Context: an optimization exercise on an open-source flow, tuned for small area. The choices shown serve that exercise and are no tape-out recipe. At most, simulation tests tie the RTL to the original design; equivalence was not proved. Not every run is shown, and edits may drop behaviour that the tests do not exercise. Function not checked in runs 2 and 3: the RTL went through the layout flow alone. Power is estimated from default activity; no workload was simulated.

==> flow/design.v <==
module RISC_V_pp (
    input clk,
    input rst_n,
    output [31:0] imem_addr,
    input  [31:0] imem_rdata,
    output [31:0] dmem_addr,
    output [31:0] dmem_wdata,
    output        dmem_we,
    input  [31:0] dmem_rdata
);
    localparam INIT = 3'd0, WIN = 3'd1, ZERO = 3'd2, EXEC = 3'd3,
               ITER = 3'd4, FIN = 3'd5, PCU = 3'd6;
    reg [2:0]  st;
    reg [4:0]  h;
    reg [4:0]  cnt;
    reg [31:0] w [0:30];
    reg [31:0] A, B, PC;
    reg [32:0] R;
    reg [4:0]  rdp;
    reg        seenA, seenB, seenW, sgn, zA, taken;
    wire [31:0] ins = imem_rdata;
    wire [4:0] rs1 = ins[19:15];
    wire [4:0] rs2 = ins[24:20];
    wire [4:0] rd  = ins[11:7];
    wire isR   = ~ins[6] &  ins[5] &  ins[4];
    wire isI   = ~ins[6] & ~ins[5] &  ins[4];
    wire isLd  = ~ins[6] & ~ins[5] & ~ins[4] & ins[0];
    wire isSt  = ~ins[6] &  ins[5] & ~ins[4];
    wire isBr  =  ins[6] & ~ins[2];
    wire isJal =  ins[6] &  ins[2];
    wire isM   = isR & ins[25];
    wire isDiv = isM & ins[14];
    wire isAlu = (isR & ~isM) | isI;
    wire use1 = isR | isI | isLd | isSt | isBr;
    wire use2 = isR | isSt | isBr;
    wire z1 = (rs1 == 5'd0);
    wire z2 = (rs2 == 5'd0);
    reg [31:0] imm;
    always @(*) begin
        if (isSt)      imm = {{20{ins[31]}}, ins[31:25], ins[11:7]};
        else if (isBr) imm = {{20{ins[31]}}, ins[7], ins[30:25], ins[11:8], 1'b0};
        else if (isJal) imm = {{12{ins[31]}}, ins[19:12], ins[20], ins[30:21], 1'b0};
        else           imm = {{20{ins[31]}}, ins[31:20]};
    end
    reg [9:0] rom;
    always @(*) begin
        case (h)
            5'd1: rom = 10'd4;    5'd2: rom = 10'd120;  5'd3: rom = 10'd2;
            5'd4: rom = 10'd4;    5'd5: rom = 10'd1;    5'd6: rom = 10'd14;
            5'd7: rom = 10'd4;    5'd8: rom = 10'd24;   5'd9: rom = 10'd12;
            5'd10: rom = 10'd23;  5'd11: rom = 10'd4;   5'd12: rom = 10'd90;
            5'd13: rom = 10'd10;  5'd14: rom = 10'd1000; 5'd15: rom = 10'd30;
            5'd16: rom = 10'd40;  5'd17: rom = 10'd50;  5'd18: rom = 10'd60;
            5'd19: rom = 10'd70;  5'd20: rom = 10'd80;  5'd21: rom = 10'd80;
            5'd22: rom = 10'd90;  5'd23: rom = 10'd70;  5'd24: rom = 10'd60;
            5'd25: rom = 10'd65;  5'd26: rom = 10'd4;   5'd27: rom = 10'd32;
            5'd28: rom = 10'd12;  5'd29: rom = 10'd34;  5'd30: rom = 10'd5;
            default: rom = 10'd10;
        endcase
    end
    wire [31:0] head = w[30];
    wire hitW = (h == rdp);
    wire [31:0] wmux = (st == INIT) ? {22'd0, rom} : (hitW ? R[31:0] : head);
    wire inWin = (st == WIN);
    wire needA = use2 & ~z2;
    wire needB = use1 & ~z1;
    wire hitA = inWin & needA & ~seenA & (h == rs2);
    wire hitB = inWin & needB & ~seenB & (h == rs1);
    wire doneA = ~needA | seenA | hitA;
    wire doneB = ~needB | seenB | hitB;
    wire doneW = (rdp == 5'd0) | seenW | hitW;
    wire negq = sgn & ~zA;
    wire sgnBr = isBr & ~ins[13];
    reg [32:0] X, Yp;
    reg inv, cin;
    always @(*) begin
        X = 33'd0; Yp = 33'd0; inv = 1'b0; cin = 1'b0;
        case (st)
            WIN: begin
                Yp = {1'b0, wmux};
                inv = isDiv & wmux[31]; cin = inv;
            end
            EXEC: begin
                if (isJal) begin
                    X = {1'b0, PC}; Yp = 33'd4;
                end else if (isAlu | isLd | isSt | isBr) begin
                    X = {sgnBr & B[31], B};
                    Yp = (isR | isBr) ? {sgnBr & A[31], A} : {1'b0, imm};
                    inv = (isR & ins[30]) | isBr; cin = inv;
                end
            end
            ITER: begin
                X = {R[31:0], isDiv & B[31]};
                if (isDiv) begin
                    Yp = {1'b0, A}; inv = ~R[32]; cin = inv;
                end else
                    Yp = B[31] ? {1'b0, A} : 33'd0;
            end
            FIN: begin
                X = {1'b0, B}; cin = negq;
            end
            PCU: begin
                X = {1'b0, PC}; Yp = taken ? {1'b0, imm} : 33'd4;
            end
            default: ;
        endcase
    end
    wire [32:0] S = X + (Yp ^ {33{inv}}) + {32'd0, cin};
    wire eqz = (S[31:0] == 32'd0);
    wire brc = ins[14] ? (S[32] ^ ins[12]) : (eqz ^ ins[12]);
    assign imem_addr  = PC;
    assign dmem_addr  = S[31:0];
    assign dmem_wdata = A;
    assign dmem_we    = (st == EXEC) & isSt;
    integer k;
    always @(posedge clk) begin
        w[0] <= wmux;
        for (k = 1; k < 31; k = k + 1) w[k] <= w[k-1];
    end
    always @(posedge clk or negedge rst_n) begin
        if (!rst_n) begin
            st <= INIT;
            h  <= 5'd1;
        end else begin
            h <= (h == 5'd31) ? 5'd1 : h + 5'd1;
            case (st)
                INIT: if (h == 5'd31) st <= WIN;
                WIN:  if (doneA & doneB & doneW)
                          st <= ((needA | ~use2) & (needB | ~use1)) ? EXEC : ZERO;
                ZERO: st <= EXEC;
                EXEC: st <= isM ? ITER : PCU;
                ITER: if (cnt == 5'd31) st <= FIN;
                FIN:  st <= PCU;
                default: st <= WIN;
            endcase
        end
    end
    always @(posedge clk) begin
        case (st)
            INIT: begin
                PC <= S[31:0];
                rdp <= 5'd0; seenW <= 1'b0;
                seenA <= 1'b0; seenB <= 1'b0; sgn <= 1'b0; zA <= 1'b1;
            end
            WIN: begin
                if (hitA) begin A <= S[31:0]; zA <= eqz; end
                if (hitB) B <= S[31:0];
                sgn <= sgn ^ (hitA & wmux[31]) ^ (hitB & wmux[31]);
                seenA <= seenA | hitA;
                seenB <= seenB | hitB;
                seenW <= seenW | hitW;
            end
            ZERO: begin
                if (use2 & z2) A <= S[31:0];
                if (use1 & z1) B <= S[31:0];
                seenW <= seenW | hitW;
            end
            EXEC: begin
                cnt <= 5'd0;
                taken <= (isBr & brc) | isJal;
                seenW <= 1'b0;
                if (isLd) R <= {1'b0, dmem_rdata};
                else if (isAlu & ins[13]) R <= {1'b0, ins[12] ? (X[31:0] & Yp[31:0]) : (X[31:0] | Yp[31:0])};
                else R <= S;
                rdp <= (isAlu | isLd | isJal) ? rd : 5'd0;
            end
            ITER: begin
                cnt <= cnt + 5'd1;
                R <= S;
                B <= {B[30:0], isDiv & (~S[32] ^ negq)};
            end
            FIN: begin
                if (isDiv) R <= S;
                rdp <= rd; seenW <= 1'b0;
            end
            PCU: begin
                PC <= S[31:0];
                seenA <= 1'b0; seenB <= 1'b0; sgn <= 1'b0; zA <= 1'b1;
                seenW <= seenW | hitW;
            end
            default: ;
        endcase
    end
endmodule
==> flow/run.sh <==
#!/bin/bash
# synth_recipe.tcl (not shown) runs the flow's synth.tcl, then flattens the netlist and writes it again
# the make line also repeats each setting of config.mk as NAME=value (left out here)
make -C /OpenROAD-flow-scripts/flow DESIGN_CONFIG=/design/flow/config.mk WORK_HOME=/design/flow/orfs CLKGATE_MAP_FILE= SYNTH_SCRIPT=/design/flow/synth_recipe.tcl finish
==> flow/config.mk <==
export PLATFORM = sky130hd
export DESIGN_NAME = RISC_V_pp
export DESIGN_NICKNAME = RISC_V_pp
export VERILOG_FILES = /design/flow/design.v
export SDC_FILE = /design/flow/constraint.sdc
export NUM_CORES = 4
export LEC_CHECK = 0
export CAP_MARGIN = 20
export CORE_MARGIN = 2
export CORE_UTILIZATION = 40
export SLEW_MARGIN = 20
==> flow/constraint.sdc <==
create_clock -name core_clock -period 150.0 [get_ports {clk}]
set_input_delay 30.0000 -clock core_clock [delete_from_list [all_inputs] [get_ports {clk}]]
set_output_delay 30.0000 -clock core_clock [all_outputs]
set_load 0.01 [all_outputs]
Fig. 1: run 1, where the registers sit
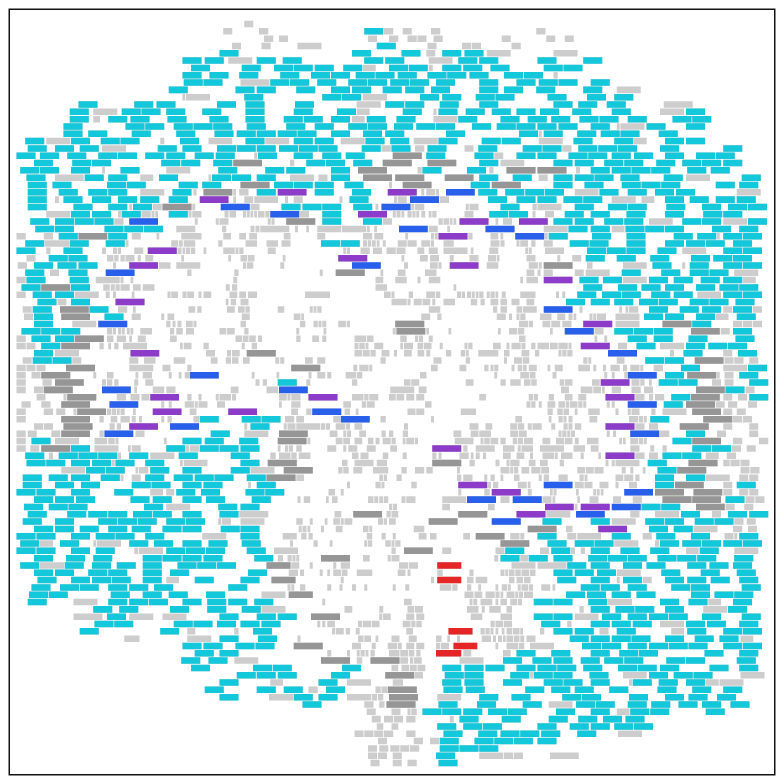
Key: B = purple [placed flops 32]; w = cyan [placed flops 992, where spread over the die]; h = red [placed flops 5, where bottom centre]; R = blue [placed flops 33]
Another 83 sequential cells are not coloured.
sequential cell area: 24400 µm²
P_seq: 399 µW

Fig. 2: run 1, cell classes on the final placement
Fill, decap, tap and diode cells in grey.
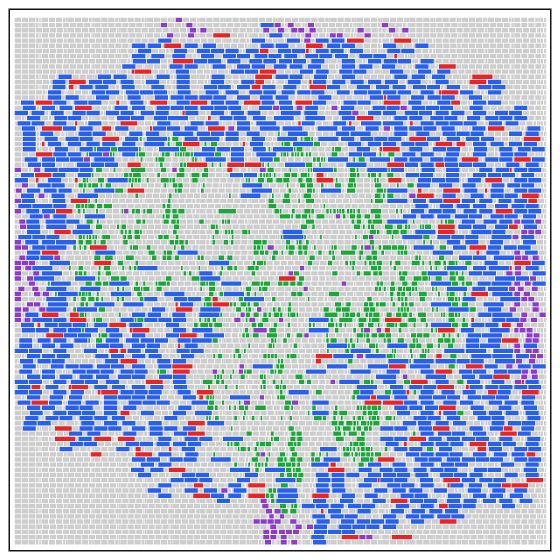
Key: clock drivers and dummy loads = red [cells 192, share of their area 9.8%]; sequential cells = blue [cells 1145, share of their area 67%]; remaining buffers and delay cells = purple [cells 184, share of their area 4.9%]; combinational and other logic = green [cells 1003, share of their area 18%]

Fig. 3: run 1, path with the least slack
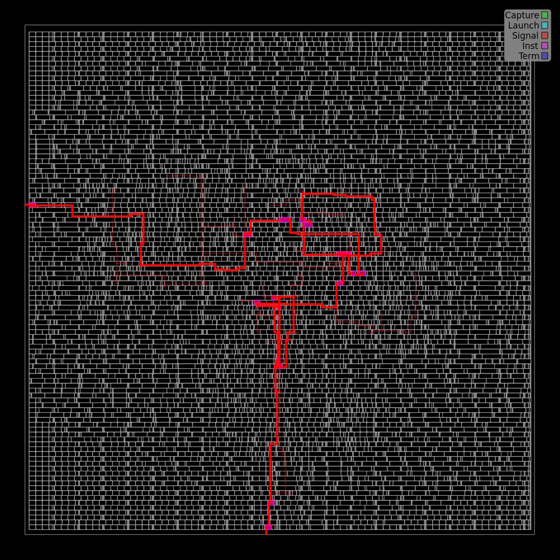
Worst Setup Slack, final: 83240 ps
Finished Layout Cells: 3564

Fig. 4: run 1, local utilization
Scale bar: 100 µm. 28 x 28 tiles, from dark purple (low) to yellow (high), 0 to 100% covered.
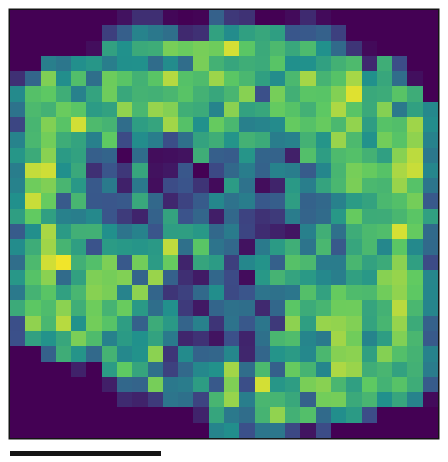
The fullest tile reaches 98%. 15% of the tiles are over 75% full. 13% of the tiles are nearly empty. The mean over all tiles is 45%. The densest ninth of the die: middle right.
Core ar.: 77600 µm²
Initial Utilization: 0.404

==> results.yml, run 1 <==
floorplanning:
  die_area_um2: 80700
  dieHeight_um: 284
  ios: 163
final_layout:
  clock_buffer_count: 146
  inverters: 72
  final_cell_mix: "992 x dfxtp_1, 160 x clkdlybuf4s50_1, 150 x nand2_1"
  largest_reg_flops: 992
  fin_area_um2: 37700
  multi_input_area_share: 0.169
  regMostFlops: "w"
  buf_share: 0.0476
  n_antenna_cell: 0
  layout.nets: 2546
  nNonClkBuffers: 184
  design.seq.count: 1145
  sh_seq_area: 0.647
  nFillCells: 6759
  dominant_cells: "flip-flops and latches"
  reg_top3: "w (992), R (33)"
  final_common_cell: "dfxtp_1"
critical_path:
  path_class: "in -> out"
  cp.arrival_ps: 36760
  reg2reg_to: "taken"
  critPathSlowestCell: "xnor2_1"
  timing.rr.start: "h[3]"
  endpoint_kind: "output pin"
  critPathMaxFanout: 22
  crit_end: "dmem_addr[20]"
  crit_start: "imem_rdata[6]"
global_route:
  met3_usage: 0.0420
  grt-busiest-layer: "met2"
  grt_max_degree: 45
  grt_use_total: 0.180
  grt_pass1_vias: 17500
  antenna_found_initial: 2
  grt_overflow: 0
  met1_usage: 0.258
placed_design:
  placed_area_um2: 34100
  hpwl_mm: 47.5
  dpl_worst_slack_ps: 83310
clock_network:
  clock_path_buffers: 3
  htreeDepth: 3
  clock_latency_ps: 670
  cts_root_buf: "clkbuf_16"
  cts.sink_count: 1145
  cts.repair.resized: 0
  postCtsSetupBuffers: 0
  hold_buffers: 0
power:
  p_sw_uw: 254
  leakage_uw: 0.0152
  comb_power_uw: 191
  intPower_uw: 601
  power.density_nw_per_um2: 22.7
  power_frac_clock: 0.310
  p_total_uw: 855
synth:
  synth_nets: 2341
  avgSynthCellArea_um2: 14.1
  yosysTopAreaCell: "dfxtp_1"
  syn_area_um2: 31400
  synth-simple-area-share: 0.0577
  synthFlopType: "dfxtp_1"
  synthArstFlopShare: 0.00699
  yosys.area_share.adder: 0.0282
  yosys-mux-area-fraction: 0.0128
  synth_compound_area_frac: 0.0793
  synth-warning-count: 2
  synth.most_common_cell: "dfxtp_1"
  synth_top_area_frac: 0.633
  synth-seq-cells: 1145
detailed_routing:
  drtAntennaViolNets: 0
  route.met2.wl_mm: 31.7
  vias_per_cell: 4.91
  drt-initial-drc-count: 1725
  firstDrtPassIters: 9
  routed.top_layer: "met4"
  drc_errors: 0
sta:
  skew_ps: 32.4
  finalSetupViolations: 0
  setup-tns-final_ps: 0
  min_period_ps: 66760
  fmaxAchievable_mhz: 15.0
  fin_crit_sh: 0.445
  drv_slew: 0
  whs_ps: 308
  hold_violations: 0
hold_path:
  holdPathStages: 0
  hold_end: "w[14][30]"
  hp-class: "reg -> reg"
run_status:
  outcome: "timing/DRC/antenna clean"
flow_run:
  cap_violations: 0
Fig. 5: run 1, power grid
Pins as bars on the die edge. Tap cells in grey.
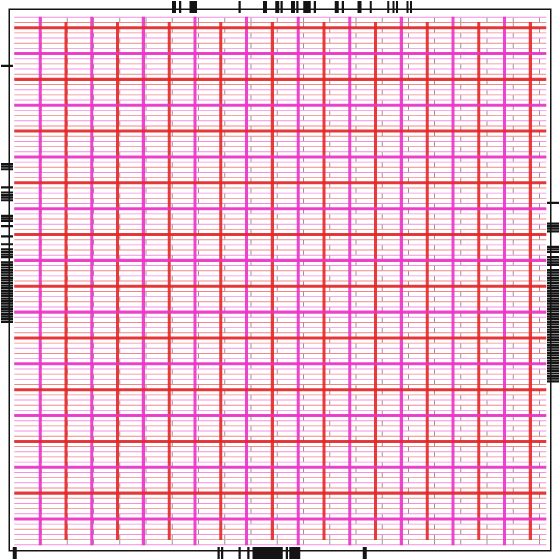

==> run 1 -> run 2 <==
--- a/flow/design.v
+++ b/flow/design.v
@@ -105,7 +105,15 @@
             default: ;
         endcase
     end
-    wire [32:0] S = X + (Yp ^ {33{inv}}) + {32'd0, cin};
+    wire [32:0] Yx = Yp ^ {33{inv}};
+    wire [33:0] cy;
+    wire [32:0] S;
+    assign cy[0] = cin;
+    genvar gi;
+    generate for (gi = 0; gi < 33; gi = gi + 1) begin : g_add
+        assign S[gi] = X[gi] ^ Yx[gi] ^ cy[gi];
+        assign cy[gi+1] = (X[gi] & Yx[gi]) | (X[gi] & cy[gi]) | (Yx[gi] & cy[gi]);
+    end endgenerate
     wire eqz = (S[31:0] == 32'd0);
     wire brc = ins[14] ? (S[32] ^ ins[12]) : (eqz ^ ins[12]);
     assign imem_addr  = PC;
--- a/flow/config.mk
+++ b/flow/config.mk
@@ -7,5 +7,8 @@
 export LEC_CHECK = 0
 export CAP_MARGIN = 20
 export CORE_MARGIN = 2
-export CORE_UTILIZATION = 40
+export CORE_UTILIZATION = 60
+export CTS_BUF_LIST = sky130_fd_sc_hd__clkbuf_4
+export CTS_CLUSTER_DIAMETER = 40
+export CTS_CLUSTER_SIZE = 10
 export SLEW_MARGIN = 20
Fig. 6: run 2, power grid
Pins as bars on the die edge. Tap cells in grey.
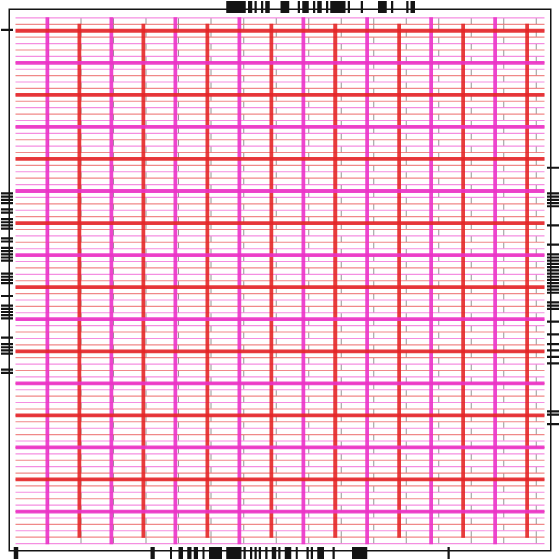
Key: VDD = red; VSS = magenta
672 tap cells. The core has 82 rows. 16 straps on met5. 163 signal pins sit on the boundary.
Core ar.: 50100 µm²
worst vdd ir: 13.6 µV
Die Wd: 229 µm
die height: 229 µm

Fig. 7: run 2, local utilization
Scale bar: 50 µm. 23 x 23 tiles, from dark purple (low) to yellow (high), 0 to 100% covered.
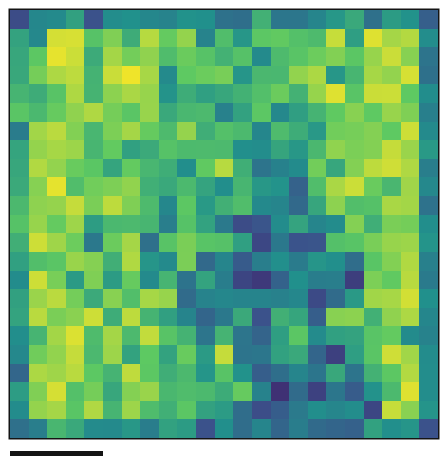
34% of the tiles are over 75% full. The fullest tile reaches 98%. The mean over all tiles is 64%.
Core Util, Final: 0.687
Initial Utilization: 0.607

Fig. 8: run 2, cell classes on the final placement
Fill, decap, tap and diode cells in grey.
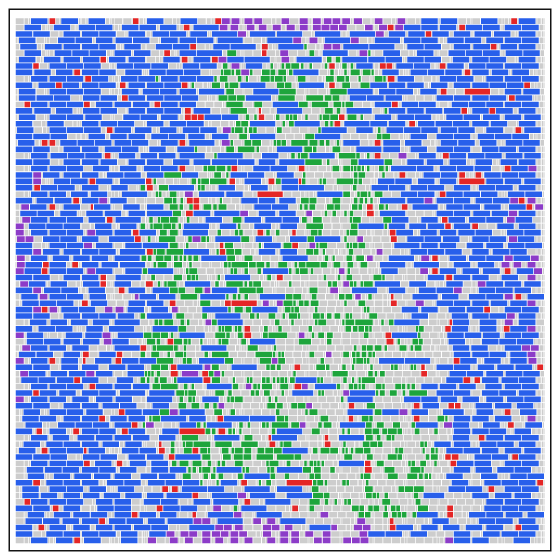
Key: clock drivers and dummy loads = red [cells 210, share of their area 5.0%]; combinational and other logic = green [cells 798, share of their area 17%]; sequential cells = blue [cells 1145, share of their area 73%]; remaining buffers and delay cells = purple [cells 186, share of their area 5.4%]
row cnt: 82
final instance area: 34400 µm²
Seq area share: 0.710

==> run 2 against run 1 <==
- still clean on timing, DRC and antenna
- clock-buffer cell count increased by 23
- maximum frequency decreased by 15%
- die area decreased by 35%
- critical path type unchanged
- largest power group unchanged
- highest routed layer is now met5
==> results.yml, run 2 <==
run_status:
  outcome: "timing/DRC/antenna clean"
final_layout:
  layout.nets: 2385
  layout.cells.non_filler: 3013
  reg_top3: "w (992), R (33)"
  buf_share: 0.0524
  final_common_cell: "dfxtp_1"
  clock_buffer_count: 169
  largest_reg_flops: 992
  n_antenna_cell: 2
critical_path:
  endpoint_kind: "output pin"
  cp.arrival_ps: 48830
  timing.rr.start: "h[3]"
  reg2reg_to: "taken"
  path_class: "in -> out"
global_route:
  grt_overflow: 0
  grt_pass1_vias: 16300
  grt_use_total: 0.251
  antenna_found_initial: 3
  grt-busiest-layer: "met2"
  grt_max_degree: 71
detailed_routing:
  firstDrtPassIters: 8
  vias_per_cell: 5.33
  drtAntennaViolNets: 0
  drt-initial-drc-count: 1349
synth:
  synth-warning-count: 2
  synth_compound_area_frac: 0.0660
  yosysTopAreaCell: "dfxtp_1"
  synth_top_area_frac: 0.653
  synth.most_common_cell: "dfxtp_1"
  synth-seq-cells: 1145
  synthFlopType: "dfxtp_1"
sta:
  fmaxAchievable_mhz: 12.7
  drv_slew: 0
  setup-tns-final_ps: 0
  finalSetupViolations: 0
  hold_violations: 0
power:
  intPower_uw: 488
  seq_power_uw: 390
  power_frac_clock: 0.237
  p_sw_uw: 191
clock_network:
  cts_root_buf: "clkbuf_4"
  cts.sink_count: 1145
  hold_buffers: 0
  clock_latency_ps: 980
  clock_path_buffers: 3
flow_run:
  cap_violations: 0
placed_design:
  dpl_worst_slack_ps: 71220
hold_path:
  hold_end: "w[7][7]"
Fig. 9: run 2, path with the least slack
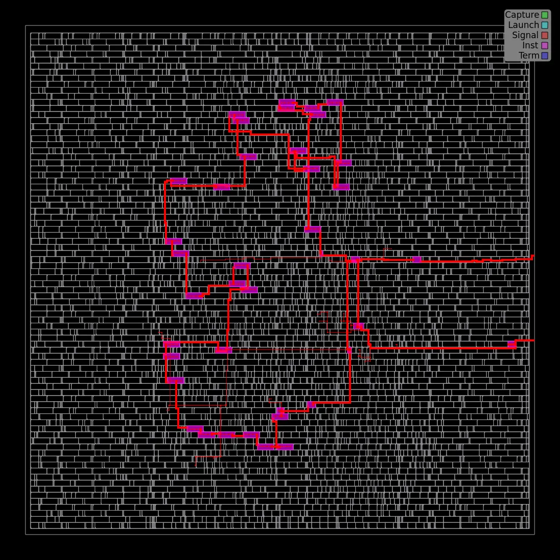

==> run 2 -> run 3 <==
--- a/flow/config.mk
+++ b/flow/config.mk
@@ -8,7 +8,7 @@
 export CAP_MARGIN = 20
 export CORE_MARGIN = 2
 export CORE_UTILIZATION = 60
-export CTS_BUF_LIST = sky130_fd_sc_hd__clkbuf_4
-export CTS_CLUSTER_DIAMETER = 40
-export CTS_CLUSTER_SIZE = 10
+export CTS_BUF_LIST = sky130_fd_sc_hd__clkbuf_8
+export CTS_CLUSTER_DIAMETER = 60
+export CTS_CLUSTER_SIZE = 16
 export SLEW_MARGIN = 20
Fig. 10: run 3, path with the least slack
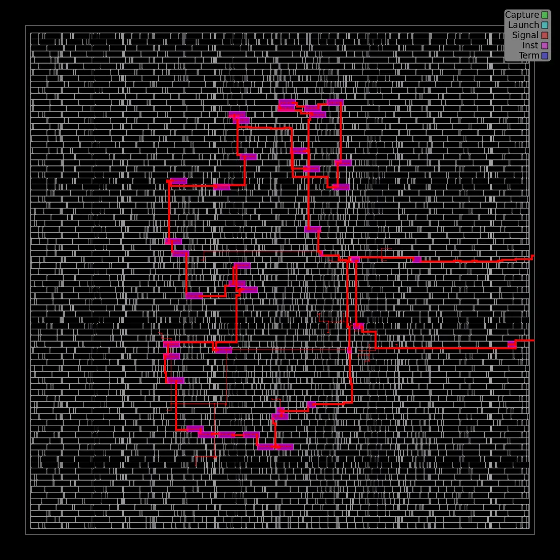
Worst Setup Slack, final: 71080 ps
Finished Layout Cells: 2924

Fig. 11: run 3, cell classes on the final placement
Fill, decap, tap and diode cells in grey.
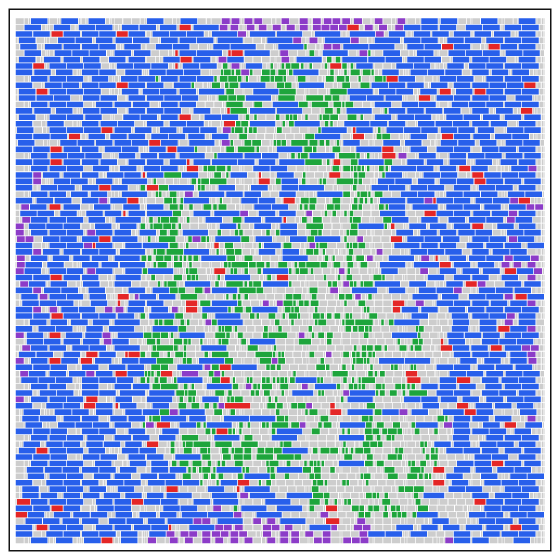
Key: combinational and other logic = green [cells 798, share of their area 17%]; clock drivers and dummy loads = red [cells 123, share of their area 4.5%]; remaining buffers and delay cells = purple [cells 186, share of their area 5.4%]; sequential cells = blue [cells 1145, share of their area 73%]
final instance area: 34200 µm²
Seq area share: 0.714

==> run 3 against run 2 <==
- critical path type unchanged
- cell count decreased by 3.0%
- hold slack improved by 3.9 ps
- final area down 0.55%
- critical path depth stayed put
- first-iteration DRC count is 13% higher
- clock power is 7% lower
- routed wire length down 1.1%
- highest routed layer unchanged
- maximum frequency fell by 0.11%
==> results.yml, run 3 <==
run_status:
  outcome: "timing/DRC/antenna clean"
synth:
  synthTopCellsByCount: "992 x dfxtp_1, 145 x edfxtp_1, 113 x nor2_1"
  avgSynthCellArea_um2: 15.1
  synthFlopType: "dfxtp_1"
  yosysSeqAreaShare: 0.803
  synth-warning-count: 2
  synth_top_family_by_area: "compound AO/OA/AOI/OAI gates"
  synth_compound_area_frac: 0.0660
  yosys.area_share.adder: 0.0352
  synth.most_common_cell: "dfxtp_1"
  synth_top_area_frac: 0.653
  synth-seq-cells: 1145
  synth_edf_count: 145
  yosysTopAreaCell: "dfxtp_1"
  yosys-mux-area-fraction: 0.0184
clock_network:
  cts_root_buf: "clkbuf_8"
  cts.sink_count: 1145
  clock_latency_ps: 720
  hold_buffers: 0
  cts_buffers: 85
  htreeDepth: 3
  clock_path_buffers: 3
  postCtsSetupBuffers: 0
  path_clk_slew_ps: 100
floorplanning:
  rows: 82
  core-area_um2: 50100
  taps: 672
  dieHeight_um: 229
  die_area_um2: 52500
  die_w_um: 229
  start_util: 0.607
sta:
  setup-tns-final_ps: 0
  slew-limit-headroom: 0.312
  drv_slew: 0
  finalSetupViolations: 0
  fin_crit_sh: 0.526
  fmaxAchievable_mhz: 12.7
  hold_violations: 0
  rsz0062_at_grt: "no"
power:
  power_frac_clock: 0.224
  power.density_nw_per_um2: 19.5
  swShare: 0.279
  power_leader: "sequential cells"
  intPower_uw: 481
  leakage_uw: 0.0134
  p_seq_frac: 0.584
  p_sw_uw: 187
  p_comb_frac: 0.192
  max-vdd-ir-drop_uv: 18.4
  p_total_uw: 668
final_layout:
  layout.nets: 2325
  n_antenna_cell: 0
  inverters: 58
  final_common_cell: "dfxtp_1"
  nMultiInputCombCells: 740
  register_area_um2: 24400
  reg_top3: "w (992), R (33)"
  final_cell_mix: "992 x dfxtp_1, 159 x clkdlybuf4s50_1, 145 x edfxtp_1"
  clock_area_frac: 0.0437
  clock_buffer_count: 90
  regMostFlops: "w"
  largest_reg_flops: 992
  nFillCells: 3483
  buf_share: 0.0527
detailed_routing:
  wire_per_inst_um: 21.7
  drtAntennaViolNets: 0
  drc_errors: 0
  vias_per_cell: 5.35
  dr_wl_met3_mm: 4.80
  firstDrtPassIters: 6
  drt-initial-drc-count: 1518
global_route:
  grt_max_degree: 71
  grt_use_total: 0.244
  grt_pass1_vias: 15700
  antenna_found_initial: 2
  grt_overflow: 0
  grt-busiest-layer: "met2"
critical_path:
  r2r_cells: 46
  path_depth: 41
  path_class: "in -> out"
  ff2ff_setup_slack_ps: 129820
  slowest_delay_ps: 850
  cpLargestDelayFamily: "adder cells"
  cp.arrival_ps: 48920
  endpoint_kind: "output pin"
  timing.rr.start: "h[3]"
  reg2reg_to: "taken"
  start_kind: "primary input"
  crit_end: "dmem_addr[31]"
placed_design:
  dpl_worst_slack_ps: 71220
  portBuffers: 160
  placed_area_um2: 32700
  place_congestion: 0.882
hold_path:
  hold_end: "w[16][12]"
  hp-class: "reg -> reg"
flow_run:
  cap_violations: 0
Fig. 12: run 3, where the registers sit
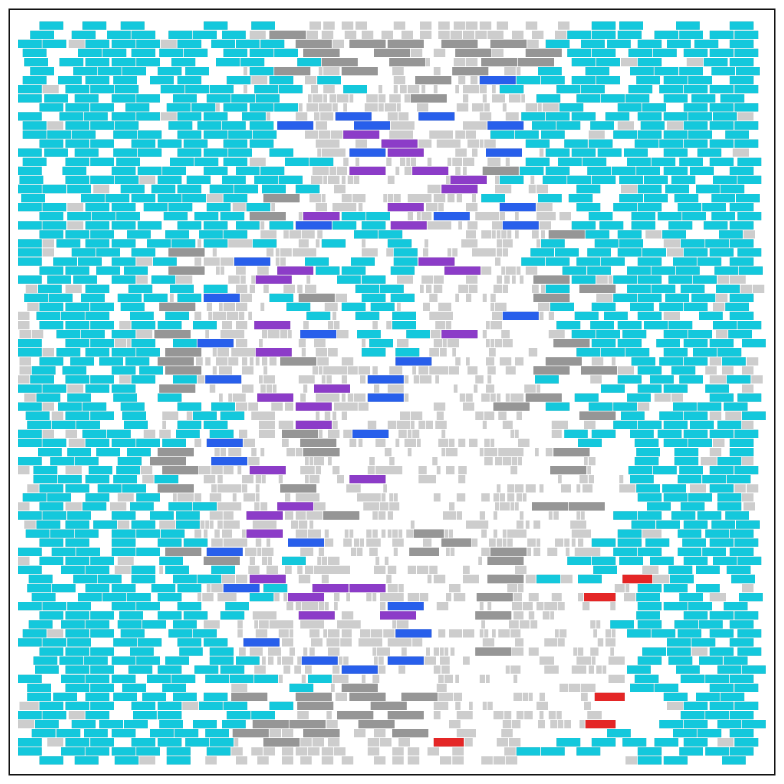
Key: w = cyan [placed flops 992, where spread over the die]; B = purple [placed flops 32]; R = blue [placed flops 33]; h = red [placed flops 5, where lower right]
P_seq: 390 µW
Core Util, Final: 0.683

Fig. 13: run 3, local utilization
Scale bar: 50 µm. 23 x 23 tiles, from dark purple (low) to yellow (high), 0 to 100% covered.
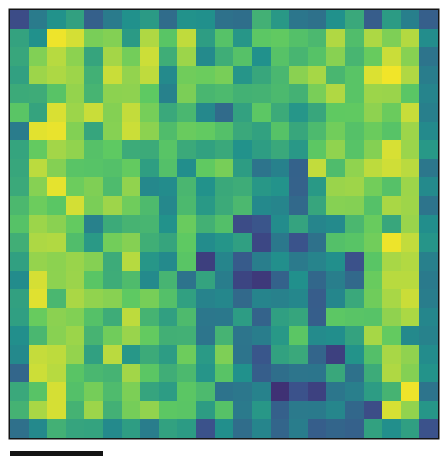

==> run 3 -> run 4 <==
--- a/flow/design.v
+++ b/flow/design.v
@@ -9,12 +9,13 @@
     input  [31:0] dmem_rdata
 );
     localparam INIT = 3'd0, WIN = 3'd1, ZERO = 3'd2, EXEC = 3'd3,
-               ITER = 3'd4, FIN = 3'd5, PCU = 3'd6;
+               ITER = 3'd4, FIN = 3'd5, PCU = 3'd6, MEM = 3'd7;
     reg [2:0]  st;
     reg [4:0]  h;
-    reg [4:0]  cnt;
     reg [31:0] w [0:30];
-    reg [31:0] A, B, PC;
+    reg [31:0] A, B;
+    reg [31:1] PCh;
+    wire [31:0] PC = {PCh, 1'b0};
     reg [32:0] R;
     reg [4:0]  rdp;
     reg        seenA, seenB, seenW, sgn, zA, taken;
@@ -24,7 +25,7 @@
     wire [4:0] rd  = ins[11:7];
     wire isR   = ~ins[6] &  ins[5] &  ins[4];
     wire isI   = ~ins[6] & ~ins[5] &  ins[4];
-    wire isLd  = ~ins[6] & ~ins[5] & ~ins[4] & ins[0];
+    wire isLd  = ~ins[6] & ~ins[5] & ~ins[4] & ins[13];    
     wire isSt  = ~ins[6] &  ins[5] & ~ins[4];
     wire isBr  =  ins[6] & ~ins[2];
     wire isJal =  ins[6] &  ins[2];
@@ -59,7 +60,7 @@
         endcase
     end
     wire [31:0] head = w[30];
-    wire hitW = (h == rdp);
+    wire hitW = (h == rdp) & (st != ITER);    
     wire [31:0] wmux = (st == INIT) ? {22'd0, rom} : (hitW ? R[31:0] : head);
     wire inWin = (st == WIN);
     wire needA = use2 & ~z2;
@@ -99,6 +100,9 @@
             FIN: begin
                 X = {1'b0, B}; cin = negq;
             end
+            MEM: begin
+                Yp = {1'b0, dmem_rdata};
+            end
             PCU: begin
                 X = {1'b0, PC}; Yp = taken ? {1'b0, imm} : 33'd4;
             end
@@ -117,9 +121,9 @@
     wire eqz = (S[31:0] == 32'd0);
     wire brc = ins[14] ? (S[32] ^ ins[12]) : (eqz ^ ins[12]);
     assign imem_addr  = PC;
-    assign dmem_addr  = S[31:0];
+    assign dmem_addr  = B;
     assign dmem_wdata = A;
-    assign dmem_we    = (st == EXEC) & isSt;
+    assign dmem_we    = (st == MEM) & isSt;
     integer k;
     always @(posedge clk) begin
         w[0] <= wmux;
@@ -136,8 +140,9 @@
                 WIN:  if (doneA & doneB & doneW)
                           st <= ((needA | ~use2) & (needB | ~use1)) ? EXEC : ZERO;
                 ZERO: st <= EXEC;
-                EXEC: st <= isM ? ITER : PCU;
-                ITER: if (cnt == 5'd31) st <= FIN;
+                EXEC: st <= isM ? ITER : ((isLd | isSt) ? MEM : PCU);
+                MEM:  st <= PCU;
+                ITER: if (rdp == 5'd31) st <= FIN;
                 FIN:  st <= PCU;
                 default: st <= WIN;
             endcase
@@ -146,7 +151,7 @@
     always @(posedge clk) begin
         case (st)
             INIT: begin
-                PC <= S[31:0];
+                PCh <= S[31:1];
                 rdp <= 5'd0; seenW <= 1'b0;
                 seenA <= 1'b0; seenB <= 1'b0; sgn <= 1'b0; zA <= 1'b1;
             end
@@ -164,25 +169,29 @@
                 seenW <= seenW | hitW;
             end
             EXEC: begin
-                cnt <= 5'd0;
                 taken <= (isBr & brc) | isJal;
                 seenW <= 1'b0;
-                if (isLd) R <= {1'b0, dmem_rdata};
+                if (isLd | isSt) B <= S[31:0];
                 else if (isAlu & ins[13]) R <= {1'b0, ins[12] ? (X[31:0] & Yp[31:0]) : (X[31:0] | Yp[31:0])};
                 else R <= S;
-                rdp <= (isAlu | isLd | isJal) ? rd : 5'd0;
+                rdp <= (isAlu | isJal) ? rd : 5'd0;    
             end
             ITER: begin
-                cnt <= cnt + 5'd1;
+                rdp <= rdp + 5'd1;
                 R <= S;
                 B <= {B[30:0], isDiv & (~S[32] ^ negq)};
+            end
+            MEM: begin
+                R <= S;
+                rdp <= isLd ? rd : 5'd0;
+                seenW <= 1'b0;
             end
             FIN: begin
                 if (isDiv) R <= S;
                 rdp <= rd; seenW <= 1'b0;
             end
             PCU: begin
-                PC <= S[31:0];
+                PCh <= S[31:1];
                 seenA <= 1'b0; seenB <= 1'b0; sgn <= 1'b0; zA <= 1'b1;
                 seenW <= seenW | hitW;
             end
==> flow/flow/run.sh (new file) <==
#!/bin/bash
# Standard layout (standard.sh) with two changes: the port buffers
# use the smallest buffer cell, and CTS inserts no dummy loads.
export BUFFER_PORTS_ARGS="-buffer_cell sky130_fd_sc_hd__buf_1"
export CTS_ARGS="-sink_clustering_enable -repair_clock_nets -buf_list sky130_fd_sc_hd__clkbuf_8 -sink_clustering_size 16 -sink_clustering_max_diameter 60 -dont_use_dummy_load"
bash standard.sh > standard.log 2>&1
==> flow/standard.sh (new file) <==
#!/bin/bash
# synth_recipe.tcl (not shown) runs the flow's synth.tcl, then flattens the netlist and writes it again
# the make line also repeats each setting of config.mk as NAME=value (left out here)
make -C /OpenROAD-flow-scripts/flow DESIGN_CONFIG=/design/flow/config.mk WORK_HOME=/design/flow/orfs CLKGATE_MAP_FILE= SYNTH_SCRIPT=/design/flow/synth_recipe.tcl "${@:-finish}"
--- a/flow/config.mk
+++ b/flow/config.mk
@@ -7,7 +7,7 @@
 export LEC_CHECK = 0
 export CAP_MARGIN = 20
 export CORE_MARGIN = 2
-export CORE_UTILIZATION = 60
+export CORE_UTILIZATION = 70
 export CTS_BUF_LIST = sky130_fd_sc_hd__clkbuf_8
 export CTS_CLUSTER_DIAMETER = 60
 export CTS_CLUSTER_SIZE = 16
removed: flow/run.sh
Fig. 14: run 4, local utilization
Scale bar: 50 µm. 21 x 21 tiles, from dark purple (low) to yellow (high), 0 to 100% covered.
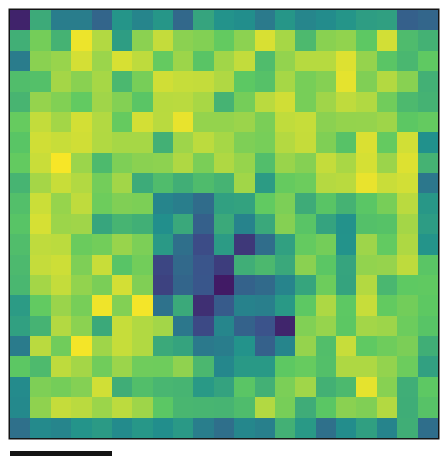
Core Util, Final: 0.765
Core ar.: 42000 µm²

Fig. 15: run 4, power grid
Pins as bars on the die edge. Tap cells in grey.
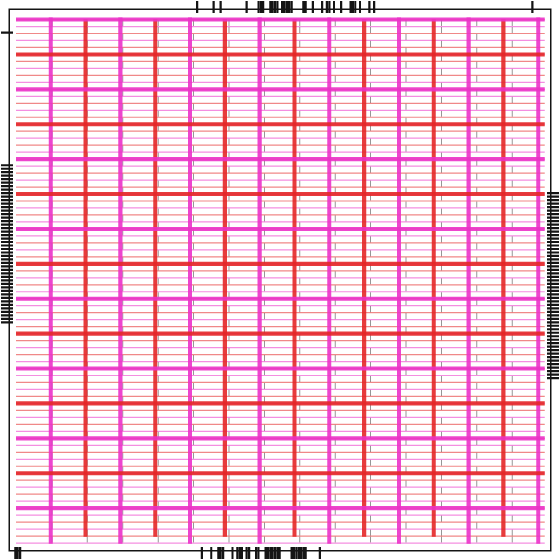
die height: 210 µm
worst vdd ir: 17.0 µV
Die Wd: 210 µm

==> run 4 against run 3 <==
- die area decreased by 16%
- combinational power increased by 36%
- cell count decreased by 8.6%
- routed wire length decreased by 3.3%
- synthesized cell count decreased by 3.9%
- critical path type unchanged
- clock skew increased by 45 ps
- global-route usage increased by 3.8 points
- sequential cell count decreased by 6
==> results.yml, run 4 <==
sta:
  drv_slew: 0
  finalSetupViolations: 0
  fmaxAchievable_mhz: 16.3
  setup-tns-final_ps: 0
  finalWorstSetupSlack_ps: 88800
  slew-limit-headroom: 0.381
  fin_crit_sh: 0.408
  rsz0062_at_grt: "no"
run_status:
  outcome: "timing/DRC/antenna clean"
power:
  power_leader: "sequential cells"
  p_sw_uw: 221
  p_total_uw: 721
  p_seq_frac: 0.575
  power_frac_clock: 0.184
  p_comb_frac: 0.241
  seq_power_uw: 415
  intPower_uw: 500
detailed_routing:
  drt-initial-drc-count: 1643
  vias_per_cell: 5.73
  wire_per_inst_um: 23.0
  dr_wl_met3_mm: 5.63
  drc_errors: 0
critical_path:
  timing.rr.start: "h[3]"
  slowest_delay_ps: 440
  ff2ff_setup_slack_ps: 130320
  endpoint_kind: "output pin"
  crit_end: "dmem_we"
  cp.arrival_ps: 31200
  r2r_cells: 44
  start_kind: "primary input"
  path_class: "in -> out"
  path_depth: 4
  cpLargestDelayFamily: "simple AND/OR/NAND/NOR gates"
final_layout:
  register_area_um2: 24200
  final_common_cell: "dfxtp_1"
  clock_area_frac: 0.0351
  reg_top3: "w (992), R (33)"
  regMostFlops: "w"
  n_antenna_cell: 1
  layout.cells.non_filler: 2672
  layout.nets: 2245
  buf_share: 0.0250
  nFillCells: 2394
  inverters: 46
  nMultiInputCombCells: 679
synth:
  yosysTopAreaCell: "dfxtp_1"
  synth_compound_area_frac: 0.0706
  synth.most_common_cell: "dfxtp_1"
  yosys.area_share.adder: 0.0279
  yosys-mux-area-fraction: 0.0150
  yosysSeqAreaShare: 0.812
  avgSynthCellArea_um2: 15.4
  synth_edf_count: 139
  synth_top_family_by_area: "compound AO/OA/AOI/OAI gates"
  synth-seq-cells: 1139
  synthFlopType: "dfxtp_1"
flow_run:
  cap_violations: 0
global_route:
  antenna_found_initial: 1
  grt_pass1_vias: 15700
  grt_use_total: 0.283
  grt_max_degree: 72
  grt_overflow: 0
  grt-busiest-layer: "met2"
clock_network:
  path_clk_slew_ps: 90
  cts.sink_count: 1139
  cts_buffers: 82
  hold_buffers: 0
  clock_latency_ps: 680
  cts_root_buf: "clkbuf_8"
placed_design:
  portBuffers: 158
  dpl_worst_slack_ps: 88830
  place_congestion: 0.860
  placed_area_um2: 31000
floorplanning:
  die_area_um2: 44300
  start_util: 0.710
  taps: 539
hold_path:
  hold_start: "w[21][31]"
  hold_end: "w[22][31]"
Fig. 16: run 4, cell classes on the final placement
Fill, decap, tap and diode cells in grey.
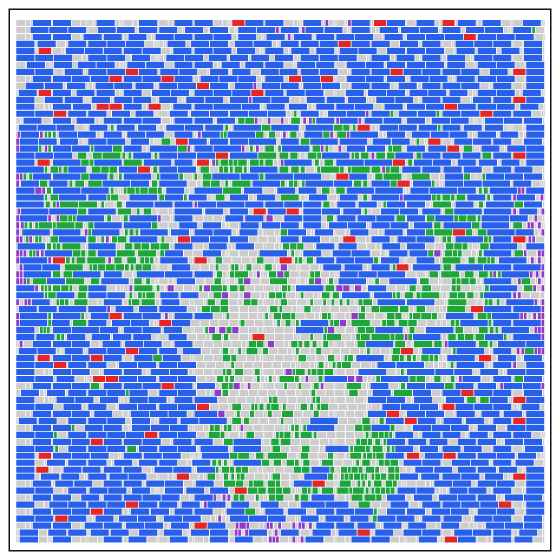
Key: remaining buffers and delay cells = purple [cells 186, share of their area 2.6%]; combinational and other logic = green [cells 725, share of their area 17%]; clock drivers = red [cells 82, share of their area 3.6%]; sequential cells = blue [cells 1139, share of their area 77%]
final instance area: 32100 µm²
row cnt: 75
Seq area share: 0.754

Fig. 17: run 4, path with the least slack
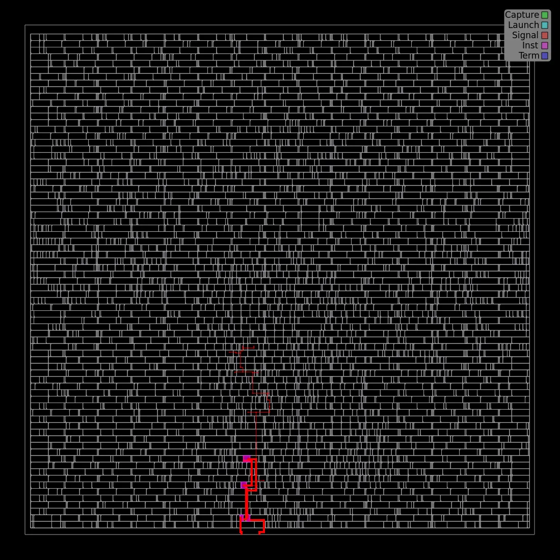

==> run 4 -> run 5 <==
==> flow/flow/run.sh (replaced) <==
#!/bin/bash
# Standard layout (standard.sh) with two changes: the port buffers
# use the smallest buffer cell, and CTS inserts no dummy loads.
export BUFFER_PORTS_ARGS="-buffer_cell sky130_fd_sc_hd__buf_1"
export CTS_ARGS="-sink_clustering_enable -repair_clock_nets -buf_list sky130_fd_sc_hd__clkbuf_8 -sink_clustering_size 20 -sink_clustering_max_diameter 50 -dont_use_dummy_load"
bash standard.sh > standard.log 2>&1
==> flow/config.mk (replaced) <==
export PLATFORM = sky130hd
export DESIGN_NAME = RISC_V_pp
export DESIGN_NICKNAME = RISC_V_pp
export VERILOG_FILES = /design/flow/design.v
export SDC_FILE = /design/flow/constraint.sdc
export NUM_CORES = 4
export LEC_CHECK = 0
export CAP_MARGIN = 5
export CORE_MARGIN = 2
export CORE_UTILIZATION = 70
export CTS_BUF_LIST = sky130_fd_sc_hd__clkbuf_8
export CTS_CLUSTER_DIAMETER = 50
export CTS_CLUSTER_SIZE = 20
export GPL_ROUTABILITY_DRIVEN = 0
export GPL_TIMING_DRIVEN = 0
export SLEW_MARGIN = 5
Fig. 18: run 5, path with the least slack
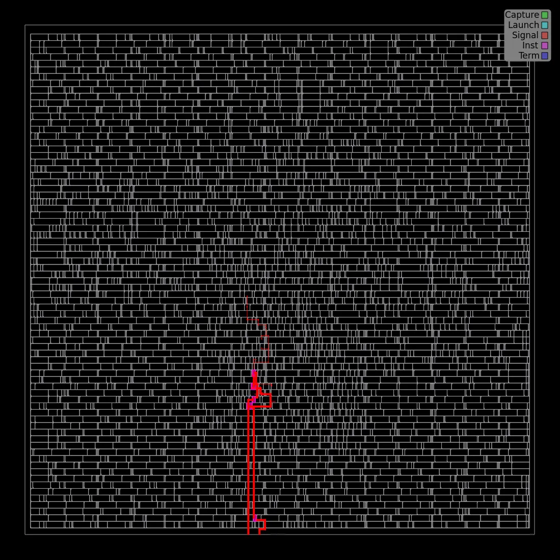
Core Util, Final: 0.767
Worst Setup Slack, final: 88840 ps
Finished Layout Cells: 2716
fin crit period: 61160 ps
final setup TNS: 0 ps

Fig. 19: run 5, local utilization
Scale bar: 50 µm. 21 x 21 tiles, from dark purple (low) to yellow (high), 0 to 100% covered.
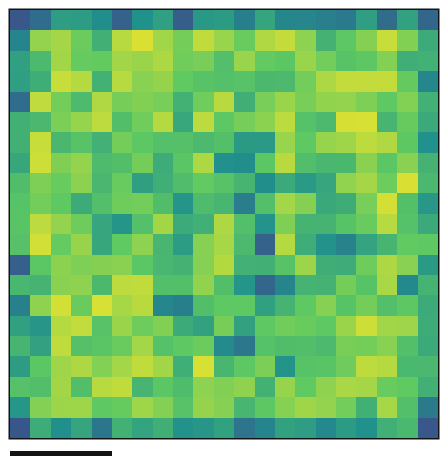
The fullest tile reaches 94%. 46% of the tiles are over 75% full. The mean over all tiles is 71%.

==> run 5 against run 4 <==
- still clean
- first-iteration DRC count rose by 39%
- non-clock buffer count rose by 52
- routed wire length fell by 1.3%
- global-route usage fell by 0.53 points
- synthesized cell count did not move
- register-to-register slack got worse by 240 ps
- clock-buffer cell count fell by 10
==> results.yml, run 5 <==
synth:
  syn_area_um2: 29800
  synth_nets: 2049
  yosys-mux-area-fraction: 0.0150
  yosysSeqAreaShare: 0.812
  synth_edf_count: 139
  yosys.area_share.adder: 0.0279
  synthFlopType: "dfxtp_1"
  synth-seq-cells: 1139
  avgSynthCellArea_um2: 15.4
  synth_top_family_by_area: "compound AO/OA/AOI/OAI gates"
  synth.area.top_cells: "dfxtp_1 67%, edfxtp_1 14%, fa_1 2.1%, a222oi_1 1.6%, a21oi_1 1.5%"
  yosysTopAreaCell: "dfxtp_1"
  synth-warning-count: 2
  synth_compound_area_frac: 0.0706
  synth.most_common_cell: "dfxtp_1"
  syn_inst: 1938
global_route:
  grt_overflow: 0
  grt-busiest-layer: "met2"
  grt_max_degree: 21
  met3_usage: 0.0894
  antenna_found_initial: 4
  grt_pass1_vias: 15500
  grt_use_total: 0.277
critical_path:
  endpoint_kind: "output pin"
  crit_path_frequent_cell: "buf_1"
  path_depth: 5
  r2r_cells: 47
  crit_start: "imem_rdata[4]"
  slowest_delay_ps: 450
  path_class: "in -> out"
  timing.rr.start: "h[0]"
  ff2ff_setup_slack_ps: 130080
  cp.arrival_ps: 31160
  crit_end: "dmem_we"
  cpLargestDelayFamily: "simple AND/OR/NAND/NOR gates"
  path_buf_inv: 3
  crit_chain: "buf_1, clkbuf_1, nor3b_1, and2_1, buf_1"
  start_kind: "primary input"
final_layout:
  sh_seq_area: 0.752
  register_area_um2: 24200
  nFillCells: 2532
  regMostFlops: "w"
  clock_area_frac: 0.0307
  nMultiInputCombCells: 679
  n_antenna_cell: 3
  inverters: 46
  final_cell_mix: "992 x dfxtp_1, 163 x buf_1, 139 x edfxtp_1"
  reg_top3: "w (992), R (33)"
  final_common_cell: "dfxtp_1"
  fin_area_um2: 32200
  nNonClkBuffers: 238
  clock_buffer_count: 72
  layout.nets: 2287
  buf_share: 0.0331
sta:
  whs_ps: 286
  rsz0062_at_grt: "no"
  finalSetupViolations: 0
  drv_slew: 0
  slew-limit-headroom: 0.140
  fmaxAchievable_mhz: 16.4
  skew_ps: 80.3
  fin_crit_sh: 0.408
power:
  power_frac_clock: 0.175
  p_comb_frac: 0.247
  max-vdd-ir-drop_uv: 15.4
  p_seq_frac: 0.577
  seq_power_uw: 415
  power_leader: "sequential cells"
  p_total_uw: 718
  comb_power_uw: 178
  swShare: 0.309
  intPower_uw: 496
  p_sw_uw: 222
clock_network:
  postCtsSetupBuffers: 0
  clock_path_buffers: 3
  clock_latency_ps: 680
  hold_buffers: 0
  cts_root_buf: "clkbuf_8"
  cts.repair.resized: 0
  cts_buffers: 72
  cts.sink_count: 1139
  path_clk_slew_ps: 110
detailed_routing:
  drc_errors: 0
  firstDrtPassIters: 8
  drtAntennaViolNets: 0
  dr_wl_met3_mm: 7.31
  route.met2.wl_mm: 25.8
  vias_per_cell: 5.74
  wl_mm: 60.5
  wire_per_inst_um: 22.3
  drt-initial-drc-count: 2288
floorplanning:
  die_w_um: 210
  dieHeight_um: 210
  taps: 539
  die_area_um2: 44300
  rows: 75
  core-area_um2: 42000
  start_util: 0.710
flow_run:
  cap_violations: 0
hold_path:
  hold_end: "w[2][8]"
  hold_start: "w[1][8]"
placed_design:
  placed_area_um2: 31200
  dpl_worst_slack_ps: 88870
  portBuffers: 157
run_status:
  outcome: "timing/DRC/antenna clean"
Fig. 20: run 5, cell classes on the final placement
Fill, decap, tap and diode cells in grey.
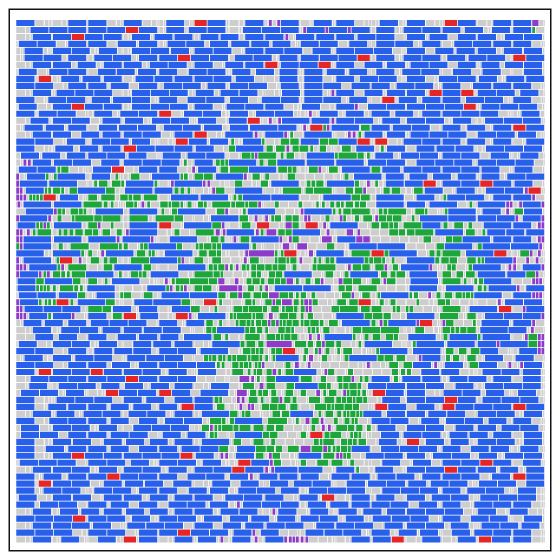
Key: combinational and other logic = green [cells 725, share of their area 17%]; sequential cells = blue [cells 1139, share of their area 77%]; remaining buffers and delay cells = purple [cells 238, share of their area 3.4%]; clock drivers = red [cells 72, share of their area 3.1%]

Fig. 21: run 5, where the registers sit
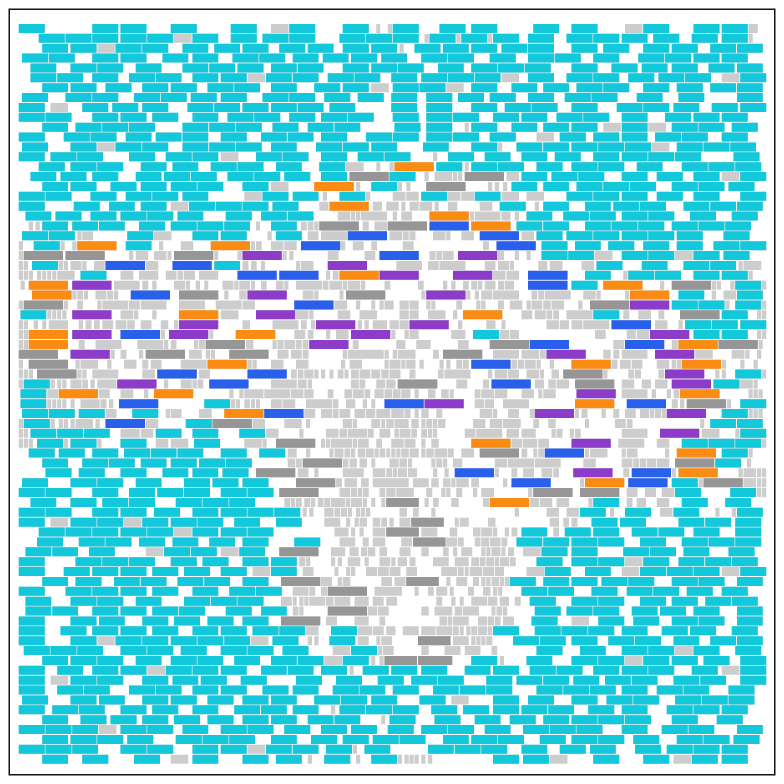

==> run 5 -> run 6 <==
--- a/flow/config.mk
+++ b/flow/config.mk
@@ -11,6 +11,4 @@
 export CTS_BUF_LIST = sky130_fd_sc_hd__clkbuf_8
 export CTS_CLUSTER_DIAMETER = 50
 export CTS_CLUSTER_SIZE = 20
-export GPL_ROUTABILITY_DRIVEN = 0
-export GPL_TIMING_DRIVEN = 0
 export SLEW_MARGIN = 5
Fig. 22: run 6, where the registers sit
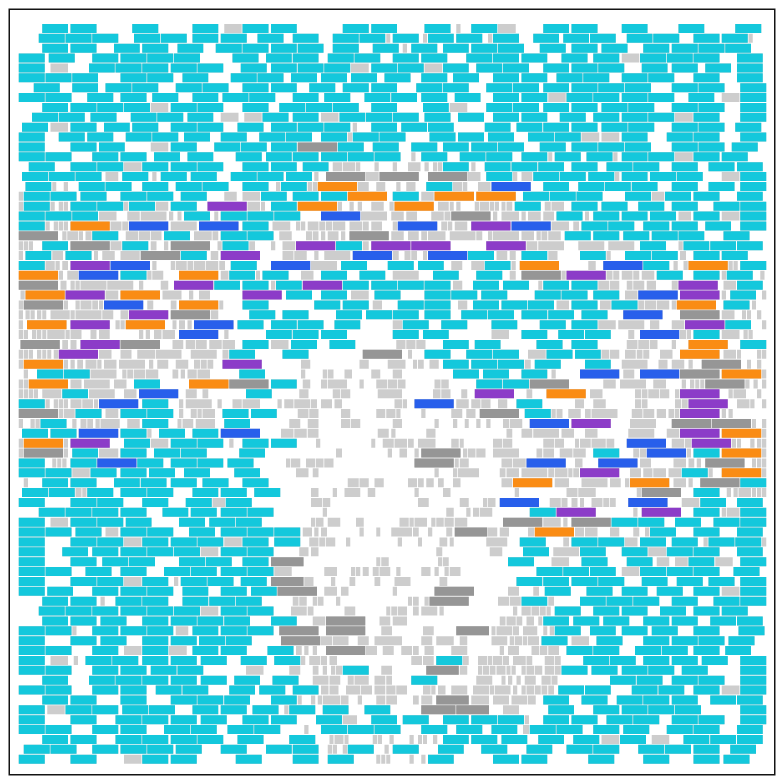
sequential cell area: 24200 µm²
P_seq: 415 µW
Core Util, Final: 0.761
Seq area share: 0.758

Fig. 23: run 6, local utilization
Scale bar: 50 µm. 21 x 21 tiles, from dark purple (low) to yellow (high), 0 to 100% covered.
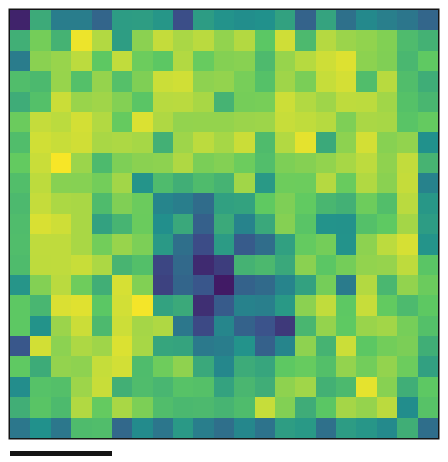
51% of the tiles are over 75% full. The mean over all tiles is 71%. The fullest tile reaches 99%.

Fig. 24: run 6, path with the least slack
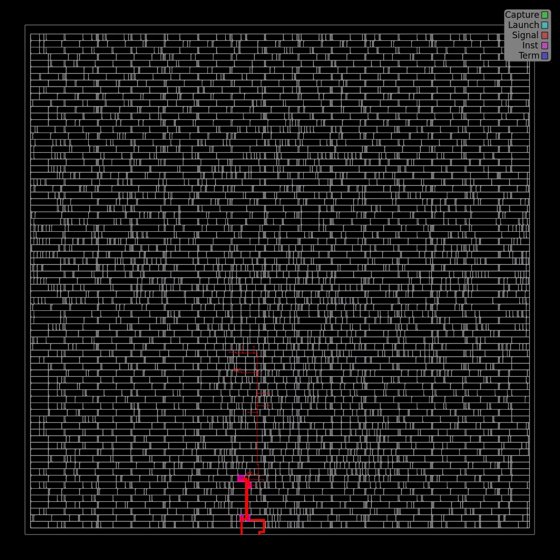
fin crit period: 61220 ps
Worst Setup Slack, final: 88780 ps
Finished Layout Cells: 2660

==> run 6 against run 5 <==
- via count fell by 2.5%
- worst setup slack got worse by 59 ps
- sequential power barely moved
- critical path depth fell by 1
- still clean
- sequential share of layout area rose by 0.64 points
- die area did not move
- power fell by 0.55%
- largest power group unchanged
- routed wire length rose by 2.7%
- register-to-register slack improved by 300 ps
==> results.yml, run 6 <==
run_status:
  outcome: "timing/DRC/antenna clean"
final_layout:
  buf_share: 0.0251
  nFillCells: 2404
  nMultiInputCombCells: 679
  final_cell_mix: "992 x dfxtp_1, 158 x buf_1, 139 x edfxtp_1"
  inverters: 46
  clock_area_frac: 0.0301
  clock_buffer_count: 70
  regMostFlops: "w"
  layout.nets: 2233
  nNonClkBuffers: 186
  fin_area_um2: 32000
  reg_top3: "w (992), R (33)"
power:
  power_leader: "sequential cells"
  comb_power_uw: 174
  intPower_uw: 493
  p_comb_frac: 0.243
  swShare: 0.310
  p_seq_frac: 0.582
  p_total_uw: 714
  max-vdd-ir-drop_uv: 16.8
  power_frac_clock: 0.175
  p_sw_uw: 221
sta:
  drv_slew: 0
  finalSetupViolations: 0
  whs_ps: 272
  rsz0062_at_grt: "no"
  skew_ps: 105
  slew-limit-headroom: 0.391
  fin_crit_sh: 0.408
  setup-tns-final_ps: 0
  fmaxAchievable_mhz: 16.3
critical_path:
  r2r_cells: 44
  cp.arrival_ps: 31220
  endpoint_kind: "output pin"
  crit_path_frequent_cell: "buf_1"
  crit_end: "dmem_we"
  path_depth: 4
  start_kind: "primary input"
  path_buf_inv: 2
  slowest_delay_ps: 440
  timing.rr.start: "h[3]"
  path_class: "in -> out"
  crit_chain: "buf_1, nor3b_1, and2_1, buf_1"
  ff2ff_setup_slack_ps: 130380
  cp.required_ps: 120000
  cpLargestDelayFamily: "simple AND/OR/NAND/NOR gates"
  crit_start: "imem_rdata[5]"
synth:
  yosys.area_share.adder: 0.0279
  synth_compound_area_frac: 0.0706
  syn_area_um2: 29800
  syn_inst: 1938
  yosysSeqAreaShare: 0.812
  synth_top_family_by_area: "compound AO/OA/AOI/OAI gates"
  synthFlopType: "dfxtp_1"
  yosys-mux-area-fraction: 0.0150
  avgSynthCellArea_um2: 15.4
  synth-seq-cells: 1139
  yosysTopAreaCell: "dfxtp_1"
  synth.area.top_cells: "dfxtp_1 67%, edfxtp_1 14%, fa_1 2.1%, a222oi_1 1.6%, a21oi_1 1.5%"
  synth_nets: 2049
  synth.most_common_cell: "dfxtp_1"
  synth_edf_count: 139
  synth-warning-count: 2
clock_network:
  cts.repair.resized: 0
  cts_root_buf: "clkbuf_8"
  path_clk_slew_ps: 110
  cts.sink_count: 1139
  cts_tree: "built"
  clock_latency_ps: 670
  cts_buffers: 70
  clock_path_buffers: 3
  postCtsSetupBuffers: 0
  hold_buffers: 0
detailed_routing:
  dr_wl_met3_mm: 5.89
  route.met2.wl_mm: 29.3
  drtAntennaViolNets: 0
  wl_mm: 62.2
  firstDrtPassIters: 6
  drc_errors: 0
  wire_per_inst_um: 23.4
  vias_per_cell: 5.71
placed_design:
  portBuffers: 158
  placed_area_um2: 31000
  dpl_worst_slack_ps: 88830
global_route:
  grt-busiest-layer: "met2"
  grt_max_degree: 72
  met3_usage: 0.0602
  grt_pass1_vias: 15600
  grt_overflow: 0
  met1_usage: 0.380
  grt_use_total: 0.285
  antenna_found_initial: 1
floorplanning:
  rows: 75
  dieHeight_um: 210
  ios: 163
  taps: 539
  start_util: 0.710
  die_area_um2: 44300
  die_w_um: 210
  core-area_um2: 42000
hold_path:
  hold_start: "w[16][29]"
  hold_end: "w[17][29]"
flow_run:
  cap_violations: 0
==> run 6 -> run 7 <==
--- a/flow/config.mk
+++ b/flow/config.mk
@@ -5,10 +5,10 @@
 export SDC_FILE = /design/flow/constraint.sdc
 export NUM_CORES = 4
 export LEC_CHECK = 0
-export CAP_MARGIN = 5
+export CAP_MARGIN = 0
 export CORE_MARGIN = 2
 export CORE_UTILIZATION = 70
 export CTS_BUF_LIST = sky130_fd_sc_hd__clkbuf_8
 export CTS_CLUSTER_DIAMETER = 50
 export CTS_CLUSTER_SIZE = 20
-export SLEW_MARGIN = 5
+export SLEW_MARGIN = 0
Fig. 25: run 7, cell classes on the final placement
Fill, decap, tap and diode cells in grey.
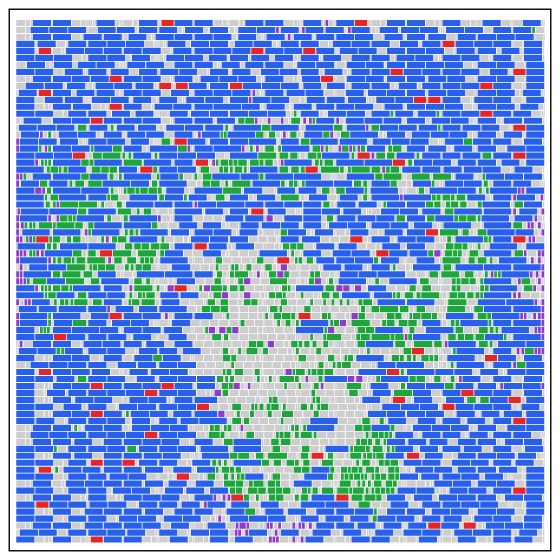
final instance area: 32000 µm²

==> run 7 against run 6 <==
- sequential cell count stayed put
- clock power about the same
- cell count unchanged
- sequential share of layout area stayed put
- clock skew is the same
- via count stayed put
- hold slack is the same
- combinational power about the same
- maximum frequency stayed put
- routed wire length did not move
- largest cell class unchanged
==> results.yml, run 7 <==
run_status:
  outcome: "timing/DRC/antenna clean"
flow_run:
  cap_violations: 0
sta:
  finalWorstSetupSlack_ps: 88780
  fmaxAchievable_mhz: 16.3
  slew-limit-headroom: 0.391
  drv_slew: 0
  whs_ps: 272
  rsz0062_at_grt: "no"
  min_period_ps: 61220
  skew_ps: 105
power:
  power_leader: "sequential cells"
  max-vdd-ir-drop_uv: 16.8
  p_sw_uw: 221
  swShare: 0.310
  p_seq_frac: 0.582
  power_frac_clock: 0.175
  p_total_uw: 714
  p_comb_frac: 0.243
  seq_power_uw: 415
final_layout:
  clock_area_frac: 0.0301
  sh_seq_area: 0.758
  buf_share: 0.0251
  register_area_um2: 24200
  reg_top3: "w (992), R (33)"
  final_util: 0.761
  nFillCells: 2404
  nNonClkBuffers: 186
  layout.nets: 2233
  clock_buffer_count: 70
  nMultiInputCombCells: 679
detailed_routing:
  wl_mm: 62.2
  wire_per_inst_um: 23.4
  route.met2.wl_mm: 29.3
  dr_wl_met3_mm: 5.89
  firstDrtPassIters: 6
critical_path:
  endpoint_kind: "output pin"
  start_kind: "primary input"
  path_depth: 4
  ff2ff_setup_slack_ps: 130380
  crit_path_frequent_cell: "buf_1"
  crit_chain: "buf_1, nor3b_1, and2_1, buf_1"
  crit_end: "dmem_we"
  cp.required_ps: 120000
  timing.rr.start: "h[3]"
  crit_start: "imem_rdata[5]"
clock_network:
  clock_latency_ps: 670
  hold_buffers: 0
  postCtsSetupBuffers: 0
  cts_root_buf: "clkbuf_8"
  cts.repair.resized: 0
  cts.sink_count: 1139
  path_clk_slew_ps: 110
synth:
  synth_top_family_by_area: "compound AO/OA/AOI/OAI gates"
  synth-warning-count: 2
  yosysTopAreaCell: "dfxtp_1"
  synth_edf_count: 139
  synthFlopType: "dfxtp_1"
  synth.most_common_cell: "dfxtp_1"
  yosys-mux-area-fraction: 0.0150
  yosys.area_share.adder: 0.0279
  avgSynthCellArea_um2: 15.4
  yosysSeqAreaShare: 0.812
  syn_inst: 1938
global_route:
  grt_max_degree: 72
  met1_usage: 0.380
  grt_use_total: 0.285
  grt_overflow: 0
  grt_pass1_vias: 15600
  antenna_found_initial: 1
  grt-busiest-layer: "met2"
floorplanning:
  dieHeight_um: 210
  rows: 75
  ios: 163
  die_w_um: 210
  core-area_um2: 42000
  start_util: 0.710
hold_path:
  hold_start: "w[16][29]"
placed_design:
  portBuffers: 158
  dpl_worst_slack_ps: 88830
  placed_area_um2: 31000
==> run 7 -> run 8 <==
==> flow/config.mk (replaced) <==
export PLATFORM = sky130hd
export DESIGN_NAME = RISC_V_pp
export DESIGN_NICKNAME = RISC_V_pp
export VERILOG_FILES = /design/flow/design.v
export SDC_FILE = /design/flow/constraint.sdc
export NUM_CORES = 4
export LEC_CHECK = 0
export CAP_MARGIN = 5
export CORE_MARGIN = 2
export CORE_UTILIZATION = 65
export CTS_BUF_LIST = sky130_fd_sc_hd__clkbuf_8
export CTS_CLUSTER_DIAMETER = 50
export CTS_CLUSTER_SIZE = 20
export SLEW_MARGIN = 5
Fig. 26: run 8, power grid
Pins as bars on the die edge. Tap cells in grey.
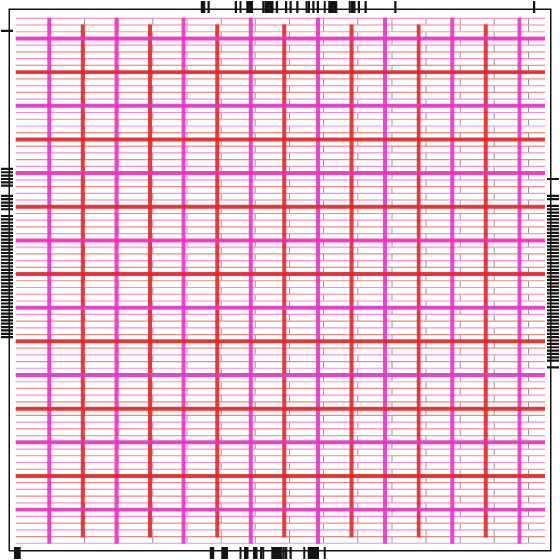
Key: VDD = red; VSS = magenta
163 signal pins sit on the boundary. 15 straps on met5. The core has 78 rows. 15 straps on met4.
worst vdd ir: 13.1 µV
Core ar.: 45400 µm²
die height: 218 µm

Fig. 27: run 8, where the registers sit
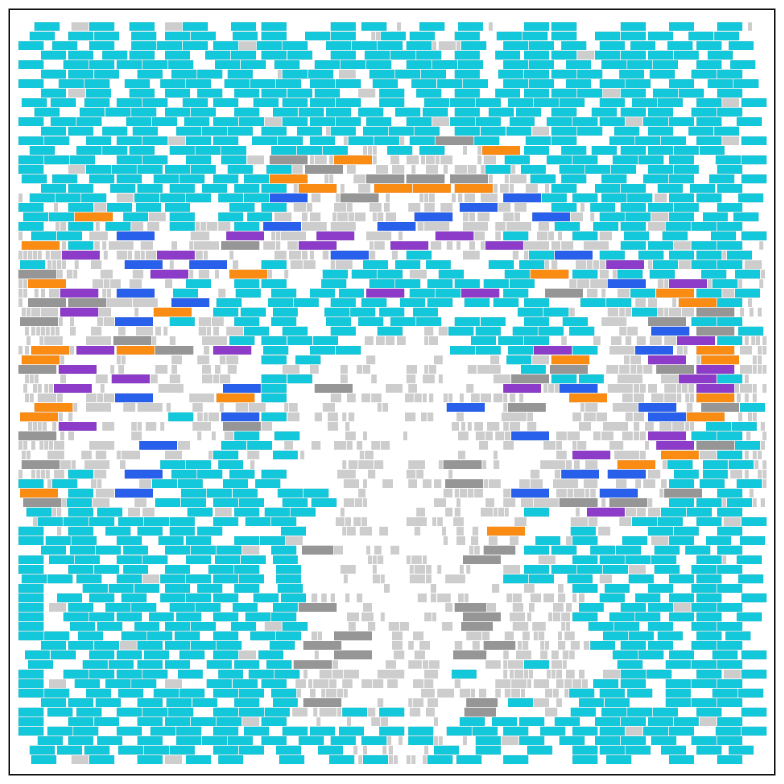
Seq area share: 0.756
Core Util, Final: 0.706

==> run 8 against run 7 <==
- power fell by 0.36%
- routed wire length fell by 4.6%
- largest power group unchanged
- core utilization fell by 5.4 points
- die area rose by 7.5%
- clock power barely moved
- still clean
- critical path depth did not move
- critical endpoint unchanged
- clock-buffer cell count rose by 2
- synthesized cell count did not move
- register-to-register slack got worse by 470 ps
- maximum frequency barely moved
- cell count rose by 2.3%
==> results.yml, run 8 <==
global_route:
  grt_overflow: 0
  grt_use_total: 0.255
  grt_max_degree: 72
  antenna_found_initial: 2
  met1_usage: 0.360
  grt-busiest-layer: "met2"
final_layout:
  layout.nets: 2233
  buf_share: 0.0246
  nMultiInputCombCells: 679
  clock_area_frac: 0.0309
  nNonClkBuffers: 184
  register_area_um2: 24200
  fin_area_um2: 32100
  reg_top3: "w (992), R (33)"
  clock_buffer_count: 72
  nFillCells: 2966
clock_network:
  clock_latency_ps: 670
  cts.sink_count: 1139
  cts_root_buf: "clkbuf_8"
  hold_buffers: 0
  postCtsSetupBuffers: 0
synth:
  syn_inst: 1938
  synth.most_common_cell: "dfxtp_1"
  synth_top_area_frac: 0.666
  avgSynthCellArea_um2: 15.4
  yosysSeqAreaShare: 0.812
  synth-warning-count: 2
  synthFlopType: "dfxtp_1"
  synth-seq-cells: 1139
  synth_top_family_by_area: "compound AO/OA/AOI/OAI gates"
  yosys.area_share.adder: 0.0279
  yosys-mux-area-fraction: 0.0150
detailed_routing:
  route.met2.wl_mm: 26.9
  wire_per_inst_um: 21.8
  wl_mm: 59.3
  dr_wl_met3_mm: 4.92
  firstDrtPassIters: 6
placed_design:
  dpl_worst_slack_ps: 88790
  placed_area_um2: 31100
  portBuffers: 158
critical_path:
  path_class: "in -> out"
  cp.required_ps: 120000
  crit_path_frequent_cell: "buf_1"
  start_kind: "primary input"
  endpoint_kind: "output pin"
  ff2ff_setup_slack_ps: 129910
  path_depth: 4
  timing.rr.start: "st[2]"
  crit_start: "imem_rdata[6]"
  crit_chain: "buf_1, nor3b_1, and2_1, buf_1"
  r2r_cells: 48
  cpLargestDelayFamily: "simple AND/OR/NAND/NOR gates"
sta:
  drv_slew: 0
  whs_ps: 264
  skew_ps: 79.6
  fmaxAchievable_mhz: 16.3
  slew-limit-headroom: 0.265
  rsz0062_at_grt: "no"
floorplanning:
  rows: 78
  ios: 163
  start_util: 0.657
  die_w_um: 218
power:
  power.density_nw_per_um2: 22.2
  p_seq_frac: 0.582
  power_leader: "sequential cells"
  p_comb_frac: 0.241
  p_sw_uw: 218
  p_total_uw: 711
  seq_power_uw: 414
  swShare: 0.306
  power_frac_clock: 0.177
run_status:
  outcome: "timing/DRC/antenna clean"
hold_path:
  hold_end: "w[23][0]"
Fig. 28: run 8, path with the least slack
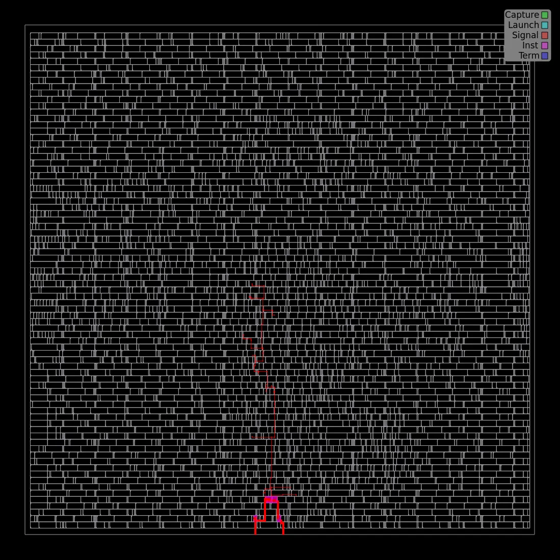
fin crit period: 61260 ps
Finished Layout Cells: 2721
Worst Setup Slack, final: 88740 ps

Fig. 29: run 8, local utilization
Scale bar: 50 µm. 22 x 22 tiles, from dark purple (low) to yellow (high), 0 to 100% covered.
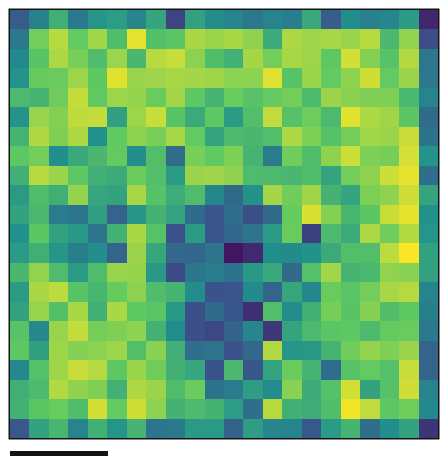

==> run 8 -> run 9 <==
==> flow/flow/run.sh (replaced) <==
#!/bin/bash
# Standard layout (standard.sh) with two changes: the port buffers
# use the smallest buffer cell, and CTS inserts no dummy loads.
export BUFFER_PORTS_ARGS="-buffer_cell sky130_fd_sc_hd__buf_1"
export CTS_ARGS="-sink_clustering_enable -repair_clock_nets -buf_list sky130_fd_sc_hd__clkbuf_16 -sink_clustering_size 30 -sink_clustering_max_diameter 40 -dont_use_dummy_load"
bash standard.sh > standard.log 2>&1
==> flow/config.mk (replaced) <==
export PLATFORM = sky130hd
export DESIGN_NAME = RISC_V_pp
export DESIGN_NICKNAME = RISC_V_pp
export VERILOG_FILES = /design/flow/design.v
export SDC_FILE = /design/flow/constraint.sdc
export NUM_CORES = 4
export LEC_CHECK = 0
export CAP_MARGIN = 5
export CORE_MARGIN = 2
export CORE_UTILIZATION = 70
export CTS_BUF_LIST = sky130_fd_sc_hd__clkbuf_16
export CTS_CLUSTER_DIAMETER = 40
export CTS_CLUSTER_SIZE = 30
export SLEW_MARGIN = 5
Fig. 30: run 9, local utilization
Scale bar: 50 µm. 21 x 21 tiles, from dark purple (low) to yellow (high), 0 to 100% covered.
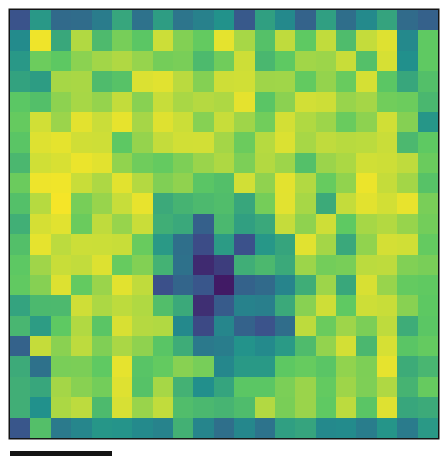
Core ar.: 42000 µm²
Core Util, Final: 0.793
Initial Utilization: 0.710

Fig. 31: run 9, path with the least slack
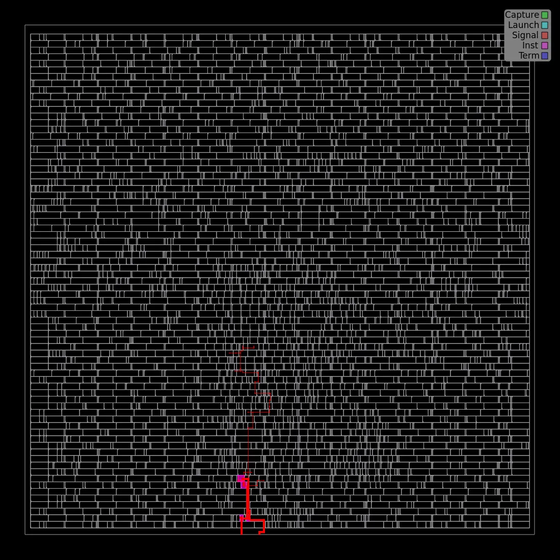
fin crit period: 61210 ps
Finished Layout Cells: 2684
Worst Setup Slack, final: 88790 ps

==> run 9 against run 8 <==
- worst setup slack better by 57 ps
- power increased by 14%
- clock skew down 6.2 ps
- synthesized area is the same
- highest routed layer is now met4
- register-to-register slack better by 210 ps
- maximum frequency hardly changed
- largest power group unchanged
- largest cell class unchanged
- first-iteration DRC count grew 46%
- still clean on timing, DRC and antenna
==> results.yml, run 9 <==
detailed_routing:
  dr_wl_met3_mm: 7.33
  route.met2.wl_mm: 34.9
  wire_per_inst_um: 26.9
synth:
  yosysSeqAreaShare: 0.812
  synth.most_common_cell: "dfxtp_1"
  yosys.area_share.adder: 0.0279
  synth_top_family_by_area: "compound AO/OA/AOI/OAI gates"
  synthFlopType: "dfxtp_1"
  synth-warning-count: 2
critical_path:
  ff2ff_setup_slack_ps: 130120
  cp.required_ps: 120000
  path_depth: 4
  crit_chain: "buf_1, nor3b_1, and2_1, buf_1"
  crit_start: "imem_rdata[5]"
  timing.rr.start: "h[3]"
  r2r_cells: 44
  path_class: "in -> out"
run_status:
  outcome: "timing/DRC/antenna clean"
final_layout:
  buf_share: 0.0241
  fin_area_um2: 33300
  nNonClkBuffers: 186
  clock_buffer_count: 92
  nFillCells: 2113
  reg_top3: "w (992), R (33)"
clock_network:
  cts.sink_count: 1139
  postCtsSetupBuffers: 0
  hold_buffers: 0
global_route:
  grt-busiest-layer: "met2"
  met1_usage: 0.399
  grt_overflow: 0
power:
  swShare: 0.311
  p_total_uw: 811
  p_comb_frac: 0.229
  power_frac_clock: 0.254
  power_leader: "sequential cells"
  p_sw_uw: 252
  p_seq_frac: 0.517
  max-vdd-ir-drop_uv: 20.6
floorplanning:
  ios: 163
placed_design:
  placed_area_um2: 31000
sta:
  slew-limit-headroom: 0.384
  whs_ps: 275
  rsz0062_at_grt: "no"
  drv_slew: 0
Fig. 32: run 9, where the registers sit
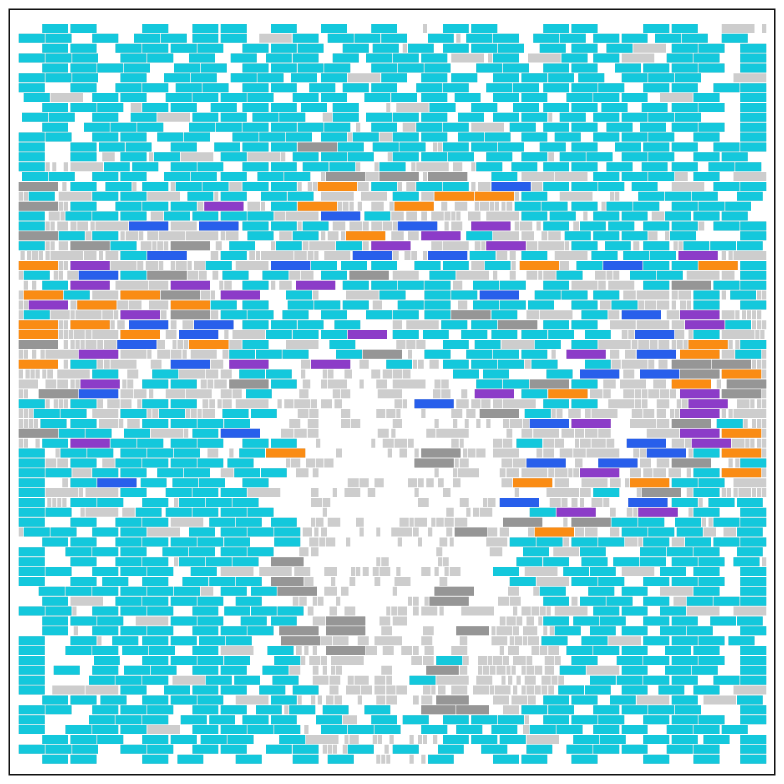
Key: PCh = orange [placed flops 31]; B = purple [placed flops 32]; w = cyan [placed flops 992, where spread over the die]; R = blue [placed flops 33]
Another 51 sequential cells are not coloured.

Fig. 33: run 9, cell classes on the final placement
Fill, decap, tap and diode cells in grey.
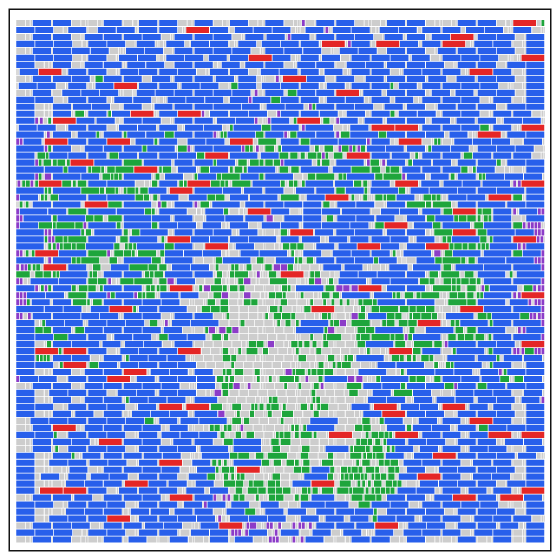

==> run 9 -> run 10 <==
==> flow/flow/run.sh (replaced) <==
#!/bin/bash
# Standard layout (standard.sh) with two changes: the port buffers
# use the smallest buffer cell, and CTS inserts no dummy loads.
export BUFFER_PORTS_ARGS="-buffer_cell sky130_fd_sc_hd__buf_1"
export CTS_ARGS="-sink_clustering_enable -repair_clock_nets -buf_list sky130_fd_sc_hd__clkbuf_16 -sink_clustering_size 36 -sink_clustering_max_diameter 45 -dont_use_dummy_load"
bash standard.sh > standard.log 2>&1
--- a/flow/config.mk
+++ b/flow/config.mk
@@ -9,6 +9,6 @@
 export CORE_MARGIN = 2
 export CORE_UTILIZATION = 70
 export CTS_BUF_LIST = sky130_fd_sc_hd__clkbuf_16
-export CTS_CLUSTER_DIAMETER = 40
-export CTS_CLUSTER_SIZE = 30
+export CTS_CLUSTER_DIAMETER = 45
+export CTS_CLUSTER_SIZE = 36
 export SLEW_MARGIN = 5
Fig. 34: run 10, cell classes on the final placement
Fill, decap, tap and diode cells in grey.
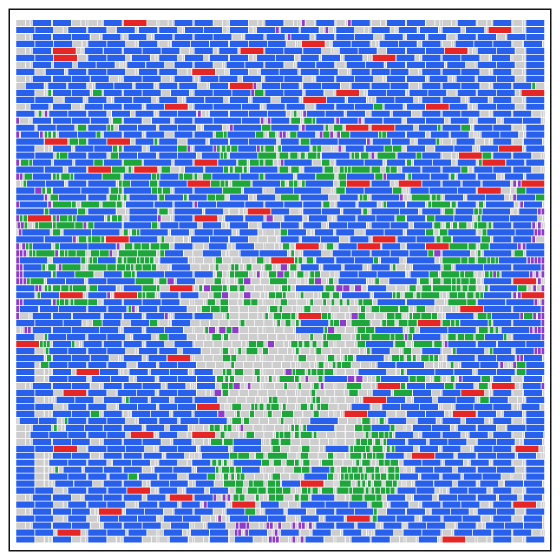
Key: sequential cells = blue [cells 1139, share of their area 75%]; clock drivers = red [cells 72, share of their area 5.6%]; combinational and other logic = green [cells 725, share of their area 16%]; remaining buffers and delay cells = purple [cells 186, share of their area 2.5%]
Core Util, Final: 0.781
final instance area: 32800 µm²

Fig. 35: run 10, where the registers sit
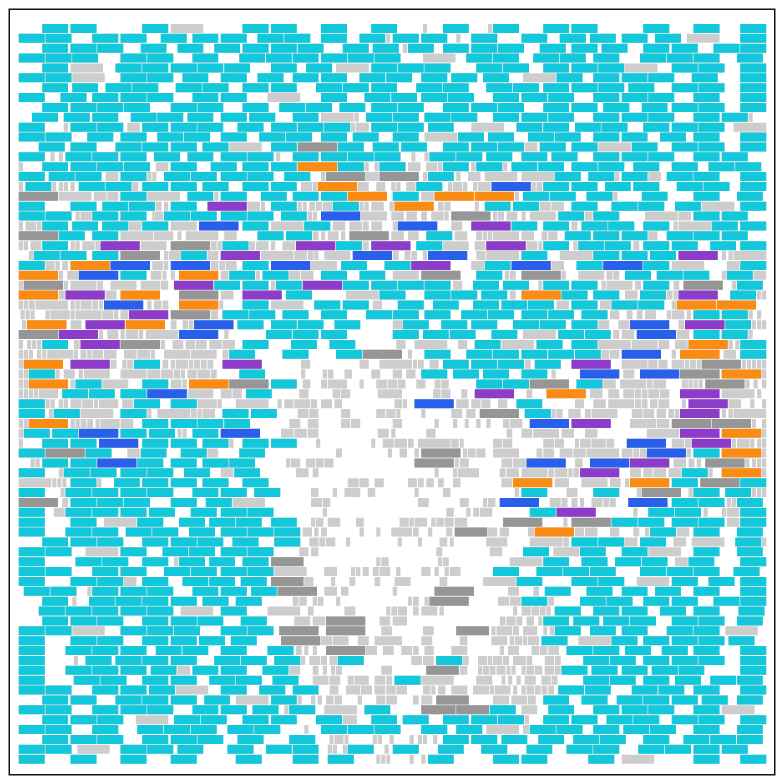
Key: w = cyan [placed flops 992, where spread over the die]; PCh = orange [placed flops 31]; R = blue [placed flops 33]; B = purple [placed flops 32]
Another 51 sequential cells are not coloured.

==> run 10 against run 9 <==
- critical path depth is the same
- clock skew grew 2.1 ps
- worst setup slack lost 43 ps
- power shrank 4.3%
- routed wire length shrank 4.8%
- global-route usage shrank 1.6 points
- clock power shrank 15%
- non-clock buffer count is the same
- largest cell class unchanged
==> results.yml, run 10 <==
run_status:
  outcome: "timing/DRC/antenna clean"
final_layout:
  clock_buffer_count: 72
  nNonClkBuffers: 186
  layout.cells.non_filler: 2662
  buf_share: 0.0245
  layout.nets: 2235
  nFillCells: 2232
  reg_top3: "w (992), R (33)"
  multiInputGateArea_um2: 5120
power:
  max-vdd-ir-drop_uv: 19.8
  comb_power_uw: 182
  power_leader: "sequential cells"
  p_comb_frac: 0.235
  swShare: 0.309
  p_total_uw: 777
  power_frac_clock: 0.227
  p_seq_frac: 0.538
critical_path:
  slowest_delay_ps: 460
  timing.rr.start: "h[3]"
  crit_end: "dmem_we"
  ff2ff_setup_slack_ps: 130270
  path_depth: 4
  crit_start: "imem_rdata[5]"
  reg2reg_to: "taken"
  crit_chain: "buf_1, nor3b_1, and2_1, buf_1"
  cp.required_ps: 120000
synth:
  synth.most_common_cell: "dfxtp_1"
  yosys-mux-area-fraction: 0.0150
  synth.area.top_cells: "dfxtp_1 67%, edfxtp_1 14%, fa_1 2.1%, a222oi_1 1.6%, a21oi_1 1.5%"
  synth_top_family_by_area: "compound AO/OA/AOI/OAI gates"
  synth-warning-count: 2
  yosys.area_share.adder: 0.0279
placed_design:
  placed_area_um2: 31000
sta:
  finalWorstSetupSlack_ps: 88750
  rsz0062_at_grt: "no"
  skew_ps: 75.5
  slew-limit-headroom: 0.370
  drv_slew: 0
  min_period_ps: 61250
floorplanning:
  die_area_um2: 44300
  start_util: 0.710
  ios: 163
hold_path:
  hold_start: "w[1][14]"
global_route:
  met1_usage: 0.397
detailed_routing:
  dr_wl_met3_mm: 6.65
  route.met2.wl_mm: 33.2
  wire_per_inst_um: 25.8
clock_network:
  hold_buffers: 0
  postCtsSetupBuffers: 0
Fig. 36: run 10, local utilization
Scale bar: 50 µm. 21 x 21 tiles, from dark purple (low) to yellow (high), 0 to 100% covered.
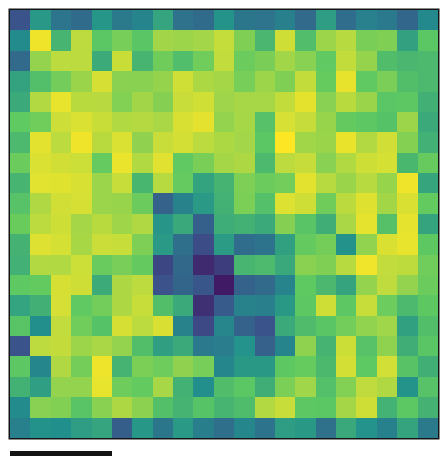
The mean over all tiles is 73%. 56% of the tiles are over 75% full. The fullest tile reaches 100%.

Fig. 37: run 10, path with the least slack
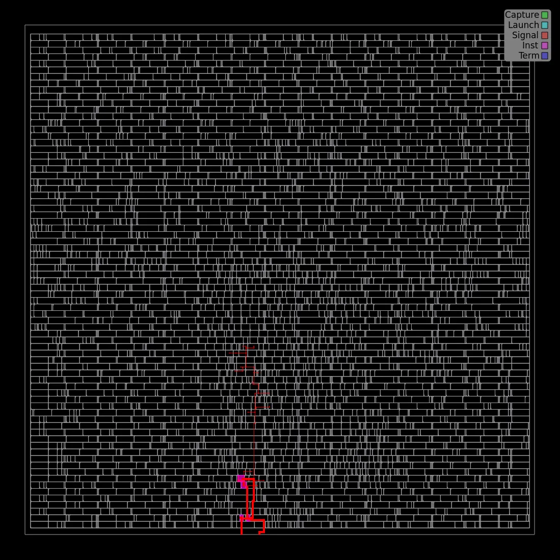

==> run 10 -> run 11 <==
==> flow/flow/run.sh (replaced) <==
#!/bin/bash
# Standard layout (standard.sh) with two changes: the port buffers
# use the smallest buffer cell, and CTS inserts no dummy loads.
export BUFFER_PORTS_ARGS="-buffer_cell sky130_fd_sc_hd__buf_1"
export CTS_ARGS="-sink_clustering_enable -repair_clock_nets -buf_list sky130_fd_sc_hd__clkbuf_8 -sink_clustering_size 22 -sink_clustering_max_diameter 50 -dont_use_dummy_load"
bash standard.sh > standard.log 2>&1
--- a/flow/config.mk
+++ b/flow/config.mk
@@ -8,7 +8,7 @@
 export CAP_MARGIN = 5
 export CORE_MARGIN = 2
 export CORE_UTILIZATION = 70
-export CTS_BUF_LIST = sky130_fd_sc_hd__clkbuf_16
-export CTS_CLUSTER_DIAMETER = 45
-export CTS_CLUSTER_SIZE = 36
+export CTS_BUF_LIST = sky130_fd_sc_hd__clkbuf_8
+export CTS_CLUSTER_DIAMETER = 50
+export CTS_CLUSTER_SIZE = 22
 export SLEW_MARGIN = 5
Fig. 38: run 11, path with the least slack
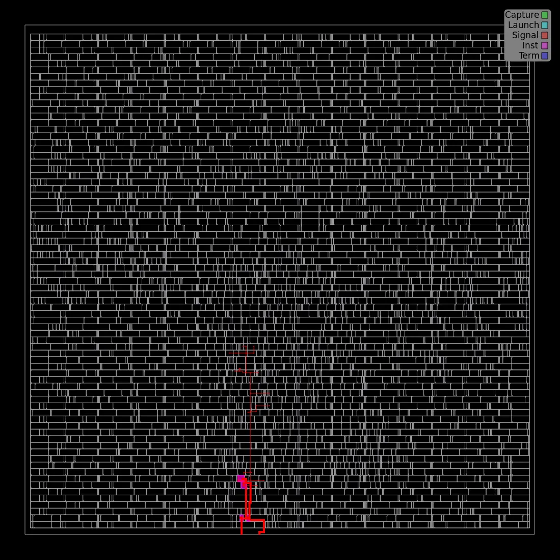
fin crit period: 61260 ps
Worst Setup Slack, final: 88740 ps
Core Util, Final: 0.759

Fig. 39: run 11, cell classes on the final placement
Fill, decap, tap and diode cells in grey.
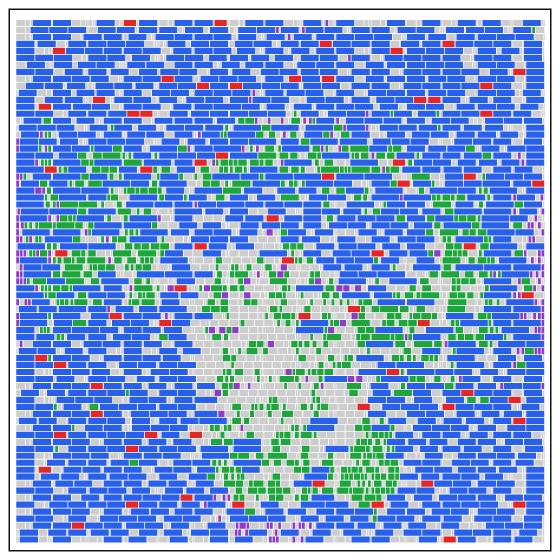
final instance area: 31900 µm²
Seq area share: 0.759

==> run 11 against run 10 <==
- via count is 3.7% lower
- maximum frequency is essentially flat
- critical path depth unchanged
- die area is the same
- sequential cell count did not move
- worst setup slack worse by 11 ps
- synthesized cell count is the same
- highest routed layer unchanged
- clock-buffer cell count down 6
- routed wire length down 11%
- register-to-register slack hardly changed
- largest power group unchanged
- hold slack lost 5.1 ps
- clock power is 31% lower
==> results.yml, run 11 <==
run_status:
  outcome: "timing/DRC/antenna clean"
power:
  p_comb_frac: 0.244
  p_total_uw: 709
  comb_power_uw: 173
  max-vdd-ir-drop_uv: 15.8
  power_leader: "sequential cells"
  swShare: 0.308
final_layout:
  multiInputGateArea_um2: 5120
  nFillCells: 2419
  layout.cells.non_filler: 2657
  nNonClkBuffers: 186
  clock_buffer_count: 66
  reg_top3: "w (992), R (33)"
  register_area_um2: 24200
  layout.nets: 2229
synth:
  yosys-mux-area-fraction: 0.0150
  yosys.area_share.adder: 0.0279
  synth.area.top_cells: "dfxtp_1 67%, edfxtp_1 14%, fa_1 2.1%, a222oi_1 1.6%, a21oi_1 1.5%"
  synth.most_common_cell: "dfxtp_1"
  synth_top_family_by_area: "compound AO/OA/AOI/OAI gates"
  synthTopCellsByCount: "992 x dfxtp_1, 139 x edfxtp_1, 89 x a21oi_1"
critical_path:
  crit_start: "imem_rdata[5]"
  reg2reg_to: "taken"
  path_depth: 4
  slowest_delay_ps: 460
  crit_chain: "buf_1, nor3b_1, and2_1, buf_1"
  crit_end: "dmem_we"
  ff2ff_setup_slack_ps: 130260
  timing.rr.start: "h[3]"
  cp.required_ps: 120000
floorplanning:
  dieHeight_um: 210
  start_util: 0.710
  die_area_um2: 44300
  ios: 163
sta:
  rsz0062_at_grt: "no"
  drv_slew: 0
  skew_ps: 93.9
  slew-limit-headroom: 0.391
  finalSetupViolations: 0
detailed_routing:
  route.met2.wl_mm: 28.8
  wire_per_inst_um: 23.1
global_route:
  met1_usage: 0.375
clock_network:
  hold_buffers: 0
  postCtsSetupBuffers: 0
hold_path:
  hold_start: "w[1][8]"
Fig. 40: run 11, local utilization
Scale bar: 50 µm. 21 x 21 tiles, from dark purple (low) to yellow (high), 0 to 100% covered.
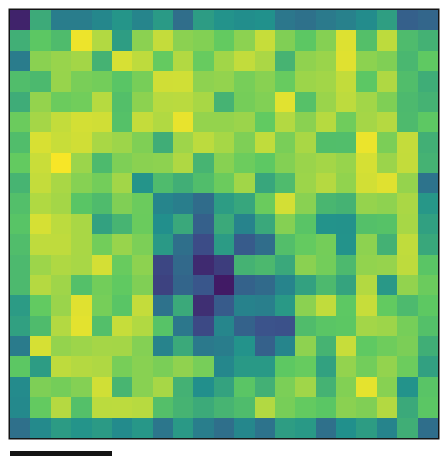
The mean over all tiles is 71%. The fullest tile reaches 99%. 52% of the tiles are over 75% full.

Fig. 41: run 11, where the registers sit
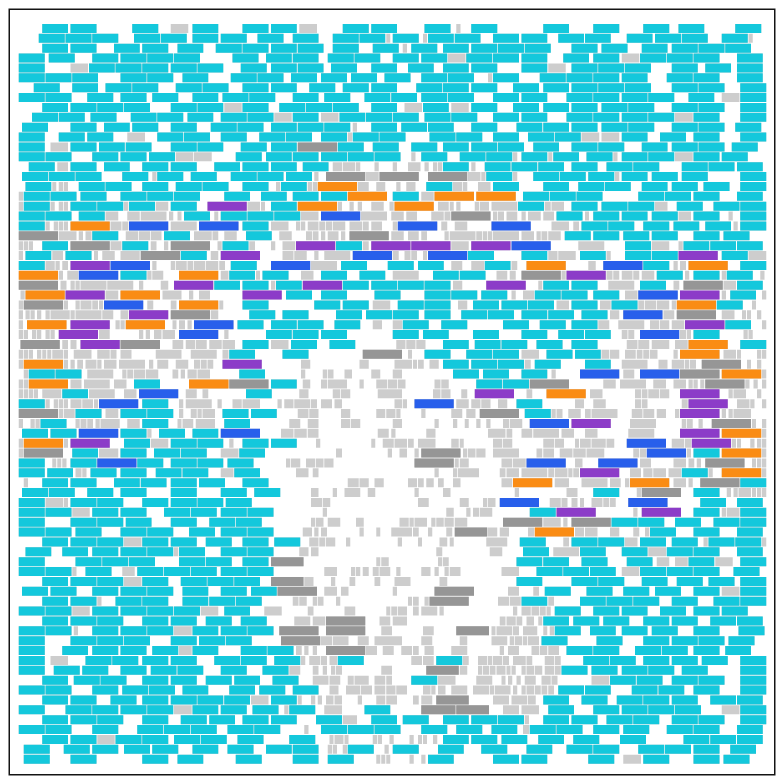

==> run 11 -> run 12 <==
--- a/flow/design.v
+++ b/flow/design.v
@@ -32,6 +32,7 @@
     wire isM   = isR & ins[25];
     wire isDiv = isM & ins[14];
     wire isAlu = (isR & ~isM) | isI;
+    wire isLog = isAlu & ins[13];        
     wire use1 = isR | isI | isLd | isSt | isBr;
     wire use2 = isR | isSt | isBr;
     wire z1 = (rs1 == 5'd0);
@@ -84,6 +85,8 @@
             EXEC: begin
                 if (isJal) begin
                     X = {1'b0, PC}; Yp = 33'd4;
+                end else if (isLog) begin
+                    Yp = isR ? {1'b0, A} : {1'b0, imm};
                 end else if (isAlu | isLd | isSt | isBr) begin
                     X = {sgnBr & B[31], B};
                     Yp = (isR | isBr) ? {sgnBr & A[31], A} : {1'b0, imm};
@@ -91,11 +94,11 @@
                 end
             end
             ITER: begin
-                X = {R[31:0], isDiv & B[31]};
+                X = {R[31:0], isDiv ? B[31] : (isLog & (ins[12] ? (B[31] & R[31]) : (B[31] | R[31])))};
                 if (isDiv) begin
                     Yp = {1'b0, A}; inv = ~R[32]; cin = inv;
-                end else
-                    Yp = B[31] ? {1'b0, A} : 33'd0;
+                end else if (isM & B[31])
+                    Yp = {1'b0, A};
             end
             FIN: begin
                 X = {1'b0, B}; cin = negq;
@@ -140,7 +143,7 @@
                 WIN:  if (doneA & doneB & doneW)
                           st <= ((needA | ~use2) & (needB | ~use1)) ? EXEC : ZERO;
                 ZERO: st <= EXEC;
-                EXEC: st <= isM ? ITER : ((isLd | isSt) ? MEM : PCU);
+                EXEC: st <= (isM | isLog) ? ITER : ((isLd | isSt) ? MEM : PCU);
                 MEM:  st <= PCU;
                 ITER: if (rdp == 5'd31) st <= FIN;
                 FIN:  st <= PCU;
@@ -172,9 +175,8 @@
                 taken <= (isBr & brc) | isJal;
                 seenW <= 1'b0;
                 if (isLd | isSt) B <= S[31:0];
-                else if (isAlu & ins[13]) R <= {1'b0, ins[12] ? (X[31:0] & Yp[31:0]) : (X[31:0] | Yp[31:0])};
                 else R <= S;
-                rdp <= (isAlu | isJal) ? rd : 5'd0;    
+                rdp <= ((isAlu & ~isLog) | isJal) ? rd : 5'd0;    
             end
             ITER: begin
                 rdp <= rdp + 5'd1;
==> flow/flow/run.sh (replaced) <==
#!/bin/bash
# Standard layout (standard.sh) with two changes: the port buffers
# use the smallest buffer cell, and CTS inserts no dummy loads.
export BUFFER_PORTS_ARGS="-buffer_cell sky130_fd_sc_hd__buf_1"
export CTS_ARGS="-sink_clustering_enable -repair_clock_nets -buf_list sky130_fd_sc_hd__clkbuf_8 -root_buf sky130_fd_sc_hd__clkbuf_4 -tree_buf sky130_fd_sc_hd__clkbuf_4 -sink_clustering_size 20 -sink_clustering_max_diameter 50 -dont_use_dummy_load"
bash standard.sh > standard.log 2>&1
--- a/flow/config.mk
+++ b/flow/config.mk
@@ -10,5 +10,5 @@
 export CORE_UTILIZATION = 70
 export CTS_BUF_LIST = sky130_fd_sc_hd__clkbuf_8
 export CTS_CLUSTER_DIAMETER = 50
-export CTS_CLUSTER_SIZE = 22
+export CTS_CLUSTER_SIZE = 20
 export SLEW_MARGIN = 5
Fig. 42: run 12, where the registers sit
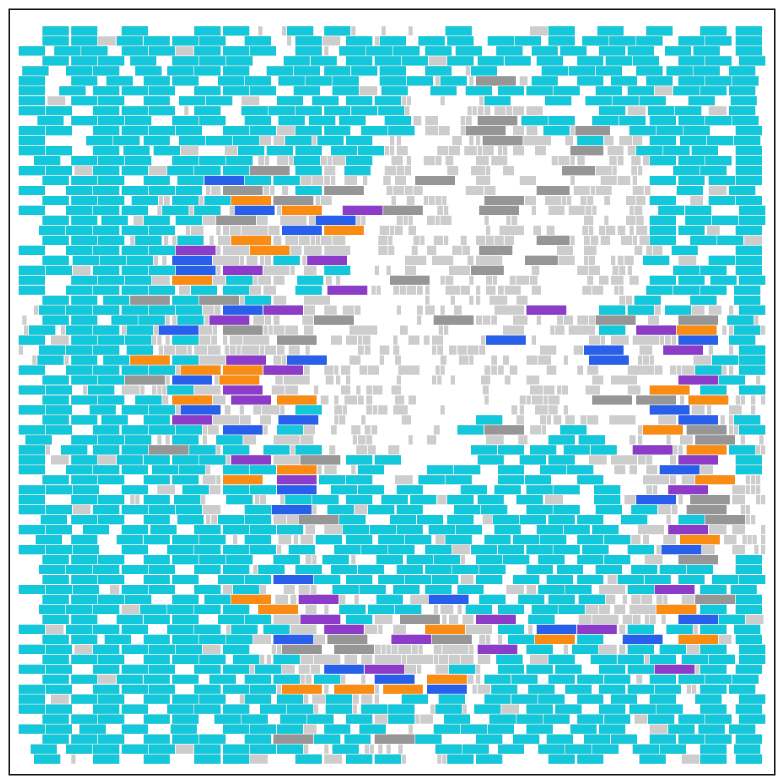
Core Util, Final: 0.765
P_seq: 405 µW

Fig. 43: run 12, path with the least slack
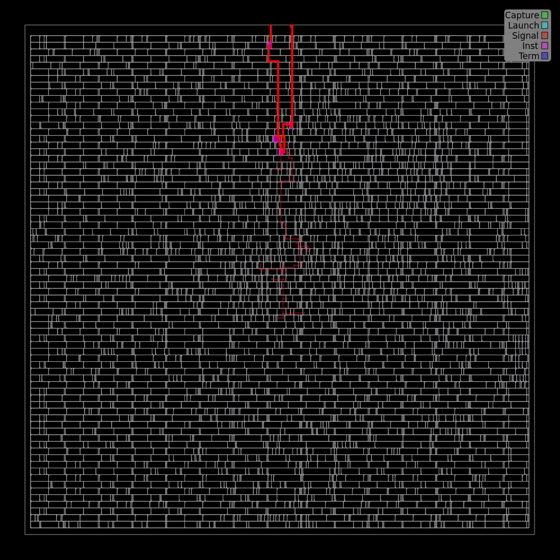
fin crit period: 61100 ps
Worst Setup Slack, final: 88900 ps

==> run 12 against run 11 <==
- largest power group unchanged
- sequential share of layout area grew 1.3 points
- largest cell class unchanged
- sequential cell count is the same
- still clean
- clock skew down 6.5 ps
- clock power hardly changed
- global-route usage fell by 0.37 points
- non-clock buffer count shrank 9
==> results.yml, run 12 <==
run_status:
  outcome: "timing/DRC/antenna clean"
sta:
  whs_ps: 269
  finalSetupViolations: 0
  slew-limit-headroom: 0.439
  hold_violations: 0
  skew_ps: 87.4
  rsz0062_at_grt: "no"
  drv_slew: 0
  tightest_slew_ps: 840
  setup-tns-final_ps: 0
synth:
  synth.area.top_cells: "dfxtp_1 68%, edfxtp_1 14%, fa_1 2.2%, a222oi_1 1.4%, a21oi_1 1.3%"
  synthTopCellsByCount: "992 x dfxtp_1, 139 x edfxtp_1, 90 x nor2_1"
  yosys.area_share.adder: 0.0275
  synth.most_common_cell: "dfxtp_1"
  synthXorXnorAreaFrac: 0.0173
  avgSynthCellArea_um2: 15.7
  yosysSeqAreaShare: 0.829
  synth_compound_area_frac: 0.0585
  syn_inst: 1857
  yosys-mux-area-fraction: 0.0145
  synthFlopType: "dfxtp_1"
  ys_types: 70
  synth_top_family_by_area: "compound AO/OA/AOI/OAI gates"
  yosysTopAreaCell: "dfxtp_1"
critical_path:
  ff2ff_setup_slack_ps: 130150
  path_class: "in -> out"
  timing.rr.start: "st[2]"
  crit_chain: "buf_1, nor2_1, and3_1, buf_1"
  crit_end: "dmem_we"
  start_kind: "primary input"
  crit_start: "imem_rdata[6]"
  path_buf_inv: 2
  cp.required_ps: 120000
  cp.arrival_ps: 31100
  path_depth: 4
  reg2reg_to: "taken"
  slowest_delay_ps: 540
clock_network:
  cts_tree: "built"
  hold_buffers: 0
  path_clk_slew_ps: 100
  cts_buffers: 71
  postCtsSetupBuffers: 0
  cts.sink_count: 1139
final_layout:
  nNonClkBuffers: 177
  fin_area_um2: 31400
  drive_gt1_frac: 0.0548
  reg_top3: "w (992), R (33)"
  area_growth_syn_to_layout_pct: 7.32
  clock_buffer_count: 71
  multi_input_area_share: 0.148
  multiInputGateArea_um2: 4630
  register_area_um2: 24200
  largest_reg_flops: 992
  layout.nets: 2157
  regMostFlops: "w"
  nMultiInputCombCells: 611
  clock_area_frac: 0.0294
  dominant_cells: "flip-flops and latches"
  nFillCells: 2244
  design.seq.count: 1139
  layout.cells.non_filler: 2580
global_route:
  grt_overflow: 0
  grt_use_met2: 0.443
  antenna_found_initial: 6
  met3_usage: 0.0782
  grt_pass1_vias: 14800
  met1_usage: 0.364
floorplanning:
  taps: 532
  die_w_um: 208
  start_util: 0.713
  die_area_um2: 43400
  ios: 163
  dieHeight_um: 208
power:
  p_seq_frac: 0.617
  power.density_nw_per_um2: 20.9
  p_comb_frac: 0.197
  swShare: 0.298
  max-vdd-ir-drop_uv: 15.0
  p_total_uw: 657
  power_leader: "sequential cells"
  p_sw_uw: 196
  power_frac_clock: 0.186
  comb_power_uw: 129
detailed_routing:
  wire_per_inst_um: 22.9
  vias_per_cell: 5.56
  drtAntennaViolNets: 0
  route.met2.wl_mm: 27.6
  dr_wl_met3_mm: 5.49
  vias: 14400
placed_design:
  hpwl_mm: 38.4
  placed_area_um2: 30400
  place_congestion: 0.871
  dp.cells: 2505
hold_path:
  holdPathStages: 0
  hold_start: "w[1][14]"
  hp-class: "reg -> reg"
  hold_end: "w[2][14]"
Fig. 44: run 12, cell classes on the final placement
Fill, decap, tap and diode cells in grey.
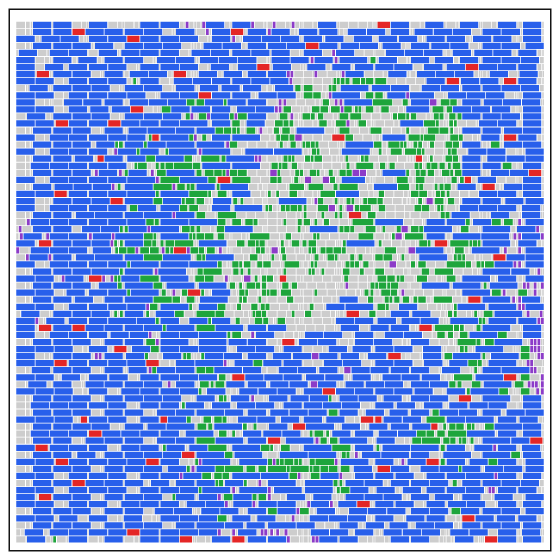
Key: clock drivers = red [cells 71, share of their area 3.0%]; sequential cells = blue [cells 1139, share of their area 79%]; remaining buffers and delay cells = purple [cells 177, share of their area 2.4%]; combinational and other logic = green [cells 657, share of their area 16%]
Core ar.: 41000 µm²
Seq area share: 0.773

Fig. 45: run 12, local utilization
Scale bar: 50 µm. 21 x 21 tiles, from dark purple (low) to yellow (high), 0 to 100% covered.
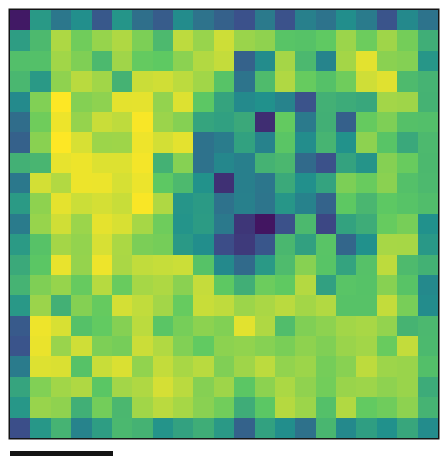

==> run 12 -> run 13 <==
==> flow/flow/run.sh (replaced) <==
#!/bin/bash
# Standard layout (standard.sh) with two changes: the port buffers
# use the smallest buffer cell, and CTS inserts no dummy loads.
export BUFFER_PORTS_ARGS="-buffer_cell sky130_fd_sc_hd__buf_1"
export CTS_ARGS="-sink_clustering_enable -repair_clock_nets -buf_list sky130_fd_sc_hd__clkbuf_8 -sink_clustering_size 20 -sink_clustering_max_diameter 50 -dont_use_dummy_load"
bash standard.sh > standard.log 2>&1
Fig. 46: run 13, local utilization
Scale bar: 50 µm. 21 x 21 tiles, from dark purple (low) to yellow (high), 0 to 100% covered.
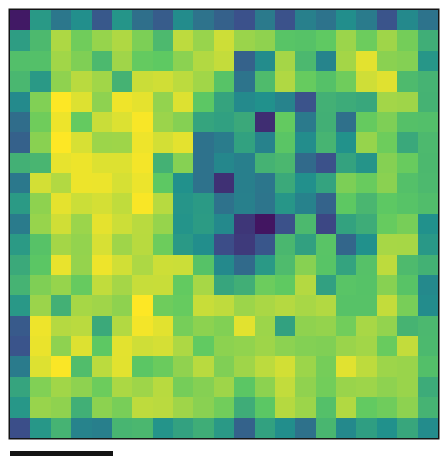
Core Util, Final: 0.766
Initial Utilization: 0.713

Fig. 47: run 13, where the registers sit
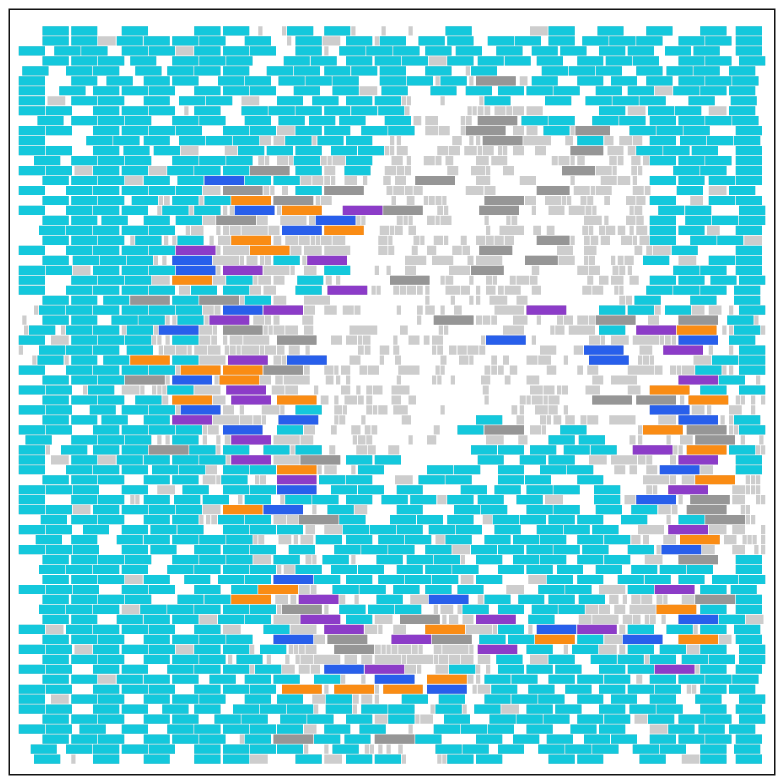
Key: w = cyan [placed flops 992, where spread over the die]; B = purple [placed flops 32]; PCh = orange [placed flops 31]; R = blue [placed flops 33]
Another 51 sequential cells are not coloured.

Fig. 48: run 13, cell classes on the final placement
Fill, decap, tap and diode cells in grey.
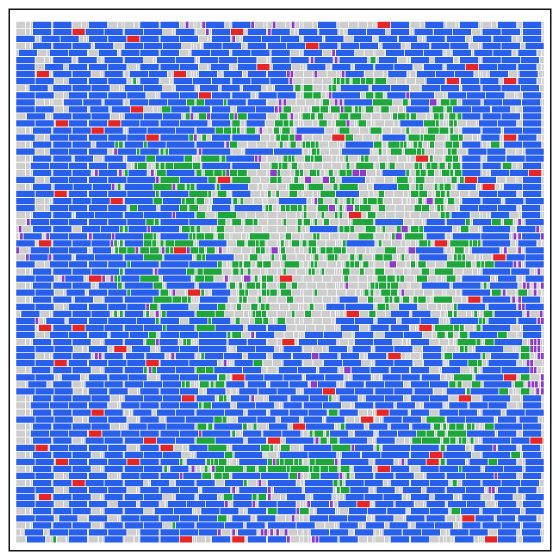
Key: combinational and other logic = green [cells 657, share of their area 16%]; clock drivers = red [cells 71, share of their area 3.2%]; sequential cells = blue [cells 1139, share of their area 79%]; remaining buffers and delay cells = purple [cells 177, share of their area 2.4%]
final instance area: 31400 µm²
Seq area share: 0.771
row cnt: 74

==> run 13 against run 12 <==
- worst setup slack gained 8.6 ps
- synthesized area did not move
- combinational power about the same
- via count rose by 0.52%
- global-route usage fell by 0.29 points
- power up 0.25%
- sequential cell count unchanged
- non-clock buffer count stayed put
- critical endpoint unchanged
- largest cell class unchanged
- highest routed layer unchanged
==> results.yml, run 13 <==
floorplanning:
  die_area_um2: 43400
  die_w_um: 208
  dieHeight_um: 208
  taps: 532
  ios: 163
placed_design:
  dp.cells: 2505
  place_congestion: 0.871
sta:
  slew-limit-headroom: 0.434
  finalSetupViolations: 0
  setup-tns-final_ps: 0
  tightest_slew_ps: 848
  min_period_ps: 61100
  finalWorstSetupSlack_ps: 88900
  drv_slew: 0
  rsz0062_at_grt: "no"
  hold_violations: 0
  skew_ps: 74.0
power:
  p_total_uw: 659
  swShare: 0.295
  comb_power_uw: 128
  p_sw_uw: 194
  max-vdd-ir-drop_uv: 15.0
  power_leader: "sequential cells"
  seq_power_uw: 405
  power_frac_clock: 0.190
  p_seq_frac: 0.615
clock_network:
  path_clk_slew_ps: 100
  hold_buffers: 0
  cts.sink_count: 1139
  cts_buffers: 71
  postCtsSetupBuffers: 0
global_route:
  grt_overflow: 0
  met3_usage: 0.0826
  antenna_found_initial: 4
  grt_use_met2: 0.436
  grt_pass1_vias: 14800
  met1_usage: 0.356
synth:
  syn_inst: 1857
  yosys-mux-area-fraction: 0.0145
  yosysSeqAreaShare: 0.829
  synthXorXnorAreaFrac: 0.0173
  yosysTopAreaCell: "dfxtp_1"
  synth_compound_area_frac: 0.0585
  yosys.area_share.adder: 0.0275
  synth.most_common_cell: "dfxtp_1"
  synth.area.top_cells: "dfxtp_1 68%, edfxtp_1 14%, fa_1 2.2%, a222oi_1 1.4%, a21oi_1 1.3%"
  avgSynthCellArea_um2: 15.7
  synth_top_family_by_area: "compound AO/OA/AOI/OAI gates"
final_layout:
  multi_input_area_share: 0.147
  design.seq.count: 1139
  reg_top3: "w (992), R (33)"
  dominant_cells: "flip-flops and latches"
  clock_buffer_count: 71
  nMultiInputCombCells: 611
  drive_gt1_frac: 0.0548
  nFillCells: 2227
  regMostFlops: "w"
  layout.nets: 2157
  largest_reg_flops: 992
  register_area_um2: 24200
  multiInputGateArea_um2: 4630
  layout.cells.non_filler: 2577
critical_path:
  start_kind: "primary input"
  timing.rr.start: "st[2]"
  critPathSlowestCell: "buf_1"
  cp.required_ps: 120000
  slowest_delay_ps: 530
  path_class: "in -> out"
  crit_chain: "buf_1, nor2_1, and3_1, buf_1"
  path_depth: 4
  ff2ff_setup_slack_ps: 130140
  crit_end: "dmem_we"
  cp.arrival_ps: 31100
  reg2reg_to: "taken"
  crit_start: "imem_rdata[6]"
detailed_routing:
  drtAntennaViolNets: 0
  dr_wl_met3_mm: 5.84
  vias: 14400
  route.met2.wl_mm: 27.1
hold_path:
  hold_end: "w[2][14]"
  holdPathStages: 0
  hold_start: "w[1][14]"
  hp-class: "reg -> reg"
run_status:
  outcome: "timing/DRC/antenna clean"

re-timing with driven ports:
The results above use ideal ports. As a check the final layouts listed here were re-extracted and re-timed, cells and wires unchanged. Step 1 sets driving cells, clkbuf_16 on the clock port and buf_2 on the other inputs (assumed; they add their load-dependent delay and slew). Step 2 adds t to the input delays and takes it off the output delays; t is the mean of the earliest and latest rising clock arrival at the registers after step 1. Input paths then give back, and output paths get back, about the clock's delay inside the block. a / b / c = ideal / step 1 / step 2; a / b = the first two.
run	t, ns	setup slack, ns	worst setup path at the end	clock arrival spread, ns	cell pins on the clock port's net
run 1	0.713	83.241 / 83.219 / 83.219	input to output	0.035 / 0.034	1
run 2	1.014	71.166 / 71.138 / 71.138	input to output	0.057 / 0.058	1
run 3	0.760	71.078 / 71.050 / 71.050	input to output	0.036 / 0.037	1
run 4	0.692	88.796 / 88.771 / 88.771	input to output	0.079 / 0.080	1
run 5	0.698	88.844 / 88.794 / 88.794	input to output	0.081 / 0.080	1
run 6	0.666	88.785 / 88.759 / 88.759	input to output	0.105 / 0.105	1
run 7	0.666	88.785 / 88.759 / 88.759	input to output	0.105 / 0.105	1
run 8	0.684	88.737 / 88.709 / 88.708	input to output	0.081 / 0.081	1
run 9	0.673	88.794 / 88.769 / 88.769	input to output	0.081 / 0.080	1
run 10	0.656	88.751 / 88.726 / 88.726	input to output	0.079 / 0.078	1
run 11	0.679	88.740 / 88.715 / 88.715	input to output	0.094 / 0.094	1
run 12	0.881	88.896 / 88.842 / 88.842	input to output	0.088 / 0.089	1
run 13	0.689	88.904 / 88.845 / 88.845	input to output	0.077 / 0.077	1
After both steps every run listed still meets setup and hold. For run 13, which loses most, drivers alone change the setup slack by -0.059 ns; drivers and shift together by -0.059 ns.
